Context: an optimization exercise on an open-source flow, tuned for small area. The choices shown serve that exercise and are no tape-out recipe. Function was checked by simulation only, so behaviour that the tests miss may differ from the original. The series may have gaps, and a smaller design here may also do less where the tests do not look. Power is estimated from default activity; no workload was simulated.

==> flow/design.v <==
package my_pkg;
localparam WD = 32; 		 
localparam SEL = 5;
typedef logic 	[2**SEL-1:0][WD-1:0]	in_bus;
typedef logic  [WD-1:0] enablet;	
typedef logic  [WD-1:0][WD-1:0] FFD_O;	
endpackage	 
import my_pkg::*;
module bcd
(
input logic [SEL-1:0] entrada,  
output logic [WD-1:0] salida
);
always_comb
	priority case(entrada)
		5'b00000	:	salida = 32'b00000000_00000000_00000000_00000000;
		5'b00001	:	salida = 32'b00000000_00000000_00000000_00000010;
		5'b00010	:	salida = 32'b00000000_00000000_00000000_00000100;
		5'b00011	:	salida = 32'b00000000_00000000_00000000_00001000;
		5'b00100	:	salida = 32'b00000000_00000000_00000000_00010000;
		5'b00101	:	salida = 32'b00000000_00000000_00000000_00100000;
		5'b00110	:	salida = 32'b00000000_00000000_00000000_01000000;
		5'b00111	:	salida = 32'b00000000_00000000_00000000_10000000;
		5'b01000	:	salida = 32'b00000000_00000000_00000001_00000000;
		5'b01001	:	salida = 32'b00000000_00000000_00000010_00000000;
		5'b01010	:	salida = 32'b00000000_00000000_00000100_00000000;
		5'b01011	:	salida = 32'b00000000_00000000_00001000_00000000;
		5'b01100	:	salida = 32'b00000000_00000000_00010000_00000000;
		5'b01101	:	salida = 32'b00000000_00000000_00100000_00000000;
		5'b01110	:	salida = 32'b00000000_00000000_01000000_00000000;
		5'b01111	:	salida = 32'b00000000_00000000_10000000_00000000;
		5'b10000	:	salida = 32'b00000000_00000001_00000000_00000000;
		5'b10001	:	salida = 32'b00000000_00000010_00000000_00000000;
		5'b10010	:	salida = 32'b00000000_00000100_00000000_00000000;
		5'b10011	:	salida = 32'b00000000_00001000_00000000_00000000;
		5'b10100	:	salida = 32'b00000000_00010000_00000000_00000000;
		5'b10101	:	salida = 32'b00000000_00100000_00000000_00000000;
		5'b10110	:	salida = 32'b00000000_01000000_00000000_00000000;
		5'b10111	:	salida = 32'b00000000_10000000_00000000_00000000;
		5'b11000	:	salida = 32'b00000001_00000000_00000000_00000000;
		5'b11001	:	salida = 32'b00000010_00000000_00000000_00000000;
		5'b11010	:	salida = 32'b00000100_00000000_00000000_00000000;
		5'b11011	:	salida = 32'b00001000_00000000_00000000_00000000;
		5'b11100	:	salida = 32'b00010000_00000000_00000000_00000000;
		5'b11101	:	salida = 32'b00100000_00000000_00000000_00000000;
		5'b11110	:	salida = 32'b01000000_00000000_00000000_00000000;
		5'b11111	:	salida = 32'b10000000_00000000_00000000_00000000;
	endcase
endmodule
import my_pkg::*;
module FFD
(
input logic [WD-1:0]d, 
input bit clk, reset, 
input bit enable, 
output logic [WD-1:0]q
);
always@(posedge clk, negedge reset)
	begin
		if(!reset) q <= 0;
		else if(enable) q <= d;
	end
endmodule
import my_pkg::*;
module FFD32
(
input logic [WD-1:0]data, 
input bit clk, reset, 
input logic [WD-1:0] and_i2,
input and_i1,
output logic [WD-1:0][WD-1:0] q
);
logic [WD-1:0] and_o;
genvar i;
generate
for (i=0; i<32; i++) begin: id_gen	
FFD FFD32(.d(data),.clk(clk),.reset(reset),.enable(and_o[i]),.q(q[i]));
and(and_o[i],and_i1,and_i2[i]);
end
endgenerate
endmodule
import my_pkg::*;
module mux32
(
input logic [SEL-1:0]	sel,
input logic [2**SEL-1:0][WD-1:0]  				in,
output [WD-1:0]			out
);
assign out = in[sel];
endmodule
import my_pkg::*;
module RegFile
(
input clk, 
input reset, 
input Reg_Write_i,
input [SEL-1:0]Read_Register_1_i,
input [SEL-1:0]Read_Register_2_i,
input [SEL-1:0]Write_Register_i,
input [WD-1:0]Write_Data_i,
output [WD-1:0]Read_Data_1_o,
output [WD-1:0]Read_Data_2_o
);
logic [WD-1:0][WD-1:0] intercon1;
logic [WD-1:0] intercon2;  
bcd mybcd(
				.entrada(Write_Register_i), .salida(intercon2)
);
FFD32 FFD32(
				.data(Write_Data_i), .clk(clk), .reset(reset), .and_i1(Reg_Write_i), .and_i2(intercon2), .q(intercon1)
);
mux32 mux32_data1(
				.sel(Read_Register_1_i), .in(intercon1),	.out(Read_Data_1_o)
);
mux32 mux32_data2(
				.sel(Read_Register_2_i), .in(intercon1),	.out(Read_Data_2_o)
);
endmodule
import my_pkg::*;
module RFTOP
(
input clk, 
input reset, 
input Reg_Write_i,
input [SEL-1:0]Read_Register_1_i,
input [SEL-1:0]Read_Register_2_i,
input [SEL-1:0]Write_Register_i,
input [WD-1:0]Write_Data_i,
output [WD-1:0]Read_Data_1_o,
output [WD-1:0]Read_Data_2_o
);
RegFile UUT(
				.clk(clk), .reset(reset), .Reg_Write_i(Reg_Write_i), .Read_Register_1_i(Read_Register_1_i), .Read_Register_2_i(Read_Register_2_i),
				.Write_Register_i(Write_Register_i), .Write_Data_i(Write_Data_i), .Read_Data_1_o(Read_Data_1_o), .Read_Data_2_o(Read_Data_2_o) 
);
endmodule
==> flow/run.sh <==
#!/bin/bash
# synth_recipe.tcl (not shown) runs the flow's synth.tcl, then flattens the netlist and writes it again
# the make line also repeats each setting of config.mk as NAME=value (left out here)
make -C /OpenROAD-flow-scripts/flow DESIGN_CONFIG=/design/flow/config.mk WORK_HOME=/design/flow/orfs CLKGATE_MAP_FILE= SYNTH_SCRIPT=/design/flow/synth_recipe.tcl finish
==> flow/config.mk <==
export PLATFORM = sky130hd
export DESIGN_NAME = RFTOP
export DESIGN_NICKNAME = RFTOP
export VERILOG_FILES = /design/flow/design.v
export SDC_FILE = /design/flow/constraint.sdc
export NUM_CORES = 4
export LEC_CHECK = 0
export CAP_MARGIN = 20
export CORE_MARGIN = 2
export CORE_UTILIZATION = 35
export PLACE_DENSITY = 0.55
export SLEW_MARGIN = 20
==> flow/constraint.sdc <==
create_clock -name core_clock -period 6.0 [get_ports {clk}]
set_input_delay 1.2000 -clock core_clock [delete_from_list [all_inputs] [get_ports {clk}]]
set_output_delay 1.2000 -clock core_clock [all_outputs]
set_load 0.01 [all_outputs]
Fig. 1: run 1, gate-type map
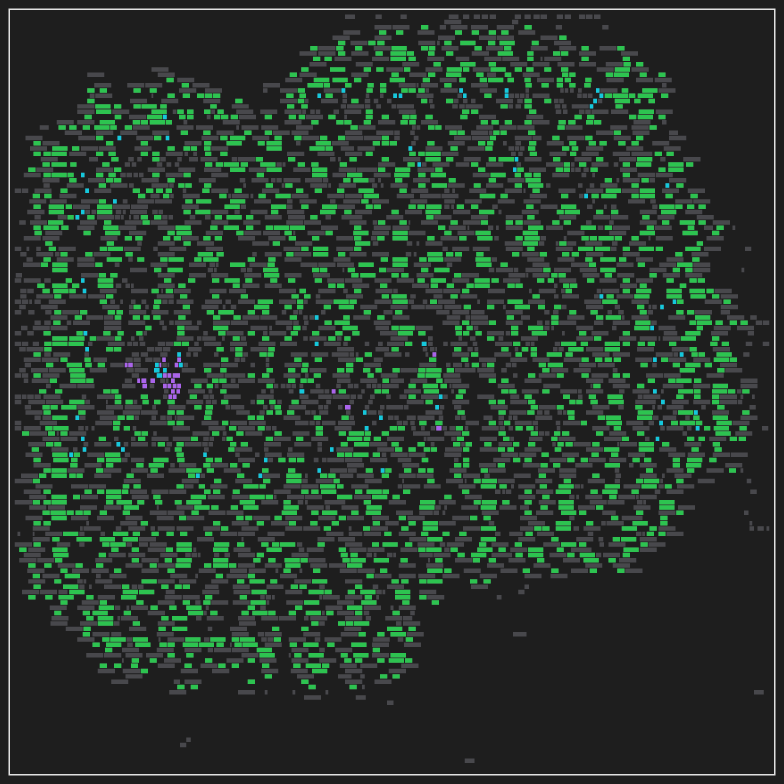
[multiplexers] green | cells: 1632 | most used: mux2_2
[NAND gates] purple | cells: 26 | most used: nand2_2 | where: middle left
[AND and OR gates] cyan | cells: 70 | most used: and2_1

Fig. 2: run 1, congestion heat map
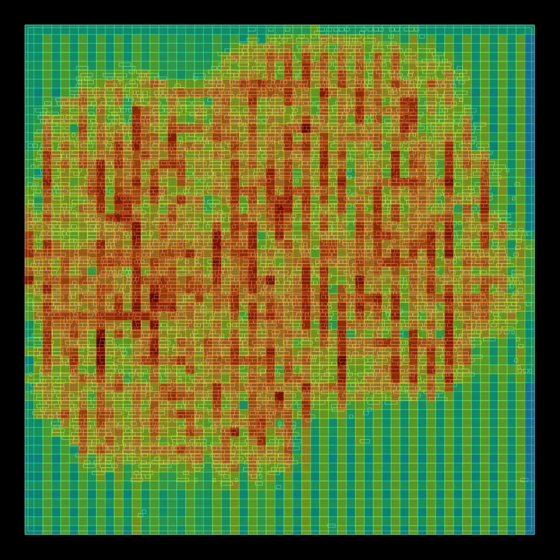
WL/cell: 31.3 um
met1 GRT Util: 31.7%

==> results.yml, run 1 <==
route:
  met1_length_mm: 77.4
  vias: 34000
  wl_met2_mm: 82.9
  highest_layer: "met5"
  via_per_inst: 5.96
  drt-total-wl_mm: 179
  dr.pass1.iters: 5
  met3_length_mm: 12.8
  drc: 0
power:
  p_leak_nw: 25.9
  maxPowerGroup: "sequential cells"
  clkPwrFrac_pct: 35.1
  power_frac_seq_pct: 43.6
  pg_seq_w: 0.00891
  p_sw_share_pct: 27.5
  pwr-share-comb_pct: 21.3
  ir_drop_v: 0.000262
cts:
  clk_pin_slew_ns: 0.06
  cts_buffer_depth: 3
  clock-root-buffer: "clkbuf_16"
  cts_resized: 0
  cts_htree_levels: 3
  cts_tree: "built"
  cts_sinks: 992
  postCtsHoldBufs: 0
  clk_latency_ns: 0.75
synth:
  yosysSeqAreaShare_pct: 46.7
  synth.top_cell.area_share_pct: 46.7
  synthFlopType: "dfrtp_1"
  syn_nets: 3647
  synthXorXnorAreaFrac_pct: 0
  synth-compound-area-share_pct: 6.33
  synthMuxAreaShare_pct: 42.2
  synth_top_area_cell: "dfrtp_1"
  synth_seq_cells: 992
  syn_avg_cell_area_sq_um: 14.8
  synthCells: 3597
  synth-simple-area-share_pct: 1.33
  yosysMostFrequentCell: "mux2_2"
  synth_commonest_cells: "mux2_2 (1056), dfrtp_1 (992), mux4_2 (384), clkbuf_1 (207)"
  yosys-top-cells-area: "dfrtp_1 (47%), mux2_2 (22%), mux4_2 (16%), mux2i_1 (3.6%), a22o_1 (3.2%)"
  syn_area_sq_mm: 0.0532
  async_flop_share_pct: 100
  synth-adder-area-share_pct: 0
  synth_cell_type_count: 28
cells_and_area:
  top_regs: "UUT.FFD32.id_gen.FFD32.q: 992 flops"
  stdcell_area_sq_mm: 0.0608
  seq_area_sq_mm: 0.0248
  drive_gt1_share_pct: 50.6
  mostFrequentLayoutCells: "mux2_2 (1056), dfrtp_1 (992), mux4_2 (384), mux2i_1 (192), a22o_1 (192)"
  largest_reg_flops: 992
  final_nets: 3639
  area_growth_pct: 14.3
  largest-register: "UUT.FFD32.id_gen.FFD32.q"
  multi_input_area_sq_mm: 0.0268
  fillers: 14100
  fin_cells: 5713
placement:
  placed_area_sq_mm: 0.0570
  dp.final_hpwl_mm: 110
  dp_slack_ns: 0.595
  dpl.cell_count: 5505
  gp_congestion: 0.803
  portBuffers: 113
sta:
  worst_hold_slack_ns: 0.518
  period_share_pct: 89.8
  fin_crit_ns: 5.39
  final_max_slew_viol_count: 0
  tns_ns: 0
  worstMarginPinSlew_ns: 1.12
  fmax_mhz: 186
  finClkSkew_ns: 0
  setup_viol: 0
  max_slew_margin_pct: 25.3
grt:
  grt_remaining_overflow: 0
  grt_use_total_pct: 22.9
  grt_max_degree: 152
  top_usage_layer: "met2"
  antenna_found_initial: 18
  met3_usage_pct: 5.21
  grt_pass1_wl_mm: 259
  grtUsageMet2_pct: 35.9
floorplanning:
  rows: 143
  start_util_pct: 35.1
  io_pins: 114
  core_area_sq_mm: 0.151
  die_h_um: 394
  die_x_um: 394
  die_area_sq_mm: 0.155
run_status:
  status: "timing/DRC/antenna clean"
job:
  maxCapViolations: 0
critical_path:
  cp.arrival_ns: 4.19
  max_stage_delay_ns: 0.77
  critical_path.max_fanout: 46
  cp-start-kind: "input pin"
  crit_type: "input pin to output pin"
  reg2reg_depth: 1
worst_hold_path:
  hp-class: "input pin to async pin"
Fig. 3: run 1, I/O nets highlighted
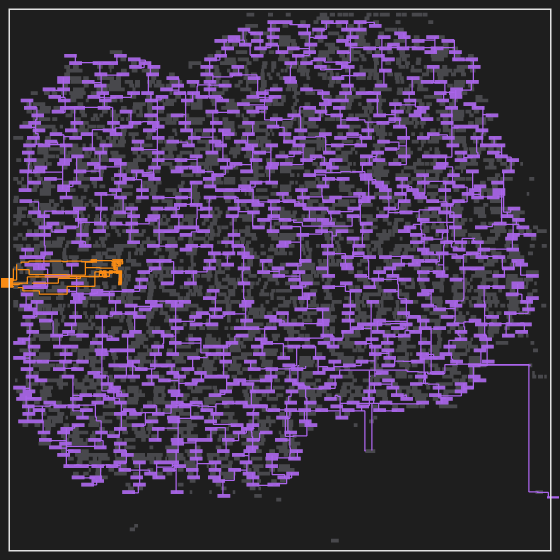
[`reset`] purple | bits: 1 | direction: input | edge: right | end cells: 992 | buffers: 12 | wire: 8940 um
[`Write_Register_i`] orange | bits: 5 | direction: input | edge: left | end cells: 17 | buffers: 5 | wire: 538 um

Fig. 4: run 1, static IR drop
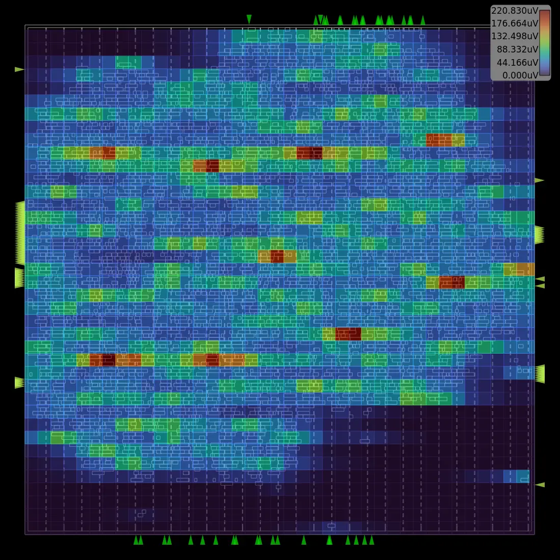
Pwr Density: 336 mW/mm^2
Sw Pwr: 0.00562 W
Int Pwr: 0.0148 W

run 1: area by class of cell:
cell class	instances	area share, %
multi-input combinational	2206	44.0
sequential	992	40.8
clock buffer	166	5.37
timing repair buffer	276	4.64
tap	2030	4.18
clock inverter	38	0.916
inverter	2	0.0123
antenna	3	0.0123
run 1: worst paths after layout:
kind,start,to,slack [ns]
worst max-delay path,Read_Register_1_i[0],Read_Data_1_o[22],0.61
worst min-delay path,reset,UUT.FFD32.id_gen[18].FFD32.q[19],0.52
worst max register to register,UUT.FFD32.id_gen[17].FFD32.q[11],UUT.FFD32.id_gen[17].FFD32.q[11],5.20
worst min register to register,UUT.FFD32.id_gen[28].FFD32.q[3],UUT.FFD32.id_gen[28].FFD32.q[3],0.52
max in group asynchronous,reset,UUT.FFD32.id_gen[2].FFD32.q[30],4.09
min in group core_clock,UUT.FFD32.id_gen[28].FFD32.q[3],UUT.FFD32.id_gen[28].FFD32.q[3],0.52
run 1: critical path, delay by kind of cell:
| family | cells | cell delay (ns) |
|---|---|---|
| compound gates | 1 | 0.77 |
| buf+inv | 3 | 1.54 |
| mux | 2 | 0.35 |
| simple gates | 1 | 0.18 |
==> inputs of run 2 (changes only) <==
==> flow/design.v (replaced) <==
module RFTOP
(
input clk,
input reset,
input Reg_Write_i,
input [4:0] Read_Register_1_i,
input [4:0] Read_Register_2_i,
input [4:0] Write_Register_i,
input [31:0] Write_Data_i,
output [31:0] Read_Data_1_o,
output [31:0] Read_Data_2_o
);
logic [31:0] regs [31:1];
logic [31:1] valid;
logic [31:1] we;
logic [31:1] sel1, sel2;
logic [31:0] rd1, rd2;
always_comb
	for (int i = 1; i < 32; i++) begin
		we[i]   = Reg_Write_i && (Write_Register_i == 5'(i));
		sel1[i] = valid[i] && (Read_Register_1_i == 5'(i));
		sel2[i] = valid[i] && (Read_Register_2_i == 5'(i));
	end
always_ff @(posedge clk, negedge reset)
	if (!reset) valid <= '0;
	else        valid <= valid | we;
always_ff @(posedge clk)
	for (int i = 1; i < 32; i++)
		if (we[i]) regs[i] <= Write_Data_i;
always_comb begin
	rd1 = '0;
	rd2 = '0;
	for (int i = 1; i < 32; i++) begin
		rd1 = rd1 | ({32{sel1[i]}} & regs[i]);
		rd2 = rd2 | ({32{sel2[i]}} & regs[i]);
	end
end
assign Read_Data_1_o = rd1;
assign Read_Data_2_o = rd2;
endmodule
==> run 2 against run 1 <==
Compared with the run above:
- now fails the layout checks on setup timing
- core utilization is 2.6 points higher
- sequential cell count grew 31
- sequential power is 3.3% lower
- non-clock buffer count is 230 higher
- largest power group unchanged
==> results.yml, run 2 <==
synth:
  syn_avg_cell_area_sq_um: 11.4
  synth-adder-area-share_pct: 0
  async_flop_share_pct: 3.03
  synth-compound-area-share_pct: 12.8
  synth_top_area_cell: "edfxtp_1"
  syn_area_sq_mm: 0.0467
  yosysMostFrequentCell: "edfxtp_1"
  synth_top_family_by_area: "simple AND/OR/NAND/NOR gates"
  syn_nets: 4161
  synth.top_cell.area_share_pct: 63.7
  synth-simple-area-share_pct: 18.6
  synthCells: 4111
  synthFlopType: "edfxtp_1"
  yosysSeqAreaShare_pct: 65.4
  yosys_warnings: 2
  synth_seq_cells: 1023
  synth-edff-count: 992
  synth_cell_type_count: 57
  synth_commonest_cells: "edfxtp_1 (992), nand2_1 (961), o22ai_1 (630), nor3_1 (300), clkbuf_1 (251)"
  yosys-top-cells-area: "edfxtp_1 (64%), o22ai_1 (8.4%), nand2_1 (7.7%), nor3_1 (3.2%), clkbuf_1 (2.0%)"
  synthMuxAreaShare_pct: 0.0241
  synthXorXnorAreaFrac_pct: 0
cells_and_area:
  final_util_pct: 42.8
  top_regs: "regs: 992 flops, valid: 31 flops"
  num-nonclk-buffers: 506
  clkCellAreaFrac_pct: 7.07
  seq_share_pct: 53.8
  area_growth_pct: 21.8
  flops_and_latches: 1023
  final_common_cell: "edfxtp_1"
  multi_input_area_sq_mm: 0.0150
  inv_count: 1
  drive_gt1_share_pct: 16.8
  mostFrequentLayoutCells: "edfxtp_1 (992), nand2_1 (944), o22ai_1 (630), buf_4 (316), nor3_1 (299)"
  largest_reg_flops: 992
  fillers: 12600
  n_antenna_cell: 21
  seq_area_sq_mm: 0.0306
  dominant_cells: "registers"
  final_nets: 4422
  largest-register: "regs"
  nClkBuffers: 150
  multi_input_gates: 2723
  multi_input_area_share_pct: 26.4
  layout.nonclk_buf_share_pct: 8.72
  stdcell_area_sq_mm: 0.0569
  fin_cells: 6262
sta:
  fin_crit_ns: 6.05
  fin_ws_ns: -0.0470
  period_share_pct: 101
  final_max_slew_viol_count: 0
  rsz0062_at_grt: "false"
  worst_hold_slack_ns: 0.606
  setup_viol: 4
  fmax_mhz: 165
  finClkSkew_ns: 0
  worstMarginPinSlew_ns: 1.38
  hold_viol_final: 0
  max_slew_margin_pct: 7.87
  tns_ns: -0.0972
route:
  dr.pass1.iters: 18
  drc: 0
  wl_per_cell_um: 51.8
  drt-total-wl_mm: 324
  ant_nets: 0
  vias: 46600
  drtIter0Drc: 10300
  via_per_inst: 7.44
power:
  maxPowerGroup: "sequential cells"
  clk-power_w: 0.00780
  ir_drop_v: 0.000261
  clkPwrFrac_pct: 40.1
  p_comb_w: 0.00304
  p_sw_share_pct: 32.2
  pg_seq_w: 0.00862
  internal_power_w: 0.0132
  power_frac_seq_pct: 44.3
  pwr-share-comb_pct: 15.6
  p_leak_nw: 18.7
  design_power_total_w: 0.0195
cts:
  clock-root-buffer: "clkbuf_16"
  clk_pin_slew_ns: 0.06
  postCtsHoldBufs: 0
  cts_buffer_depth: 3
  cts_htree_levels: 3
  postCtsSetupBuffers: 0
  cts_resized: 0
  cts_made_buffers: 117
  cts_tree: "built"
  cts_sinks: 1023
  clk_latency_ns: 0.78
floorplanning:
  die_area_sq_mm: 0.136
  core_area_sq_mm: 0.133
  start_util_pct: 35.2
  io_pins: 114
  die_x_um: 369
  die_h_um: 369
  taps: 1768
  rows: 134
critical_path:
  crit_type: "input pin to output pin"
  worstPathRequired_ns: 4.80
  cpMaxStageDelayCell: "nor2_1"
  reg2reg_depth: 2
  r2r_start: "valid[22]"
  critical_path.max_fanout: 24
  endpoint: "Read_Data_1_o[17]"
  setup.worst_path.start: "Read_Register_1_i[0]"
  cp.arrival_ns: 4.85
  rr_endpoint: "valid[22]"
  cp-start-kind: "input pin"
  endpoint_kind: "output pin"
  r2r_slack_ns: 4.16
  worstPathCellList: "clkdlybuf4s50_1 > or2b_4 > buf_12 > buf_12 > nor2_1 > nand3_1 > nand4_1 > or4_1 > clkdlybuf4s50_1"
  max_stage_delay_ns: 0.91
grt:
  grt_pass1_vias: 42400
  grt_max_degree: 39
  grt_pass1_wl_mm: 415
  antenna_found_initial: 25
  grt_remaining_overflow: 0
run_status:
  check.faults: "setup timing"
  status: "failed layout checks"
placement:
  placed_area_sq_mm: 0.0529
  gp_congestion: 1.04
  dp_slack_ns: 0.0311
  dpl.cell_count: 6021
  dp.final_hpwl_mm: 205
  portBuffers: 113
worst_hold_path:
  hp-class: "input pin to async pin"
job:
  maxCapViolations: 0
-- run 2: cell count changes after synthesis, moves of 73 or more --
cell,delta
mux2_2,-1055
o22ai_1,+566
a22o_1,-190
nor2_1,+81
nand4_1,+73
nor3_1,+299
dfrtp_1,-961
mux4_2,-384
o22a_1,+78
edfxtp_1,+992
nor4_1,+134
nand2_1,+943
mux2i_1,-192
-- run 2: layer usage --
layer | part of all wire, % | GRT usage, %
met1 | 36 | 60.0
met2 | 40 | 63.8
met3 | 15 | 15.5
met4 | 9.1 | 33.9
met5 | 0.019 | 0
-- run 2: critical path, delay by kind of cell --
family / cells / cell delay, ns
and+or+nand+nor: 5 / 1.91
buffers and inverters: 4 / 1.69
-- run 2: how the worst min path moves through the flow --
stage	from	end	slack [ns]	cells after the start
6_report	reset	valid[22]	0.61	2
3_3_place_gp	valid[28]	valid[28]	0.78	2
3_5_place_dp	valid[28]	valid[28]	0.79	2
2_1_floorplan	valid[28]	valid[28]	0.45	2
5_1_grt	reset	valid[10]	0.63	2
4_1_cts	reset	valid[17]	0.58	2
-- run 2: logic make-up after synthesis --
logic type / Yosys count
AOI/OAI and AO/OA: 866
and+or+nand+nor: 1856
DFF: 1023
buffers and inverters: 365
muxes: 1
Fig. 5: run 2, static IR drop
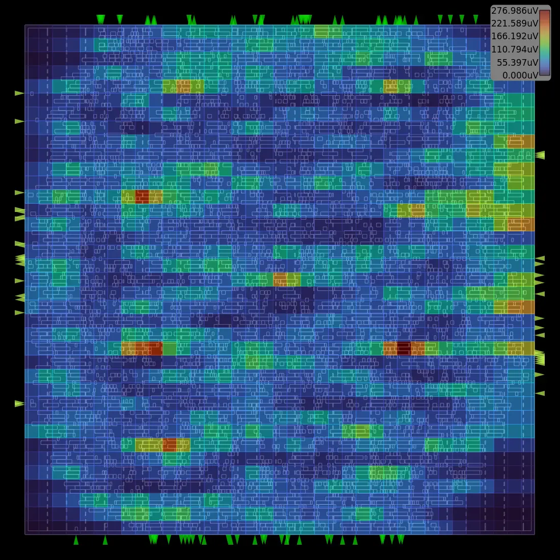
Pwr Density: 342 mW/mm^2
Sw Pwr: 0.00626 W

Fig. 6: run 2, placed cells, one colour a class
The bar under the picture is 100 um long.
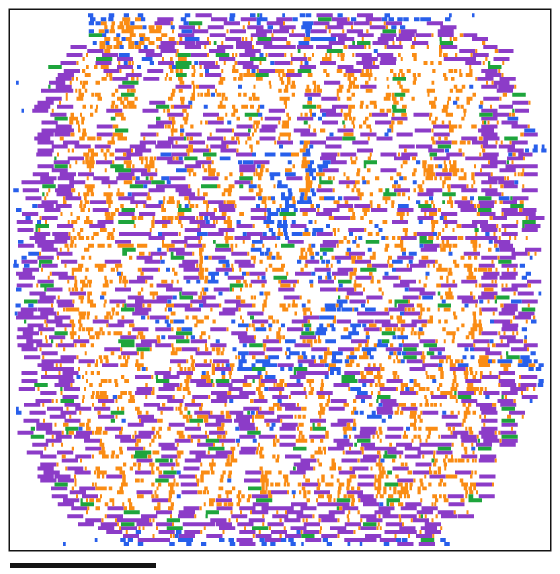
[combinational and other logic] orange | cells: 2724
[flops] purple | cells: 1023
[clock drivers and dummy loads] green | cells: 220
[other buffers and delay cells] blue | cells: 506

Fig. 7: run 2, congestion heat map
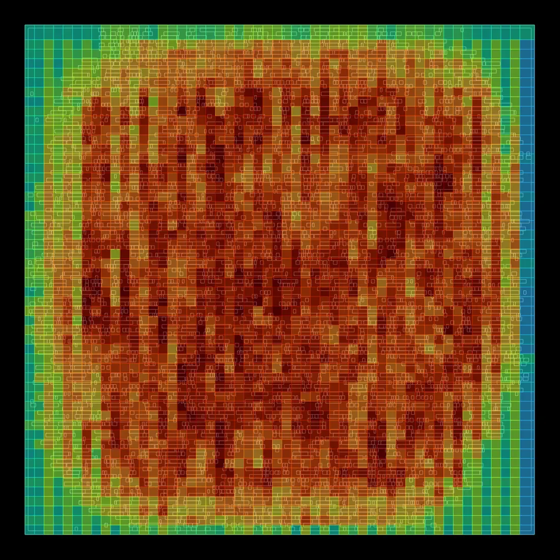
Tot GR Track Use: 46.2%
GRT met2 Usage: 63.8%

Fig. 8: run 2, I/O nets highlighted
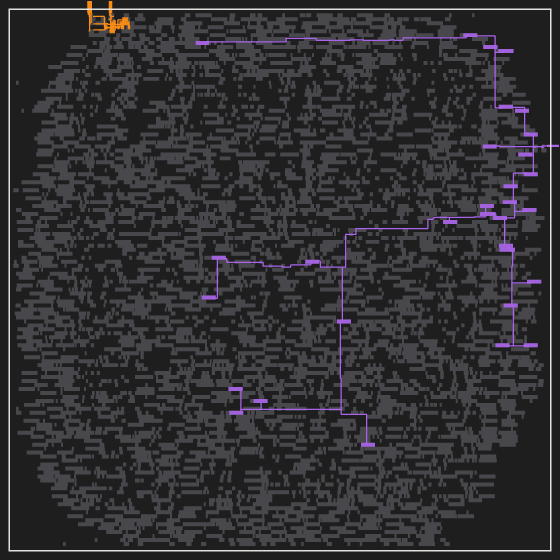
[`reset`] purple | bits: 1 | direction: input | edge: right | end cells: 31 | buffers: 2 | wire: 1060 um
[`Write_Register_i`] orange | bits: 5 | direction: input | edge: top | end cells: 13 | buffers: 5 | wire: 177 um

--- run 3 (changed files replaced; the others as in run 2) ---
removed: flow/run.sh
==> flow/design.v <==
module rf_aoi222 (input a0, b0, a1, b1, a2, b2, output y);
	assign y = ~((a0 & b0) | (a1 & b1) | (a2 & b2));
endmodule
module rf_nand2 (input a0, b0, output y);
	assign y = ~(a0 & b0);
endmodule
module rf_or11n (input [3:0] a, input [3:0] b, input [2:0] c, output y);
	assign y = ~(&a) | ~(&b) | ~(&c);
endmodule
module rf_rdbit (input [31:1] sel, input [31:1] d, output y);
	logic [10:0] t;
	genvar k;
	generate
		for (k = 0; k < 10; k++) begin : g
			rf_aoi222 u (.a0(sel[3*k+1]), .b0(d[3*k+1]), .a1(sel[3*k+2]), .b1(d[3*k+2]),
			             .a2(sel[3*k+3]), .b2(d[3*k+3]), .y(t[k]));
		end
	endgenerate
	rf_nand2 u31 (.a0(sel[31]), .b0(d[31]), .y(t[10]));
	rf_or11n uo (.a(t[3:0]), .b(t[7:4]), .c(t[10:8]), .y(y));
endmodule
module rf_hold (input q, d, we, nwe, output y);
	assign y = (q & nwe) | (d & we);
endmodule
module RFTOP
(
input clk,
input reset,
input Reg_Write_i,
input [4:0] Read_Register_1_i,
input [4:0] Read_Register_2_i,
input [4:0] Write_Register_i,
input [31:0] Write_Data_i,
output [31:0] Read_Data_1_o,
output [31:0] Read_Data_2_o
);
logic [31:0] regs [31:1];
logic [31:0] nxt [31:1];
logic [31:1] valid;
logic [31:1] we, nwe;
logic [31:1] sel1, sel2;
always_comb
	for (int i = 1; i < 32; i++) begin
		we[i]   = Reg_Write_i && (Write_Register_i == 5'(i));
		nwe[i]  = !we[i];
		sel1[i] = valid[i] && (Read_Register_1_i == 5'(i));
		sel2[i] = valid[i] && (Read_Register_2_i == 5'(i));
	end
always_ff @(posedge clk, negedge reset)
	if (!reset) valid <= '0;
	else        valid <= valid | we;
genvar i, b;
generate
	for (i = 1; i < 32; i++) begin : r
		for (b = 0; b < 32; b++) begin : h
			rf_hold u (.q(regs[i][b]), .d(Write_Data_i[b]), .we(we[i]), .nwe(nwe[i]), .y(nxt[i][b]));
		end
	end
endgenerate
always_ff @(posedge clk)
	for (int j = 1; j < 32; j++)
		regs[j] <= nxt[j];
generate
	for (b = 0; b < 32; b++) begin : rb
		logic [31:1] d;
		for (i = 1; i < 32; i++) begin : c
			assign d[i] = regs[i][b];
		end
		rf_rdbit u1 (.sel(sel1), .d(d), .y(Read_Data_1_o[b]));
		rf_rdbit u2 (.sel(sel2), .d(d), .y(Read_Data_2_o[b]));
	end
endgenerate
endmodule
==> flow/flow/run.sh <==
#!/bin/bash
# Layout flow: the standard synthesis unchanged, then the standard ORFS
# layout with small port buffers and without the largest buffer cells, so
# repair sizes high-fanout nets with moderate drivers.
set -o pipefail
here=$(pwd)
dont_use="$(tr -s ' \n' ' ' < flow/dont_use.txt)"
bash standard.sh synth > "$here/synth.log" 2>&1 || exit 1
bash standard.sh \
  "BUFFER_PORTS_ARGS=-buffer_cell sky130_fd_sc_hd__buf_1" \
  "DONT_USE_CELLS=$dont_use" \
  finish > "$here/layout.log" 2>&1 || exit 1
==> flow/flow/dont_use.txt <==
 sky130_fd_sc_hd__probe_p_8 sky130_fd_sc_hd__probec_p_8 sky130_fd_sc_hd__lpflow_bleeder_1 sky130_fd_sc_hd__lpflow_clkbufkapwr_1 sky130_fd_sc_hd__lpflow_clkbufkapwr_16 sky130_fd_sc_hd__lpflow_clkbufkapwr_2 sky130_fd_sc_hd__lpflow_clkbufkapwr_4 sky130_fd_sc_hd__lpflow_clkbufkapwr_8 sky130_fd_sc_hd__lpflow_clkinvkapwr_1 sky130_fd_sc_hd__lpflow_clkinvkapwr_16 sky130_fd_sc_hd__lpflow_clkinvkapwr_2 sky130_fd_sc_hd__lpflow_clkinvkapwr_4 sky130_fd_sc_hd__lpflow_clkinvkapwr_8 sky130_fd_sc_hd__lpflow_decapkapwr_12 sky130_fd_sc_hd__lpflow_decapkapwr_3 sky130_fd_sc_hd__lpflow_decapkapwr_4 sky130_fd_sc_hd__lpflow_decapkapwr_6 sky130_fd_sc_hd__lpflow_decapkapwr_8 sky130_fd_sc_hd__lpflow_inputiso0n_1 sky130_fd_sc_hd__lpflow_inputiso0p_1 sky130_fd_sc_hd__lpflow_inputiso1n_1 sky130_fd_sc_hd__lpflow_inputiso1p_1 sky130_fd_sc_hd__lpflow_inputisolatch_1 sky130_fd_sc_hd__lpflow_isobufsrc_1 sky130_fd_sc_hd__lpflow_isobufsrc_16 sky130_fd_sc_hd__lpflow_isobufsrc_2 sky130_fd_sc_hd__lpflow_isobufsrc_4 sky130_fd_sc_hd__lpflow_isobufsrc_8 sky130_fd_sc_hd__lpflow_isobufsrckapwr_16 sky130_fd_sc_hd__lpflow_lsbuf_lh_hl_isowell_tap_1 sky130_fd_sc_hd__lpflow_lsbuf_lh_hl_isowell_tap_2 sky130_fd_sc_hd__lpflow_lsbuf_lh_hl_isowell_tap_4 sky130_fd_sc_hd__lpflow_lsbuf_lh_isowell_4 sky130_fd_sc_hd__lpflow_lsbuf_lh_isowell_tap_1 sky130_fd_sc_hd__lpflow_lsbuf_lh_isowell_tap_2 sky130_fd_sc_hd__lpflow_lsbuf_lh_isowell_tap_4  sky130_fd_sc_hd__buf_6 sky130_fd_sc_hd__buf_8 sky130_fd_sc_hd__buf_12 sky130_fd_sc_hd__buf_16 sky130_fd_sc_hd__bufinv_16 sky130_fd_sc_hd__bufinv_8 sky130_fd_sc_hd__bufbuf_16 sky130_fd_sc_hd__bufbuf_8 sky130_fd_sc_hd__inv_12 sky130_fd_sc_hd__inv_16 sky130_fd_sc_hd__clkinv_16 sky130_fd_sc_hd__clkdlybuf4s50_1 sky130_fd_sc_hd__clkdlybuf4s50_2 sky130_fd_sc_hd__clkdlybuf4s25_1 sky130_fd_sc_hd__clkdlybuf4s25_2 sky130_fd_sc_hd__clkdlybuf4s18_1 sky130_fd_sc_hd__clkdlybuf4s18_2 sky130_fd_sc_hd__clkdlybuf4s15_1 sky130_fd_sc_hd__clkdlybuf4s15_2
==> flow/standard.sh <==
#!/bin/bash
# synth_recipe.tcl (not shown) runs the flow's synth.tcl, then flattens the netlist and writes it again
# the make line also repeats each setting of config.mk as NAME=value (left out here)
make -C /OpenROAD-flow-scripts/flow DESIGN_CONFIG=/design/flow/config.mk WORK_HOME=/design/flow/orfs CLKGATE_MAP_FILE= SYNTH_SCRIPT=/design/flow/synth_recipe.tcl "${@:-finish}"
==> flow/config.mk <==
export PLATFORM = sky130hd
export DESIGN_NAME = RFTOP
export DESIGN_NICKNAME = RFTOP
export VERILOG_FILES = /design/flow/design.v
export SDC_FILE = /design/flow/constraint.sdc
export NUM_CORES = 4
export LEC_CHECK = 0
export CAP_MARGIN = 0
export CORE_MARGIN = 2
export CORE_UTILIZATION = 50
export CTS_BUF_LIST = sky130_fd_sc_hd__clkbuf_16
export CTS_CLUSTER_DIAMETER = 80
export CTS_CLUSTER_SIZE = 25
export GPL_TIMING_DRIVEN = 0
export PLACE_DENSITY = 0.65
export SLEW_MARGIN = 0
export SYNTH_HIERARCHICAL = 1
==> run 3 against run 2 <==
Compared with the run above:
- now clean on timing, DRC and antenna
- critical path depth shrank 2
- cell count down 27%
- global-route usage is 0.40 points lower
- clock power is 49% lower
- design area decreased by 24%
- hold slack got worse by 0.14 ns
- first-iteration DRC count decreased by 3.7%
- non-clock buffer count shrank 255
- synthesized cell count down 22%
- area after synthesis fell by 17%
==> results.yml, run 3 <==
power:
  clkPwrFrac_pct: 25.8
  p_leak_nw: 16.4
  power_frac_seq_pct: 59.5
  maxPowerGroup: "sequential cells"
  pg_seq_w: 0.00925
  p_per_area_mw_per_mm2: 358
  internal_power_w: 0.0111
  pwr-share-comb_pct: 14.7
  p_comb_w: 0.00228
  p_sw_share_pct: 28.5
  clk-power_w: 0.00401
  ir_drop_v: 0.000237
  switchingPower_w: 0.00442
  design_power_total_w: 0.0155
sta:
  period_share_pct: 96.1
  worstMarginPinSlew_ns: 1.12
  worst_hold_slack_ns: 0.470
  hold_viol_final: 0
  fin_ws_ns: 0.233
  fin_crit_ns: 5.77
  fmax_mhz: 173
  finClkSkew_ns: 0
  tns_ns: 0
  setup_viol: 0
critical_path:
  max_stage_delay_ns: 0.97
  cp.arrival_ns: 4.57
  worstPathCellList: "buf_1 > nor3b_1 > and3_2 > a222oi_1 > nand4_1 > or3_1 > buf_1"
  endpoint_kind: "output pin"
  cp_num_buf_inv: 2
  setup.worst_path.start: "Read_Register_2_i[2]"
  r2r_start: "regs[7][28]"
  critical_path.max_fanout: 32
  cpMaxStageDelayCell: "and3_2"
  r2r_slack_ns: 5.29
  crit_type: "input pin to output pin"
  worstPathRequired_ns: 4.80
  cp-start-kind: "input pin"
cts:
  clk_latency_ns: 0.65
  cts_sinks: 1023
  clk_pin_slew_ns: 0.08
  cts_tree: "built"
  cts_buffer_depth: 3
  postCtsHoldBufs: 0
  cts_htree_levels: 2
synth:
  synthMuxAreaShare_pct: 0
  synth.top_cell.area_share_pct: 51.1
  yosys-top-cells-area: "dfxtp_1 (51%), a22o_1 (22%), a222oi_1 (16%), nand4_1 (2.1%), dfrtp_1 (2.0%)"
  synth_cell_type_count: 33
  syn_avg_cell_area_sq_um: 12.1
  synth-compound-area-share_pct: 39.4
  yosys_warnings: 10
  syn_area_sq_mm: 0.0389
  synth-edff-count: 0
  synth_commonest_cells: "a22o_1 (992), dfxtp_1 (992), a222oi_1 (640), nand4_1 (129), nand2_1 (96)"
  synthXorXnorAreaFrac_pct: 0
  synth_top_area_cell: "dfxtp_1"
  synth-adder-area-share_pct: 0
  synth-simple-area-share_pct: 7.21
  syn_nets: 3259
  yosysSeqAreaShare_pct: 53.1
  async_flop_share_pct: 3.03
  synthFlopType: "dfxtp_1"
  synth_top_family_by_area: "compound AO/OA/AOI/OAI gates"
  synthCells: 3209
grt:
  grt_pass1_wl_mm: 268
  grt_remaining_overflow: 0
  antenna_found_initial: 9
  grt_max_degree: 33
  grt_use_total_pct: 45.8
cells_and_area:
  mostFrequentLayoutCells: "a22o_1 (992), dfxtp_1 (992), a222oi_1 (640), nand4_1 (129), buf_4 (110)"
  final_nets: 3538
  fin_cells: 4558
  top_regs: "regs: 992 flops, valid: 31 flops"
  drive_gt1_share_pct: 10.1
  area_growth_pct: 11.7
  largest-register: "regs"
route:
  drtIter0Drc: 9900
  met3_length_mm: 29.6
  highest_layer: "met5"
  ant_nets: 0
  via_per_inst: 8.77
  vias: 40000
  met1_length_mm: 65.5
  wl_met2_mm: 78.1
floorplanning:
  die_x_um: 283
  rows: 102
  io_pins: 114
  start_util_pct: 50.4
  die_h_um: 283
  die_area_sq_mm: 0.0800
placement:
  gp_congestion: 0.926
  dpl.cell_count: 4476
  placed_area_sq_mm: 0.0419
run_status:
  status: "timing/DRC/antenna clean"
worst_hold_path:
  hold_path_startpoint: "valid[8]"
  hold_depth: 1
job:
  maxCapViolations: 0
run 3: changes by cell type in the layout (fill, tap and decap cells not counted), sizes merged, moves of 78 or more:
cell,before,now
clkdlybuf4s50,94,0
edfxtp,992,0
a222oi,0,640
nor4,134,1
nor3,301,2
buf,412,229
dfxtp,0,992
nand2,962,96
a22o,2,992
o22a,78,0
o22ai,630,0
run 3: timing repair:
item	CTS	global route
endpoints found under the setup margin	0	1
setup buffers	0	0
gates resized for setup	0	3
run 3: Yosys stat by module (local to each module, per instance), a selection:
module,cells,area (sq um),times used
RFTOP,1257,22000,1
rf_aoi222,1,10.0,640
rf_nand2,1,3.75,64
rf_or11n,4,23.8,64
rf_hold,1,8.76,992
run 3: final cells by class:
cell class / instances / area (sq um)
flip-flops and latches: 1023 / 20600
diodes: 7 / 17.5
multi-input cells: 2162 / 18500
clock buffers: 55 / 1380
plain buffers: 24 / 123
repair buffers: 227 / 1300
fillers: 6437 / 33800
well taps: 1040 / 1300
clock inverters: 20 / 134
run 3: layer usage:
layer	GRT usage, %	up-vias
met3	15.6	1134
met2	65.6	4177
met4	36.3	4
met5	0.0611	-
met1	56.2	19300
li1	-	15400
Fig. 9: run 3, clock network drawn from the DEF
The bar under the picture is 100 um long.
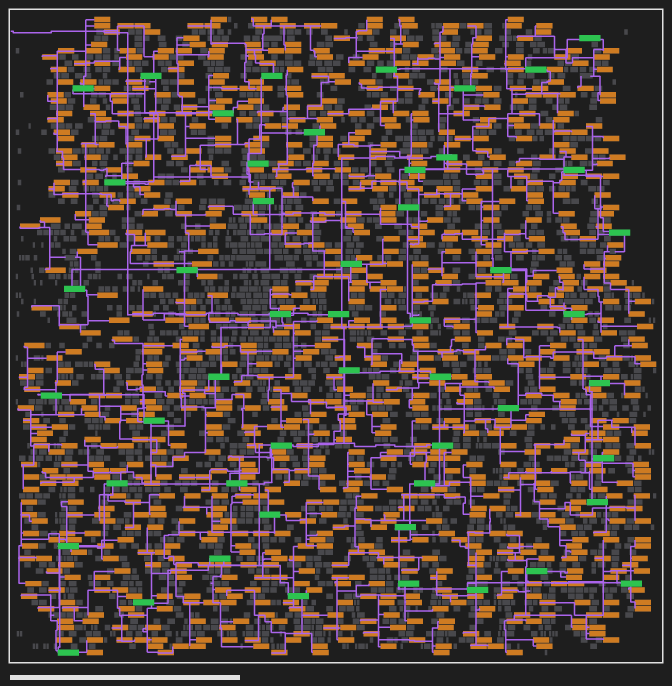
[flip-flops] orange | count: 1023
[clock drivers] green | count: 50
[clock wires] purple | length: 10700 um
routed clock nets: 51
flops lie: spread over the die

Fig. 10: run 3, congestion heat map
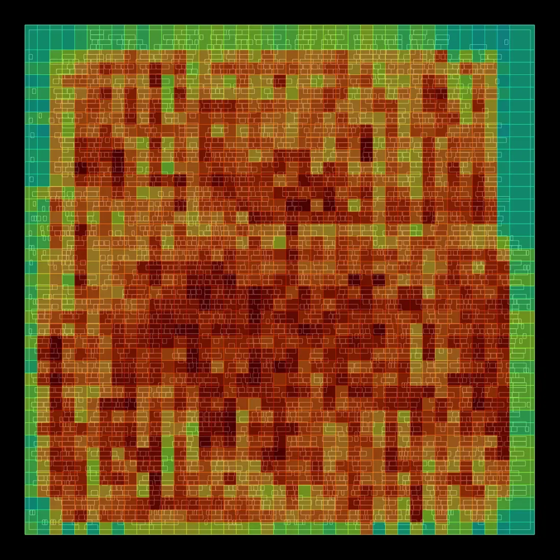
WL/cell: 41.9 um
met1 GRT Util: 56.2%
GRT busiest layer: met2

Fig. 11: run 3, placed cells, one colour a class
The bar under the picture is 100 um long.
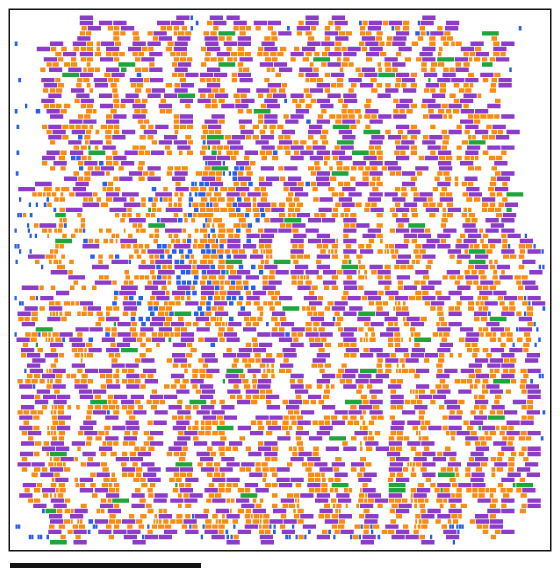
[other buffers and delay cells] blue | cells: 251
[clock drivers and dummy loads] green | cells: 75
[flops] purple | cells: 1023
[combinational and other logic] orange | cells: 2162

Fig. 12: run 3, gate-type map
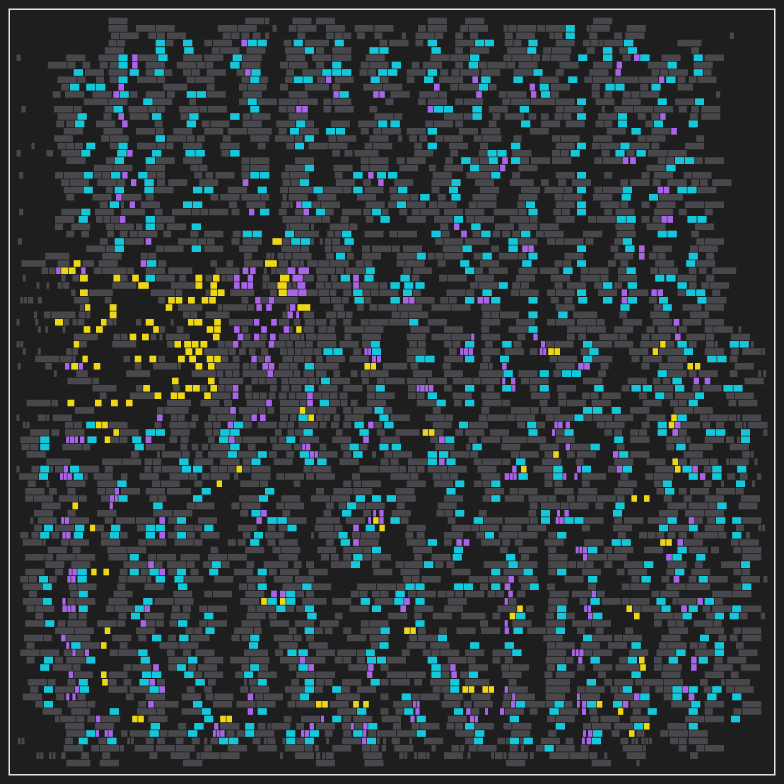
[inverting AOI/OAI gates] cyan | cells: 640 | most used: a222oi_1 | where: spread over the die
[NAND gates] purple | cells: 301 | most used: nand4_1 | where: spread over the die
[AND and OR gates] yellow | cells: 140 | most used: or3_1

==> inputs of run 4 (changes only) <==
==> flow/flow/run.sh (replaced) <==
#!/bin/bash
# Layout flow: the standard synthesis unchanged, then the standard ORFS
# layout with small port buffers, without the largest buffer cells, and
# with the drivers of high-fanout nets upsized before repair_design, so
# repair meets slew limits mostly by sizing instead of inserting buffers.
set -o pipefail
here=$(pwd)
dont_use="$(tr -s ' \n' ' ' < flow/dont_use.txt)"
bash standard.sh synth > "$here/synth.log" 2>&1 || exit 1
HF_SIZE=2 HF_MIN_FANOUT=20 bash standard.sh \
  "BUFFER_PORTS_ARGS=-buffer_cell sky130_fd_sc_hd__buf_1" \
  "DONT_USE_CELLS=$dont_use" \
  "PRE_RESIZE_TCL=$here/flow/upsize_hf.tcl" \
  finish > "$here/layout.log" 2>&1 || exit 1
==> flow/flow/upsize_hf.tcl (new file) <==
# Upsize the drivers of high-fanout nets before repair_design, so that
# repair meets slew limits by sizing instead of inserting buffers.
set hf_size [expr {[info exists ::env(HF_SIZE)] ? $::env(HF_SIZE) : 4}]
set hf_min  [expr {[info exists ::env(HF_MIN_FANOUT)] ? $::env(HF_MIN_FANOUT) : 20}]
set block [ord::get_db_block]
set db [ord::get_db]
set n_up 0
foreach net [$block getNets] {
  if {[$net getSigType] ne "SIGNAL"} { continue }
  set iterms [$net getITerms]
  if {[llength $iterms] <= $hf_min} { continue }
  foreach it $iterms {
    if {[$it isOutputSignal]} {
      set inst [$it getInst]
      set m [[$inst getMaster] getName]
      if {[regexp {^(.*)_([0-9]+)$} $m -> base sz] && $sz < $hf_size} {
        set new [$db findMaster "${base}_${hf_size}"]
        if {$new ne "NULL"} { $inst swapMaster $new; incr n_up }
      }
    }
  }
}
puts "upsize_hf: upsized $n_up drivers to _$hf_size"
==> run 4 against run 3 <==
Compared with the run above:
- core utilization shrank 0.77 points
- power is 0.64% lower
- critical endpoint is now Read_Data_1_o[18]
- register-to-register slack about the same
- largest cell class unchanged
- highest routed layer unchanged
- area after synthesis unchanged
- non-clock buffer count down 75
- design area shrank 1.4%
- sequential cell count stayed put
- critical path depth rose by 1
- cell count down 1.8%
==> results.yml, run 4 <==
sta:
  finClkSkew_ns: 0
  fin_ws_ns: 0.184
  period_share_pct: 96.9
  setup_viol: 0
  fmax_mhz: 172
  final_max_slew_viol_count: 0
  tns_ns: 0
  max_slew_margin_pct: 2.70
  hold_viol_final: 0
  rsz0062_at_grt: "false"
  fin_crit_ns: 5.82
  worstMarginPinSlew_ns: 1.46
  worst_hold_slack_ns: 0.473
synth:
  synth-compound-area-share_pct: 39.4
  synthFlopType: "dfxtp_1"
  synth_commonest_cells: "a22o_1 (992), dfxtp_1 (992), a222oi_1 (640), nand4_1 (129), nand2_1 (96)"
  yosys-top-cells-area: "dfxtp_1 (51%), a22o_1 (22%), a222oi_1 (16%), nand4_1 (2.1%), dfrtp_1 (2.0%)"
  synthMuxAreaShare_pct: 0
  synth_top_area_cell: "dfxtp_1"
  synthXorXnorAreaFrac_pct: 0
  synthCells: 3209
  syn_nets: 3259
  syn_area_sq_mm: 0.0389
  syn_avg_cell_area_sq_um: 12.1
  synth-adder-area-share_pct: 0
  async_flop_share_pct: 3.03
  yosys_warnings: 10
  synth-edff-count: 0
  synth_top_family_by_area: "compound AO/OA/AOI/OAI gates"
  synth_seq_cells: 1023
  synth_cell_type_count: 33
  yosysSeqAreaShare_pct: 53.1
  synth.top_cell.area_share_pct: 51.1
floorplanning:
  die_area_sq_mm: 0.0800
  io_pins: 114
  core_area_sq_mm: 0.0772
  start_util_pct: 50.4
  die_x_um: 283
  die_h_um: 283
  rows: 102
route:
  dr.pass1.iters: 15
  met3_length_mm: 31.1
  highest_layer: "met5"
  drc: 0
  via_per_inst: 8.81
  wl_met2_mm: 77.0
  drt-total-wl_mm: 190
  drtIter0Drc: 9237
  wl_per_cell_um: 42.5
  vias: 39400
  met1_length_mm: 64.6
  ant_nets: 0
critical_path:
  endpoint_kind: "output pin"
  max_stage_delay_ns: 0.70
  cp-start-kind: "input pin"
  worstPathCellList: "buf_1 > clkbuf_2 > and3b_1 > and3_2 > a222oi_1 > nand4_1 > or3_1 > buf_1"
  r2r_start: "regs[4][22]"
  r2r_slack_ns: 5.30
  endpoint: "Read_Data_1_o[18]"
  cp.arrival_ns: 4.62
  crit_type: "input pin to output pin"
  rr_endpoint: "regs[4][22]"
  setup.worst_path.start: "Read_Register_1_i[1]"
  critical_path.max_fanout: 32
  worstPathRequired_ns: 4.80
  cpMaxStageDelayCell: "nand4_1"
placement:
  dp_slack_ns: 0.419
  dpl.cell_count: 4401
  dp.final_hpwl_mm: 104
  gp_congestion: 0.926
  portBuffers: 113
  placed_area_sq_mm: 0.0414
cts:
  cts_made_buffers: 50
  clk_pin_slew_ns: 0.07
  postCtsHoldBufs: 0
  cts_buffer_depth: 3
  cts_tree: "built"
  postCtsSetupBuffers: 0
  cts_htree_levels: 2
  clk_latency_ns: 0.67
  cts_sinks: 1023
  cts_resized: 0
worst_hold_path:
  hold_depth: 1
  hold_path_startpoint: "valid[8]"
  hp-class: "register to register"
  worstHoldEndpoint: "valid[8]"
cells_and_area:
  drive_gt1_share_pct: 8.28
  final_nets: 3463
  area_growth_pct: 10.2
  fin_cells: 4475
  mostFrequentLayoutCells: "a22o_1 (992), dfxtp_1 (992), a222oi_1 (640), nand4_1 (129), buf_1 (80)"
  stdcell_area_sq_mm: 0.0428
  largest_reg_flops: 992
  top_regs: "regs: 992 flops, valid: 31 flops"
  final_util_pct: 55.5
  largest-register: "regs"
grt:
  grt_use_met1_pct: 55.5
  grtUsageMet2_pct: 65.4
  grt_pass1_wl_mm: 266
  grt_pass1_vias: 38400
  grt_max_degree: 33
  top_usage_layer: "met2"
  antenna_found_initial: 10
  grt_use_total_pct: 45.5
  grt_remaining_overflow: 0
  met3_usage_pct: 16.6
power:
  p_leak_nw: 16.0
  ir_drop_v: 0.000237
  p_per_area_mw_per_mm2: 360
job:
  maxCapViolations: 0
run_status:
  status: "timing/DRC/antenna clean"
run 4: cell types whose count changed in the layout (fill, tap and decap cells not counted), moves of 3 or more:
cell       previous run  this run
buf_4               110        41
clkbuf_2             15         3
buf_2                36        44
diode_2               7         3
inv_1                 6         2
clkbuf_16            55        52
nor3b_2               3         0
nor3b_4               0         3
run 4: cells by family (layout without fill, tap and decap cells):
group | after synthesis | in the layout
flip-flops | 1023 | 1023
AO/OA/AOI/OAI | 1663 | 1663
other | 0 | 3
AND/OR/NAND/NOR | 499 | 499
buffers and inverters | 24 | 247
run 4: area by class of cell:
cell class	count	area (sq um)
buffer	24	123
antenna	3	7.51
tap	1040	1300
clock inverter	19	149
timing repair buffer	152	758
clock buffer	52	1300
multi-input combinational	2162	18600
sequential	1023	20600
fill	6505	34400
run 4: power by group:
group	switching [W]	internal [W]	total [W]
logic	0.000984	0.00129	0.00227
registers	0.00108	0.00815	0.00923
clock network	0.00234	0.00160	0.00394
run 4: worst max-delay path: cells and delay by family:
family	cells	cell delay, ns
AND/OR/NAND/NOR	4	2.36
buffers and inverters	3	0.51
AO/OA/AOI/OAI	1	0.52
Fig. 13: run 4, static IR drop
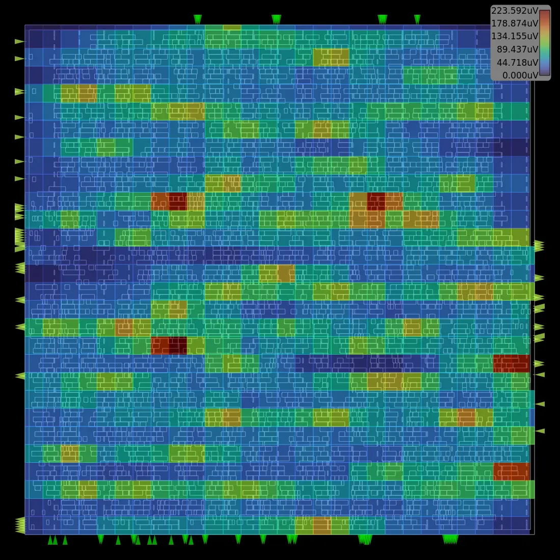
Sw Pwr: 0.00441 W
Int Pwr: 0.0110 W
Total Power: 0.0154 W

Fig. 14: run 4, placed cells, one colour a class
The bar under the picture is 100 um long.
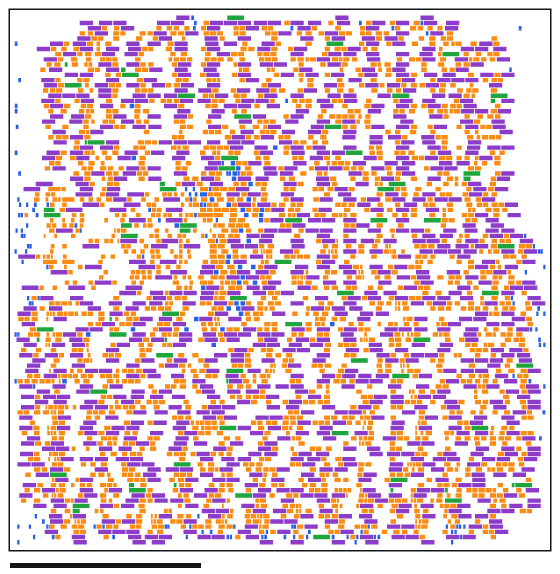
[combinational and other logic] orange | cells: 2162
[flops] purple | cells: 1023
[clock drivers and dummy loads] green | cells: 71
[other buffers and delay cells] blue | cells: 176

Fig. 15: run 4, clock network drawn from the DEF
The bar under the picture is 100 um long.
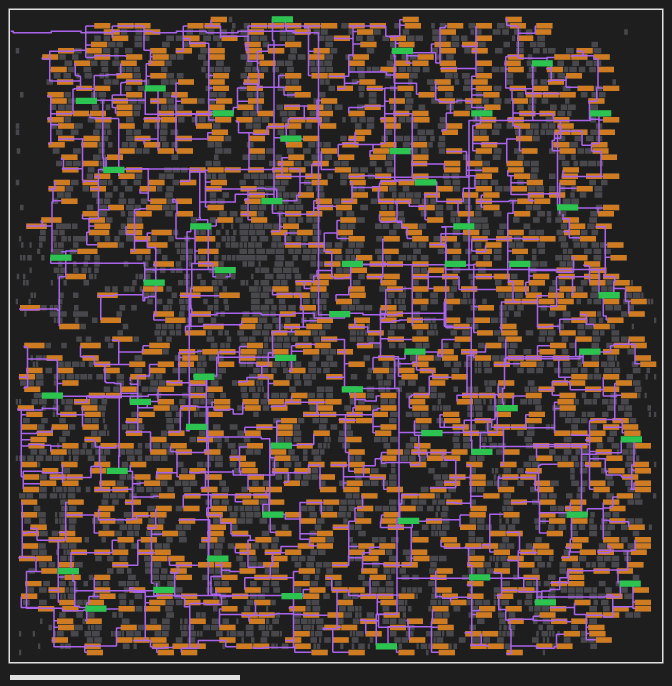
[flip-flops] orange | count: 1023
[clock wires] purple | length: 10600 um
[clock drivers] green | count: 50
routed clock nets: 51
flops lie: spread over the die

Fig. 16: run 4, gate-type map
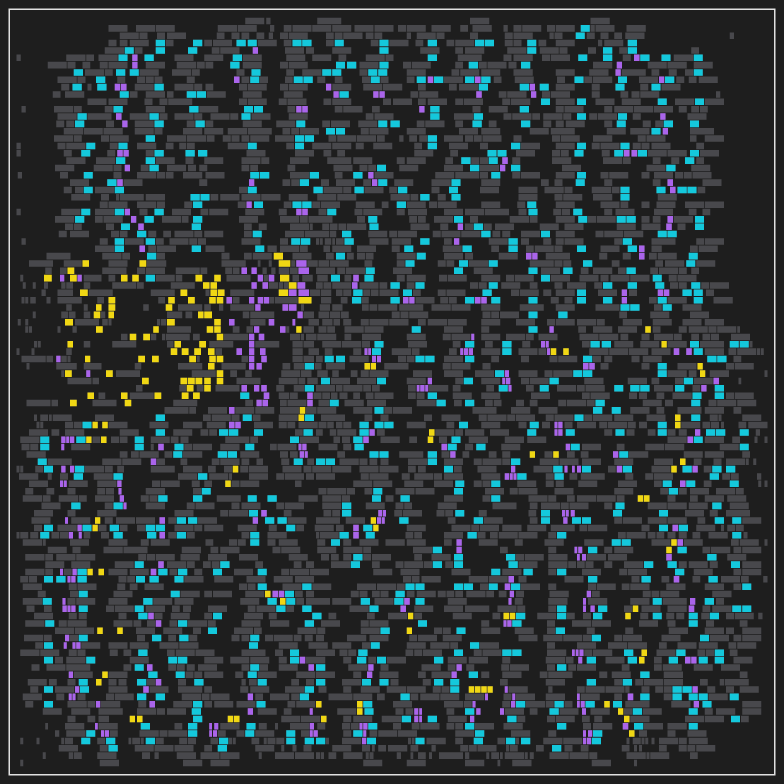
[NAND gates] purple | cells: 301 | most used: nand4_1 | where: spread over the die
[inverting AOI/OAI gates] cyan | cells: 640 | most used: a222oi_1 | where: spread over the die
[AND and OR gates] yellow | cells: 140 | most used: or3_1

==> inputs of run 5 (changes only) <==
--- a/flow/config.mk
+++ b/flow/config.mk
@@ -10,7 +10,7 @@
 export CORE_UTILIZATION = 50
 export CTS_BUF_LIST = sky130_fd_sc_hd__clkbuf_16
 export CTS_CLUSTER_DIAMETER = 80
-export CTS_CLUSTER_SIZE = 25
+export CTS_CLUSTER_SIZE = 28
 export GPL_TIMING_DRIVEN = 0
 export PLACE_DENSITY = 0.65
 export SLEW_MARGIN = 0
==> run 5 against run 4 <==
Compared with the run above:
- global-route usage is 0.11 points lower
- register-to-register slack about the same
- area after synthesis is the same
- sequential power about the same
- via count decreased by 0.32%
- clock power down 2%
- critical path type unchanged
- critical endpoint unchanged
- synthesized cell count unchanged
- die area stayed put
==> results.yml, run 5 <==
run_status:
  status: "timing/DRC/antenna clean"
job:
  maxCapViolations: 0
cells_and_area:
  fillers: 6509
  clkCellAreaFrac_pct: 3.30
  num-nonclk-buffers: 176
  dominant_cells: "registers"
  stdcell_area_sq_mm: 0.0428
  multi_input_area_share_pct: 43.4
  inv_count: 0
  mostFrequentLayoutCells: "a22o_1 (992), dfxtp_1 (992), a222oi_1 (640), nand4_1 (129), buf_1 (80)"
  largest_reg_flops: 992
  top_regs: "regs: 992 flops, valid: 31 flops"
synth:
  syn_area_sq_mm: 0.0389
  synth.top_cell.area_share_pct: 51.1
  synth-adder-area-share_pct: 0
  synthCells: 3209
  synth_top_family_by_area: "compound AO/OA/AOI/OAI gates"
  syn_nets: 3259
  synthXorXnorAreaFrac_pct: 0
  yosys-top-cells-area: "dfxtp_1 (51%), a22o_1 (22%), a222oi_1 (16%), nand4_1 (2.1%), dfrtp_1 (2.0%)"
  synth_seq_cells: 1023
route:
  wl_met2_mm: 76.9
  ant_nets: 0
  met1_length_mm: 64.3
  drc: 0
worst_hold_path:
  hold_depth: 1
  worstHoldEndpoint: "valid[4]"
  hold_path_startpoint: "valid[4]"
  hp-class: "register to register"
sta:
  fmax_mhz: 173
  max_slew_margin_pct: 2.33
  worstMarginPinSlew_ns: 1.46
  tns_ns: 0
  rsz0062_at_grt: "false"
power:
  p_leak_nw: 16.0
  ir_drop_v: 0.000245
critical_path:
  rr_endpoint: "regs[1][11]"
  endpoint_kind: "output pin"
  setup.worst_path.start: "Read_Register_1_i[1]"
  max_stage_delay_ns: 0.69
  worstPathRequired_ns: 4.80
  r2r_start: "regs[1][11]"
  r2r_slack_ns: 5.30
placement:
  dp_slack_ns: 0.419
  dp.final_hpwl_mm: 104
  portBuffers: 113
  gp_congestion: 0.926
cts:
  clock-root-buffer: "clkbuf_16"
  cts_made_buffers: 46
  postCtsSetupBuffers: 0
  cts_resized: 0
  clk_pin_slew_ns: 0.08
  postCtsHoldBufs: 0
floorplanning:
  die_area_sq_mm: 0.0800
  start_util_pct: 50.4
  rows: 102
  core_area_sq_mm: 0.0772
grt:
  grt_remaining_overflow: 0
  grt_use_met1_pct: 55.1
  antenna_found_initial: 13
==> run 5: cell count changes in the layout (fill, tap and decap cells not counted) <==
cell	previous run	this run
clkinv_8	3	2
clkinv_4	0	5
inv_8	2	1
inv_1	2	1
clkinv_2	6	2
inv_6	2	4
clkinvlp_4	2	3
diode_2	3	4
inv_4	0	2
clkinv_1	2	4
clkbuf_16	52	49
==> run 5: power breakdown <==
group	total, W	internal, W	switching [W]
clock network	0.00387	0.00153	0.00234
logic	0.00227	0.00129	0.000985
registers	0.00923	0.00815	0.00108
total	0.0154	0.0110	0.00440
==> run 5: through the flow <==
step / total power, W / std cells
2_1_floorplan: 0.0106 / 3209
3_3_place_gp: 0.0112 / 4362
3_5_place_dp: 0.0115 / 4401
4_1_cts: 0.0152 / 4474
5_1_grt: 0.0158 / 4476
6_report: 0.0154 / 4478
==> run 5: modules after synthesis, one instance, submodules excluded, a selection <==
| module | copies in the design | area (sq um) | cells inside |
|---|---|---|---|
| rf_or11n | 64 | 23.8 | 4 |
| rf_aoi222 | 640 | 10.0 | 1 |
| RFTOP | 1 | 22000 | 1257 |
| rf_hold | 992 | 8.76 | 1 |
| rf_nand2 | 64 | 3.75 | 1 |
Fig. 17: run 5, static IR drop
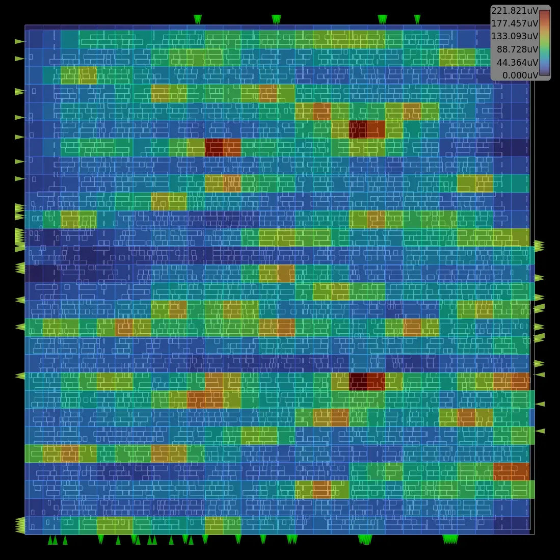
Sw Pwr: 0.00440 W
Pwr Density: 359 mW/mm^2
Int Pwr: 0.0110 W
Total Power: 0.0154 W

Fig. 18: run 5, congestion heat map
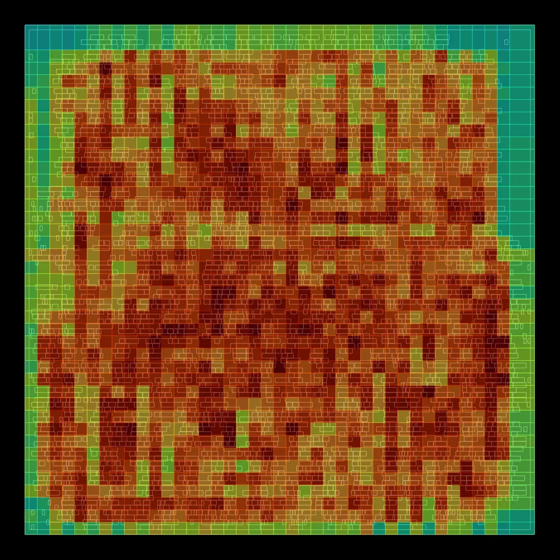
WL/cell: 42.4 um
Tot GR Track Use: 45.4%
final core occ: 55.4%
GRT met2 Usage: 64.7%

Fig. 19: run 5, gate-type map
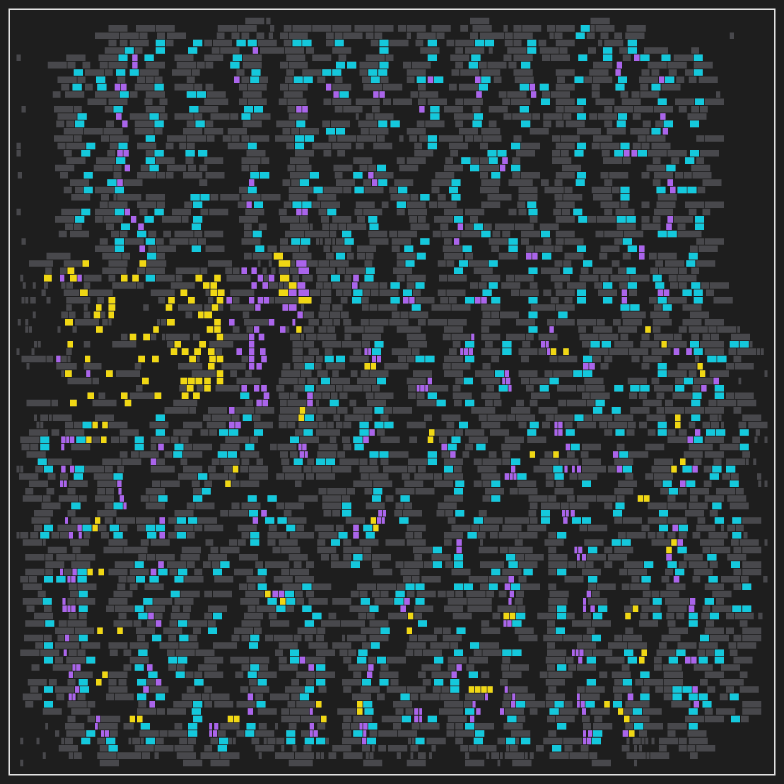
[inverting AOI/OAI gates] cyan | cells: 640 | most used: a222oi_1 | where: spread over the die
[AND and OR gates] yellow | cells: 140 | most used: or3_1
[NAND gates] purple | cells: 301 | most used: nand4_1 | where: spread over the die

Fig. 20: run 5, I/O nets highlighted
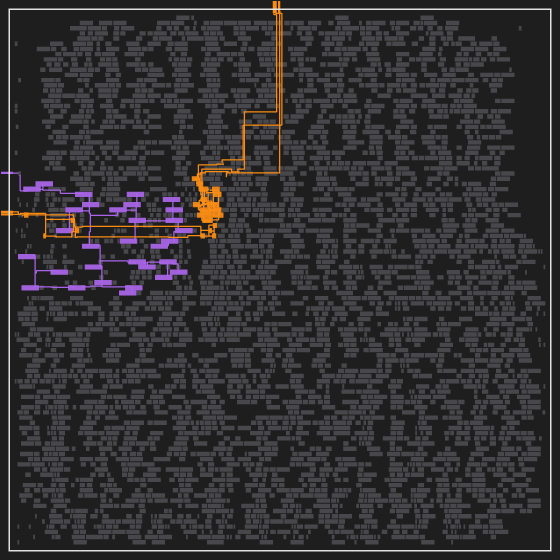
[`reset`] purple | bits: 1 | direction: input | edge: left | end cells: 31 | buffers: 1 | wire: 350 um
[`Write_Register_i`] orange | bits: 5 | direction: input | edge: 3 top, 2 left | end cells: 24 | buffers: 8 | wire: 915 um

==> inputs of run 6 (changes only) <==
--- a/flow/config.mk
+++ b/flow/config.mk
@@ -7,11 +7,11 @@
 export LEC_CHECK = 0
 export CAP_MARGIN = 0
 export CORE_MARGIN = 2
-export CORE_UTILIZATION = 50
+export CORE_UTILIZATION = 60
 export CTS_BUF_LIST = sky130_fd_sc_hd__clkbuf_16
 export CTS_CLUSTER_DIAMETER = 80
-export CTS_CLUSTER_SIZE = 28
+export CTS_CLUSTER_SIZE = 25
 export GPL_TIMING_DRIVEN = 0
-export PLACE_DENSITY = 0.65
+export PLACE_DENSITY = 0.72
 export SLEW_MARGIN = 0
 export SYNTH_HIERARCHICAL = 1
==> run 6 against run 5 <==
Compared with the run above:
- the layout now fails its checks (setup timing)
- combinational power is essentially flat
- critical path depth is the same
- sequential share of layout area grew 0.34 points
- clock skew is the same
- sequential cell count is the same
- core utilization grew 11 points
- via count grew 1.8%
- global-route usage grew 6.6 points
- cell count shrank 4.1%
- design area shrank 0.70%
- hold slack gained 0.0026 ns
- power shrank 0.80%
- critical path type unchanged
- critical endpoint is now Read_Data_1_o[21]
- largest cell class unchanged
==> results.yml, run 6 <==
run_status:
  status: "failed layout checks"
  check.faults: "setup timing"
cts:
  postCtsHoldBufs: 0
  cts_made_buffers: 48
  clock-root-buffer: "clkbuf_16"
  cts_resized: 0
  clk_latency_ns: 0.65
  cts_buffer_depth: 3
  cts_tree: "built"
grt:
  grtUsageMet2_pct: 73.8
  grt_remaining_overflow: 0
  grt_max_degree: 33
  grt_use_total_pct: 52.0
  grt_use_met1_pct: 61.5
  grt_pass1_vias: 38900
route:
  drc: 0
  drtIter0Drc: 10700
  met3_length_mm: 32.1
  vias: 40000
  met1_length_mm: 58.7
  ant_nets: 0
  drt-total-wl_mm: 183
  dr.pass1.iters: 22
  wl_met2_mm: 73.9
critical_path:
  cp_num_buf_inv: 3
  path_depth: 8
  reg2reg_depth: 1
  setup.worst_path.start: "Read_Register_1_i[1]"
  cp-start-kind: "input pin"
  crit_family: "simple AND/OR/NAND/NOR gates"
  crit_type: "input pin to output pin"
  critical_path.max_fanout: 32
  endpoint_kind: "output pin"
  max_stage_delay_ns: 0.69
  r2r_start: "regs[31][8]"
  worstPathCellList: "buf_1 > clkbuf_1 > nor3b_1 > and3_2 > a222oi_1 > nand4_1 > or3_1 > buf_1"
floorplanning:
  die_area_sq_mm: 0.0669
  die_h_um: 259
  die_x_um: 259
  rows: 93
  start_util_pct: 60.5
  io_pins: 114
  core_area_sq_mm: 0.0642
cells_and_area:
  top_regs: "regs: 992 flops, valid: 31 flops"
  drive_gt1_share_pct: 7.97
  area_growth_pct: 9.30
  largest_reg_flops: 992
  multi_input_area_sq_mm: 0.0186
  largest-register: "regs"
  seq_area_sq_mm: 0.0206
  fillers: 5023
  final_nets: 3462
  fin_cells: 4295
  mostFrequentLayoutCells: "a22o_1 (992), dfxtp_1 (992), a222oi_1 (640), nand4_1 (129), buf_1 (80)"
sta:
  final_max_slew_viol_count: 0
  period_share_pct: 101
  setup_viol: 2
  finClkSkew_ns: 0
  hold_viol_final: 0
  worstMarginPinSlew_ns: 1.39
  max_slew_margin_pct: 7.09
  fin_crit_ns: 6.04
  fin_ws_ns: -0.0392
  rsz0062_at_grt: "false"
power:
  clkPwrFrac_pct: 24.6
  p_sw_share_pct: 28.3
  p_per_area_mw_per_mm2: 359
  p_comb_w: 0.00226
  ir_drop_v: 0.000298
  pwr-share-comb_pct: 14.8
  power_frac_seq_pct: 60.6
  switchingPower_w: 0.00432
synth:
  synthCells: 3209
  synth.top_cell.area_share_pct: 51.1
  synth-adder-area-share_pct: 0
  synth-compound-area-share_pct: 39.4
  synthXorXnorAreaFrac_pct: 0
  synthFlopType: "dfxtp_1"
  synth_commonest_cells: "a22o_1 (992), dfxtp_1 (992), a222oi_1 (640), nand4_1 (129), nand2_1 (96)"
  syn_avg_cell_area_sq_um: 12.1
  synth_seq_cells: 1023
  synthMuxAreaShare_pct: 0
  async_flop_share_pct: 3.03
  synth_top_family_by_area: "compound AO/OA/AOI/OAI gates"
  synth_cell_type_count: 33
  synth-edff-count: 0
worst_hold_path:
  hold_path_startpoint: "valid[22]"
  hp-class: "register to register"
  hold_depth: 1
  worstHoldEndpoint: "valid[22]"
placement:
  gp_congestion: 0.976
run 6: per-module statistics from Yosys (local to each module, per instance), excerpt:
module | cells | cell area (sq um) | flops+latches | copies in the design
rf_nand2 | 1 | 3.75 | 0 | 64
rf_or11n | 4 | 23.8 | 0 | 64
RFTOP | 1257 | 22000 | 1023 | 1
rf_hold | 1 | 8.76 | 0 | 992
rf_aoi222 | 1 | 10.0 | 0 | 640
run 6: metrics by stage:
step / hold WS (ns) / util [%] / area, sq um / TNS (ns) / total power [W]
after floorplan: 0.433 / - / 38900 / 0 / 0.0106
after global placement: 0.444 / 62.9 / 40400 / -137.76 / 0.0112
after detailed placement: 0.450 / 64.1 / 41200 / 0 / 0.0115
after CTS: 0.472 / 66.1 / 42500 / 0 / 0.0150
after global routing: 0.498 / 66.1 / 42500 / 0 / 0.0157
final: 0.475 / 66.2 / 42500 / -0.0410 / 0.0152
run 6: area by class of cell:
type / count / area share [%]
sequential: 1023 / 48.5
multi-input combinational: 2162 / 43.7
clock buffer: 49 / 2.88
tap: 855 / 2.52
timing repair buffer: 153 / 1.80
buffer: 24 / 0.286
clock inverter: 16 / 0.212
antenna: 13 / 0.0765
Fig. 21: run 6, clock network drawn from the DEF
The bar under the picture is 100 um long.
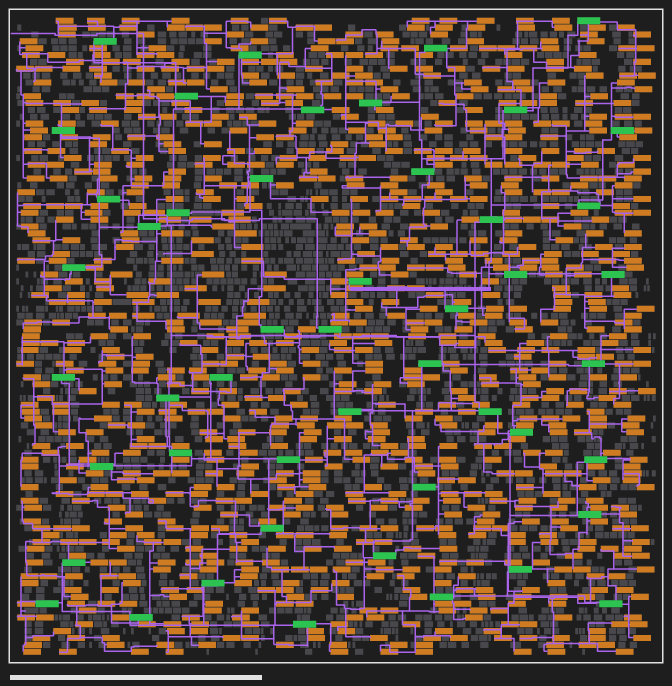
[clock drivers] green | count: 48
[clock wires] purple | length: 10200 um
[flip-flops] orange | count: 1023
routed clock nets: 49

Fig. 22: run 6, placed cells, one colour a class
The bar under the picture is 100 um long.
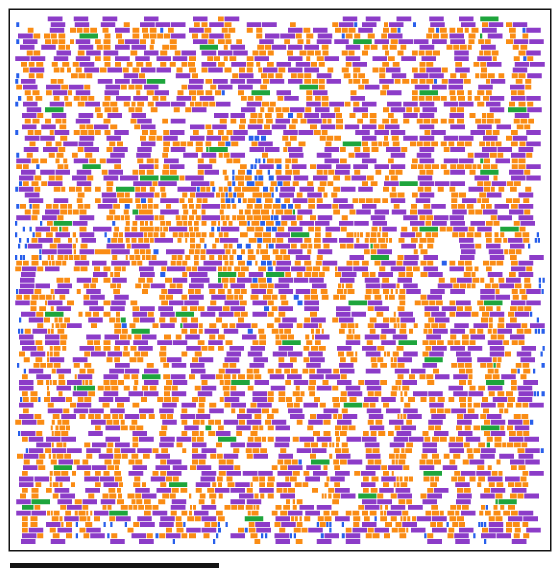
[flops] purple | cells: 1023
[combinational and other logic] orange | cells: 2162
[clock drivers and dummy loads] green | cells: 65
[other buffers and delay cells] blue | cells: 177

Fig. 23: run 6, gate-type map
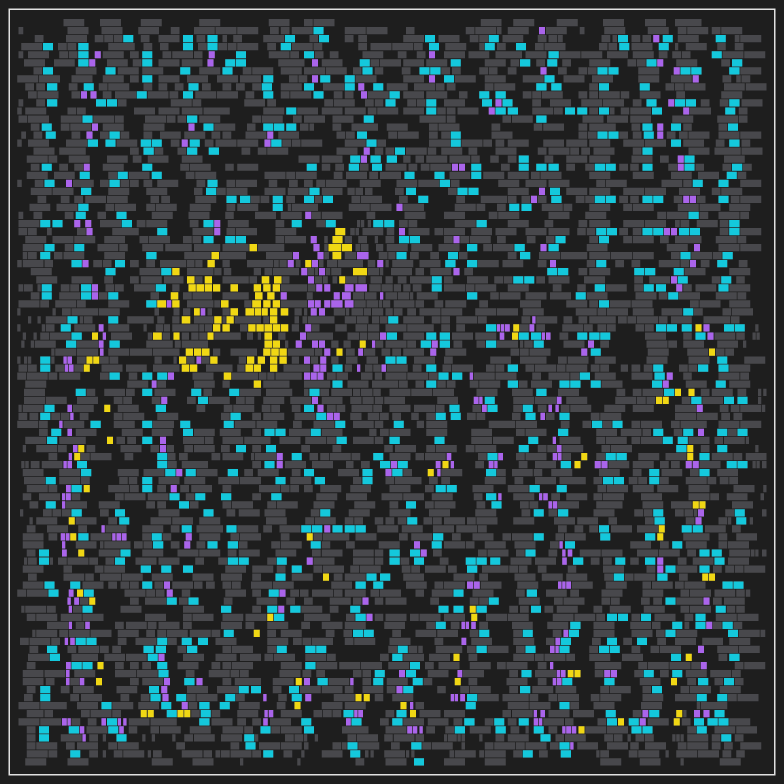
[inverting AOI/OAI gates] cyan | cells: 640 | most used: a222oi_1 | where: spread over the die
[AND and OR gates] yellow | cells: 140 | most used: or3_1
[NAND gates] purple | cells: 301 | most used: nand4_1 | where: spread over the die

Fig. 24: run 6, I/O nets highlighted
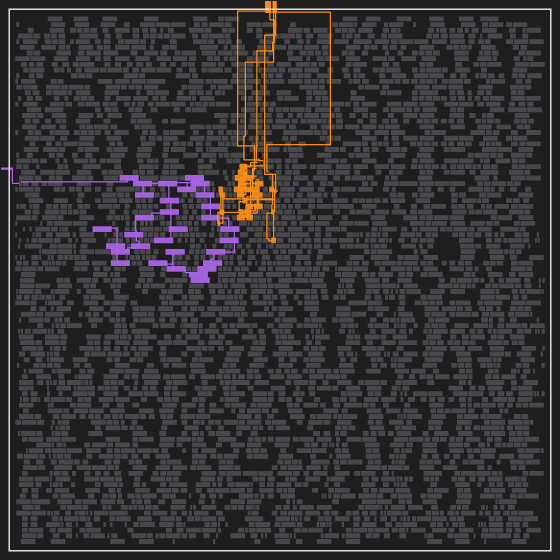
[`reset`] purple | bits: 1 | direction: input | edge: left | end cells: 31 | buffers: 1 | wire: 278 um
[`Write_Register_i`] orange | bits: 5 | direction: input | edge: top | end cells: 24 | buffers: 8 | wire: 938 um

==> inputs of run 7 (changes only) <==
--- a/flow/config.mk
+++ b/flow/config.mk
@@ -7,11 +7,11 @@
 export LEC_CHECK = 0
 export CAP_MARGIN = 0
 export CORE_MARGIN = 2
-export CORE_UTILIZATION = 60
+export CORE_UTILIZATION = 55
 export CTS_BUF_LIST = sky130_fd_sc_hd__clkbuf_16
 export CTS_CLUSTER_DIAMETER = 80
 export CTS_CLUSTER_SIZE = 25
 export GPL_TIMING_DRIVEN = 0
-export PLACE_DENSITY = 0.72
+export PLACE_DENSITY = 0.68
 export SLEW_MARGIN = 0
 export SYNTH_HIERARCHICAL = 1
==> run 7 against run 6 <==
Compared with the run above:
- the run now finishes clean
- sequential cell count is the same
- routed wire length grew 0.70%
- critical path depth is the same
- clock skew is the same
- highest routed layer unchanged
- via count shrank 2.0%
- cell count grew 2.0%
- core utilization shrank 5.2 points
- sequential power is essentially flat
- combinational power is essentially flat
- clock power grew 4%
==> results.yml, run 7 <==
cts:
  cts_tree: "built"
  cts_buffer_depth: 3
  clk_pin_slew_ns: 0.09
  cts_htree_levels: 2
  cts_made_buffers: 49
  cts_resized: 0
  postCtsHoldBufs: 0
  clk_latency_ns: 0.65
  postCtsSetupBuffers: 0
  cts_sinks: 1023
  clock-root-buffer: "clkbuf_16"
sta:
  setup_viol: 0
  period_share_pct: 97.5
  fin_ws_ns: 0.153
  fin_crit_ns: 5.85
  rsz0062_at_grt: "false"
  final_max_slew_viol_count: 0
  finClkSkew_ns: 0
  hold_viol_final: 0
  worst_hold_slack_ns: 0.470
  fmax_mhz: 171
  max_slew_margin_pct: 7.02
  worstMarginPinSlew_ns: 1.39
synth:
  synthMuxAreaShare_pct: 0
  synth-edff-count: 0
  yosysSeqAreaShare_pct: 53.1
  synth_top_area_cell: "dfxtp_1"
  synth_cell_type_count: 33
  synth-compound-area-share_pct: 39.4
  async_flop_share_pct: 3.03
  syn_nets: 3259
  synthFlopType: "dfxtp_1"
  synth-adder-area-share_pct: 0
  syn_area_sq_mm: 0.0389
  synthCells: 3209
  synth.top_cell.area_share_pct: 51.1
  synth_commonest_cells: "a22o_1 (992), dfxtp_1 (992), a222oi_1 (640), nand4_1 (129), nand2_1 (96)"
  synth-simple-area-share_pct: 7.21
  synth_top_family_by_area: "compound AO/OA/AOI/OAI gates"
  syn_avg_cell_area_sq_um: 12.1
  synthXorXnorAreaFrac_pct: 0
  synth_seq_cells: 1023
  yosys_warnings: 10
  yosys-top-cells-area: "dfxtp_1 (51%), a22o_1 (22%), a222oi_1 (16%), nand4_1 (2.1%), dfrtp_1 (2.0%)"
critical_path:
  worstPathRequired_ns: 4.80
  critical_path.max_fanout: 32
  cp-start-kind: "input pin"
  worstPathCellList: "buf_1 > clkbuf_1 > nor3b_1 > and3_2 > a222oi_1 > nand4_1 > or3_1 > buf_1"
  cpMaxStageDelayCell: "or3_1"
  cp.arrival_ns: 4.65
  max_stage_delay_ns: 0.68
  crit_type: "input pin to output pin"
  crit_top_cell: "buf_1"
  endpoint_kind: "output pin"
placement:
  portBuffers: 113
  dp.final_hpwl_mm: 101
  dp_slack_ns: 0.468
  gp_congestion: 0.916
cells_and_area:
  top_regs: "regs: 992 flops, valid: 31 flops"
  area_growth_pct: 9.80
  inv_count: 0
  n_antenna_cell: 7
  multi_input_gates: 2162
  flops_and_latches: 1023
  final_nets: 3463
  clkCellAreaFrac_pct: 3.33
  fillers: 5713
  layout.nonclk_buf_share_pct: 2.08
  seq_area_sq_mm: 0.0206
  dominant_cells: "registers"
  largest-register: "regs"
  drive_gt1_share_pct: 8.12
  multi_input_area_share_pct: 43.5
  nClkBuffers: 52
  multi_input_area_sq_mm: 0.0186
  seq_share_pct: 48.3
  largest_reg_flops: 992
  mostFrequentLayoutCells: "a22o_1 (992), dfxtp_1 (992), a222oi_1 (640), nand4_1 (129), buf_1 (80)"
  num-nonclk-buffers: 177
floorplanning:
  rows: 97
  io_pins: 114
  taps: 940
  core_area_sq_mm: 0.0700
  start_util_pct: 55.5
  die_x_um: 270
  die_area_sq_mm: 0.0728
  die_h_um: 270
route:
  met3_length_mm: 31.4
  highest_layer: "met5"
  wl_per_cell_um: 42.0
  wl_met2_mm: 73.8
  drc: 0
  via_per_inst: 8.95
  met1_length_mm: 63.0
  vias: 39200
  drt-total-wl_mm: 184
  drtIter0Drc: 10200
  dr.pass1.iters: 14
  ant_nets: 0
power:
  ir_drop_v: 0.000251
  p_leak_nw: 16.0
grt:
  top_usage_layer: "met2"
  grt_pass1_vias: 37800
  grt_remaining_overflow: 0
  grt_max_degree: 33
  antenna_found_initial: 15
  grt_pass1_wl_mm: 257
  grtUsageMet2_pct: 66.7
  met3_usage_pct: 19.1
worst_hold_path:
  hp-class: "register to register"
job:
  maxCapViolations: 0
run_status:
  status: "timing/DRC/antenna clean"
[run 7: cell counts after synthesis]
No cell type changed its count.
[run 7: stage by stage]
stage	area, sq um	setup TNS (ns)	cells	util (%)	power [W]
2_1_floorplan	38900	0	3209	-	0.0106
3_3_place_gp	40500	-152.23	4262	57.8	0.0112
3_5_place_dp	41300	0	4302	58.9	0.0115
4_1_cts	42700	0	4374	60.9	0.0152
5_1_grt	42700	0	4377	61.0	0.0158
6_report	42700	0	4381	61.0	0.0154
[run 7: worst paths after layout]
check                           cells after the start                end            startpoint  slack [ns]
worst max-delay path                                8  Read_Data_1_o[18]  Read_Register_1_i[1]        0.15
worst min-delay path                                1          valid[24]             valid[24]        0.47
worst max register to register                      1       regs[28][21]          regs[28][21]        5.28
worst min register to register                      1          valid[24]             valid[24]        0.47
max in group asynchronous                           1          valid[26]                 reset        4.96
min in group asynchronous                           1          valid[29]                 reset        0.56
[run 7: report_power, final]
part           switching (W)  internal, W
registers            0.00108      0.00815
logic               0.000971      0.00129
clock network        0.00232      0.00158
[run 7: worst max-delay path, delay by kind of cell]
kind                   cells  cell delay [ns]
AND/OR/NAND/NOR            4             2.10
buffers and inverters      3             0.84
AO/OA/AOI/OAI              1             0.49
Fig. 25: run 7, clock network drawn from the DEF
The bar under the picture is 100 um long.
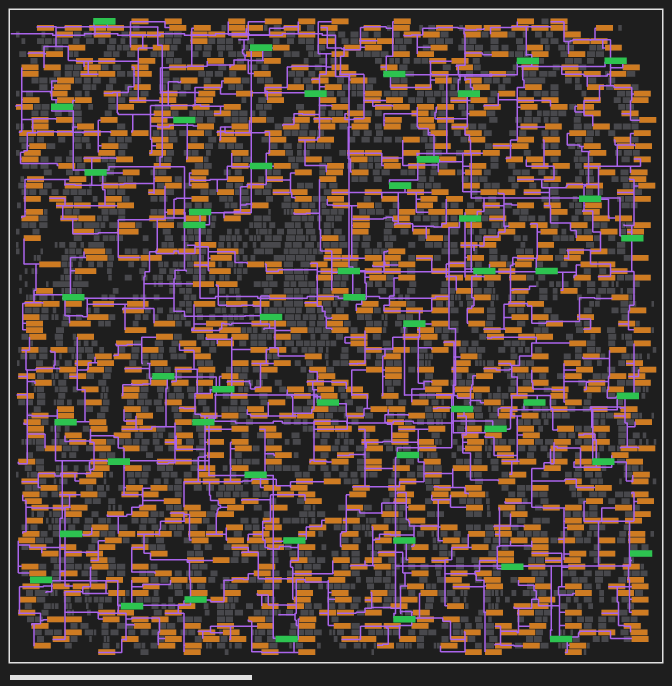
[flip-flops] orange | count: 1023
[clock drivers] green | count: 49
[clock wires] purple | length: 10700 um
flops lie: spread over the die

Fig. 26: run 7, static IR drop
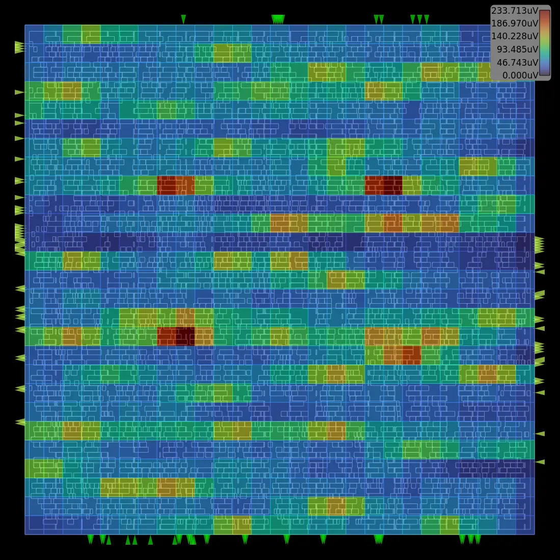
Sw Pwr: 0.00438 W
Int Pwr: 0.0110 W
Pwr Density: 361 mW/mm^2
Total Power: 0.0154 W

Fig. 27: run 7, I/O nets highlighted
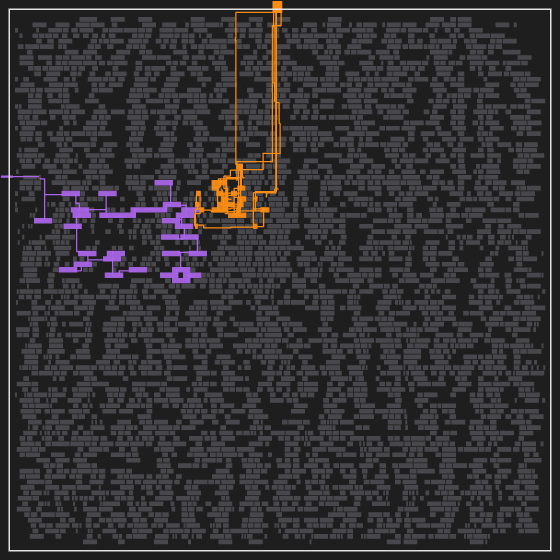
[`Write_Register_i`] orange | bits: 5 | direction: input | edge: top | end cells: 24 | buffers: 8 | wire: 999 um
[`reset`] purple | bits: 1 | direction: input | edge: left | end cells: 31 | buffers: 1 | wire: 263 um

Fig. 28: run 7, congestion heat map
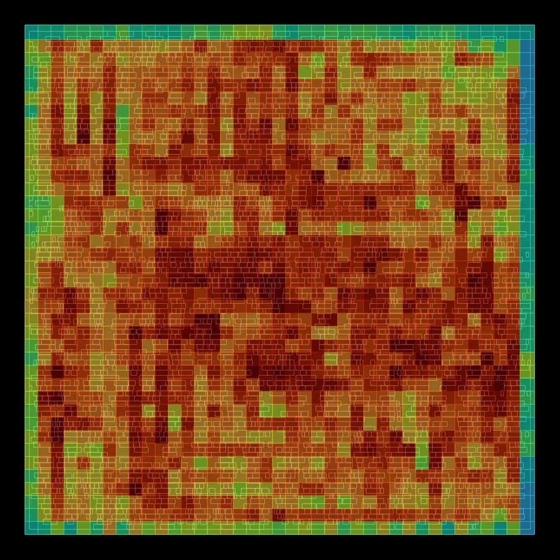
met1 GRT Util: 58.7%
Tot GR Track Use: 47.5%
final core occ: 61.0%


==> gallery <==
Placed cells, one colour a class.
The bar under the picture is 100 um long.
panel A
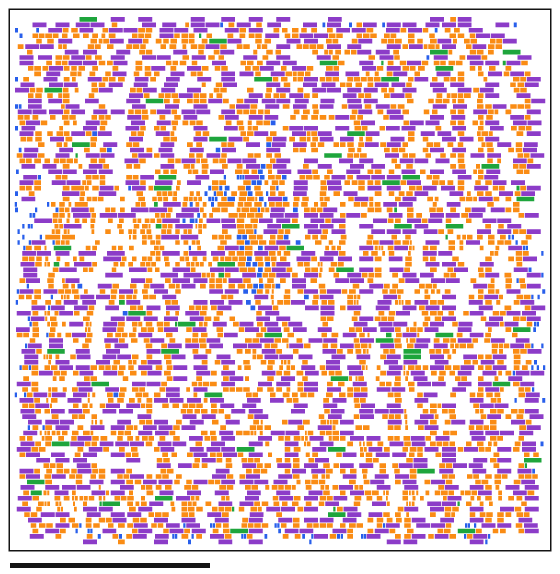
panel B
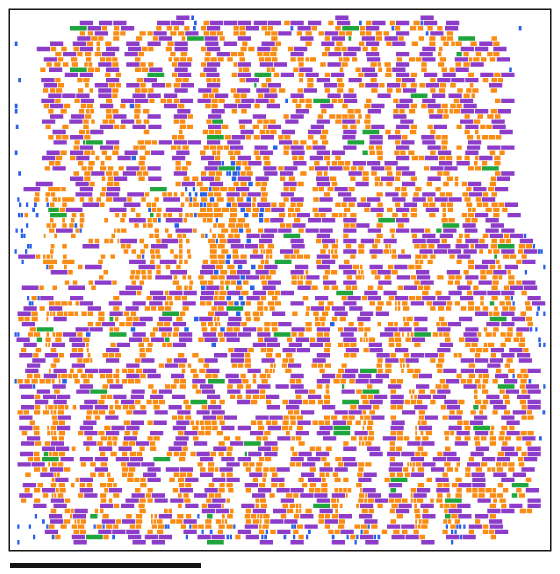
panel C
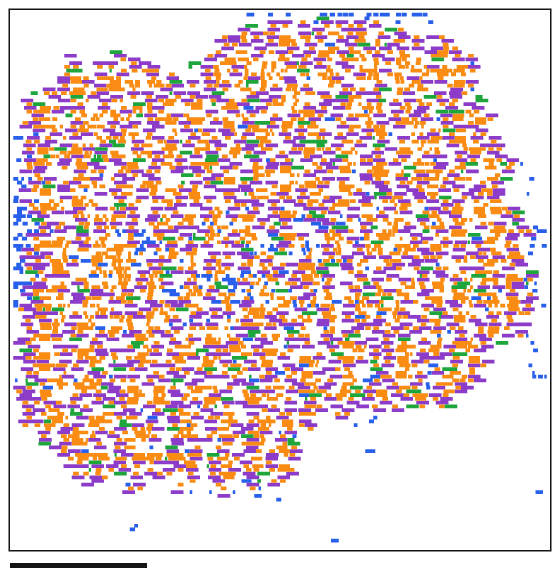
panel A -> run 7
panel B -> run 5
panel C -> run 1
- most cells: panel C


## Gallery

Clock network drawn from the DEF.
The bar under the picture is 100 um long.
image #1
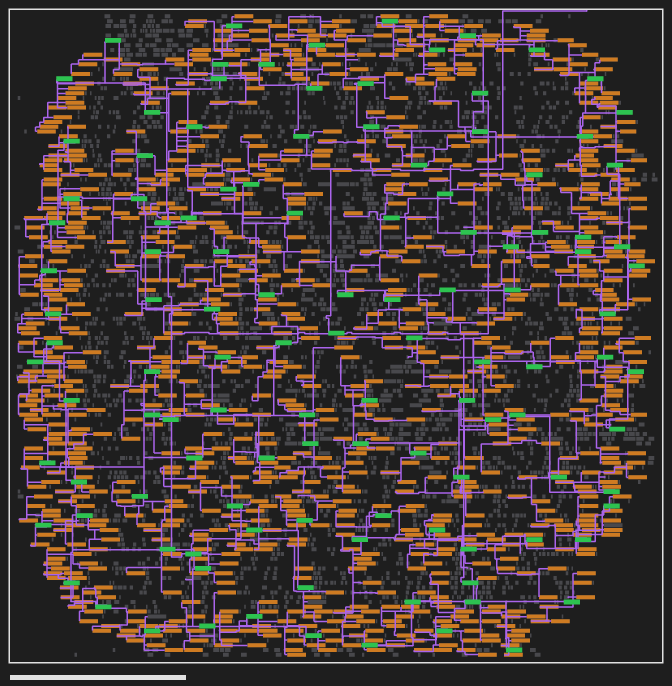
image #2
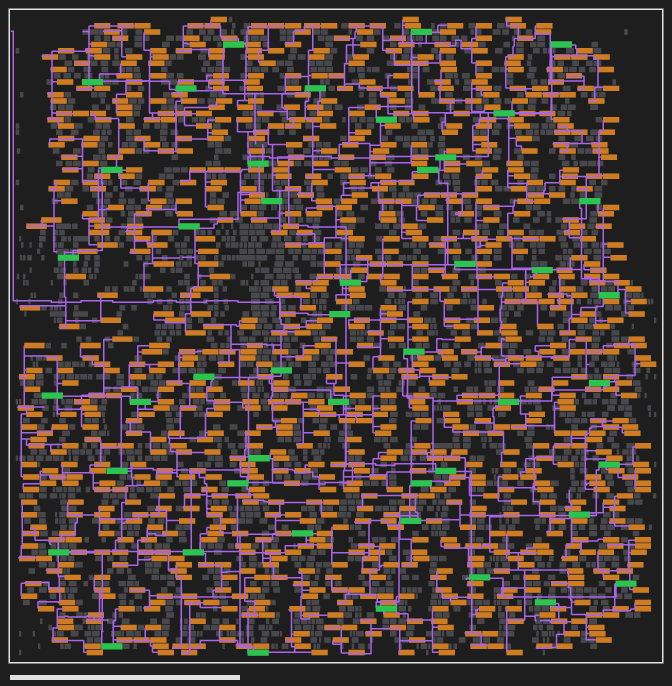
image #3
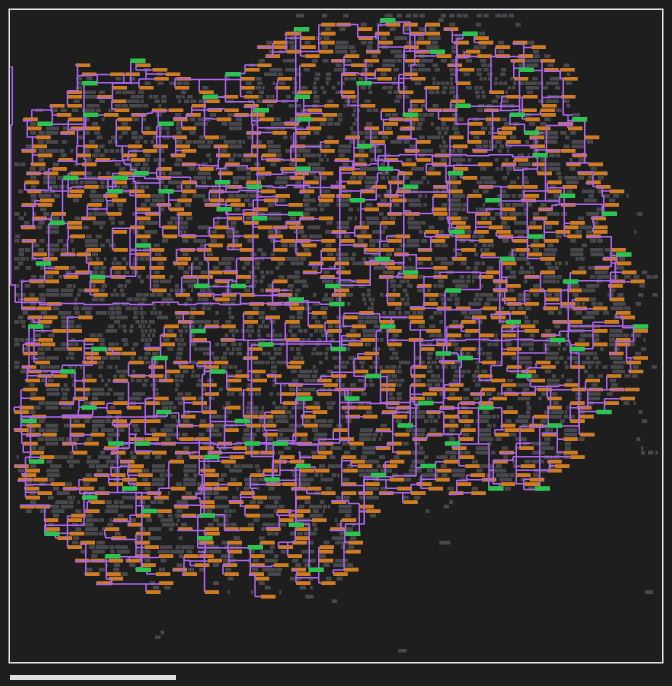
| from | picture |
|---|---|
| run 5 | image #2 |
| run 2 | image #1 |
| run 1 | image #3 |
- smallest die: image #2

==> what the ideal ports hide <==
No port has a modelled driver above. Below, the same layouts with a new extraction and two added sets of constraints. Step 1: set_driving_cell puts a clkbuf_16 on clk and a buf_2 on each other input, an assumption about the parent block. Step 2 also shifts input and output timing later by t, the mid clock arrival at the registers, as if the neighbouring blocks saw the same clock. a / b / c = ideal ports / drivers / drivers and shift; a / b = the first two.
run	t, ns	setup WS [ns]	hold slack, ns	worst data-port slew with drivers (ns)
run 1	0.810	0.613 / 0.564 / 0.564	0.518 / 0.492 / 0.520	0.25
run 2	0.852	-0.047 / -0.074 / -0.074	0.606 / 0.547 / 0.844	0.05
run 3	0.730	0.233 / 0.202 / 0.202	0.470 / 0.470 / 0.470	0.13
run 4	0.722	0.184 / 0.162 / 0.162	0.473 / 0.473 / 0.473	0.13
run 5	0.721	0.235 / 0.213 / 0.213	0.472 / 0.472 / 0.472	0.13
run 6	0.710	-0.039 / -0.068 / -0.068	0.475 / 0.475 / 0.475	0.13
run 7	0.736	0.153 / 0.131 / 0.131	0.470 / 0.470 / 0.470	0.14
The setup slack of run 1, which loses most, moves by -0.049 ns with the drivers and by -0.049 ns with both steps.
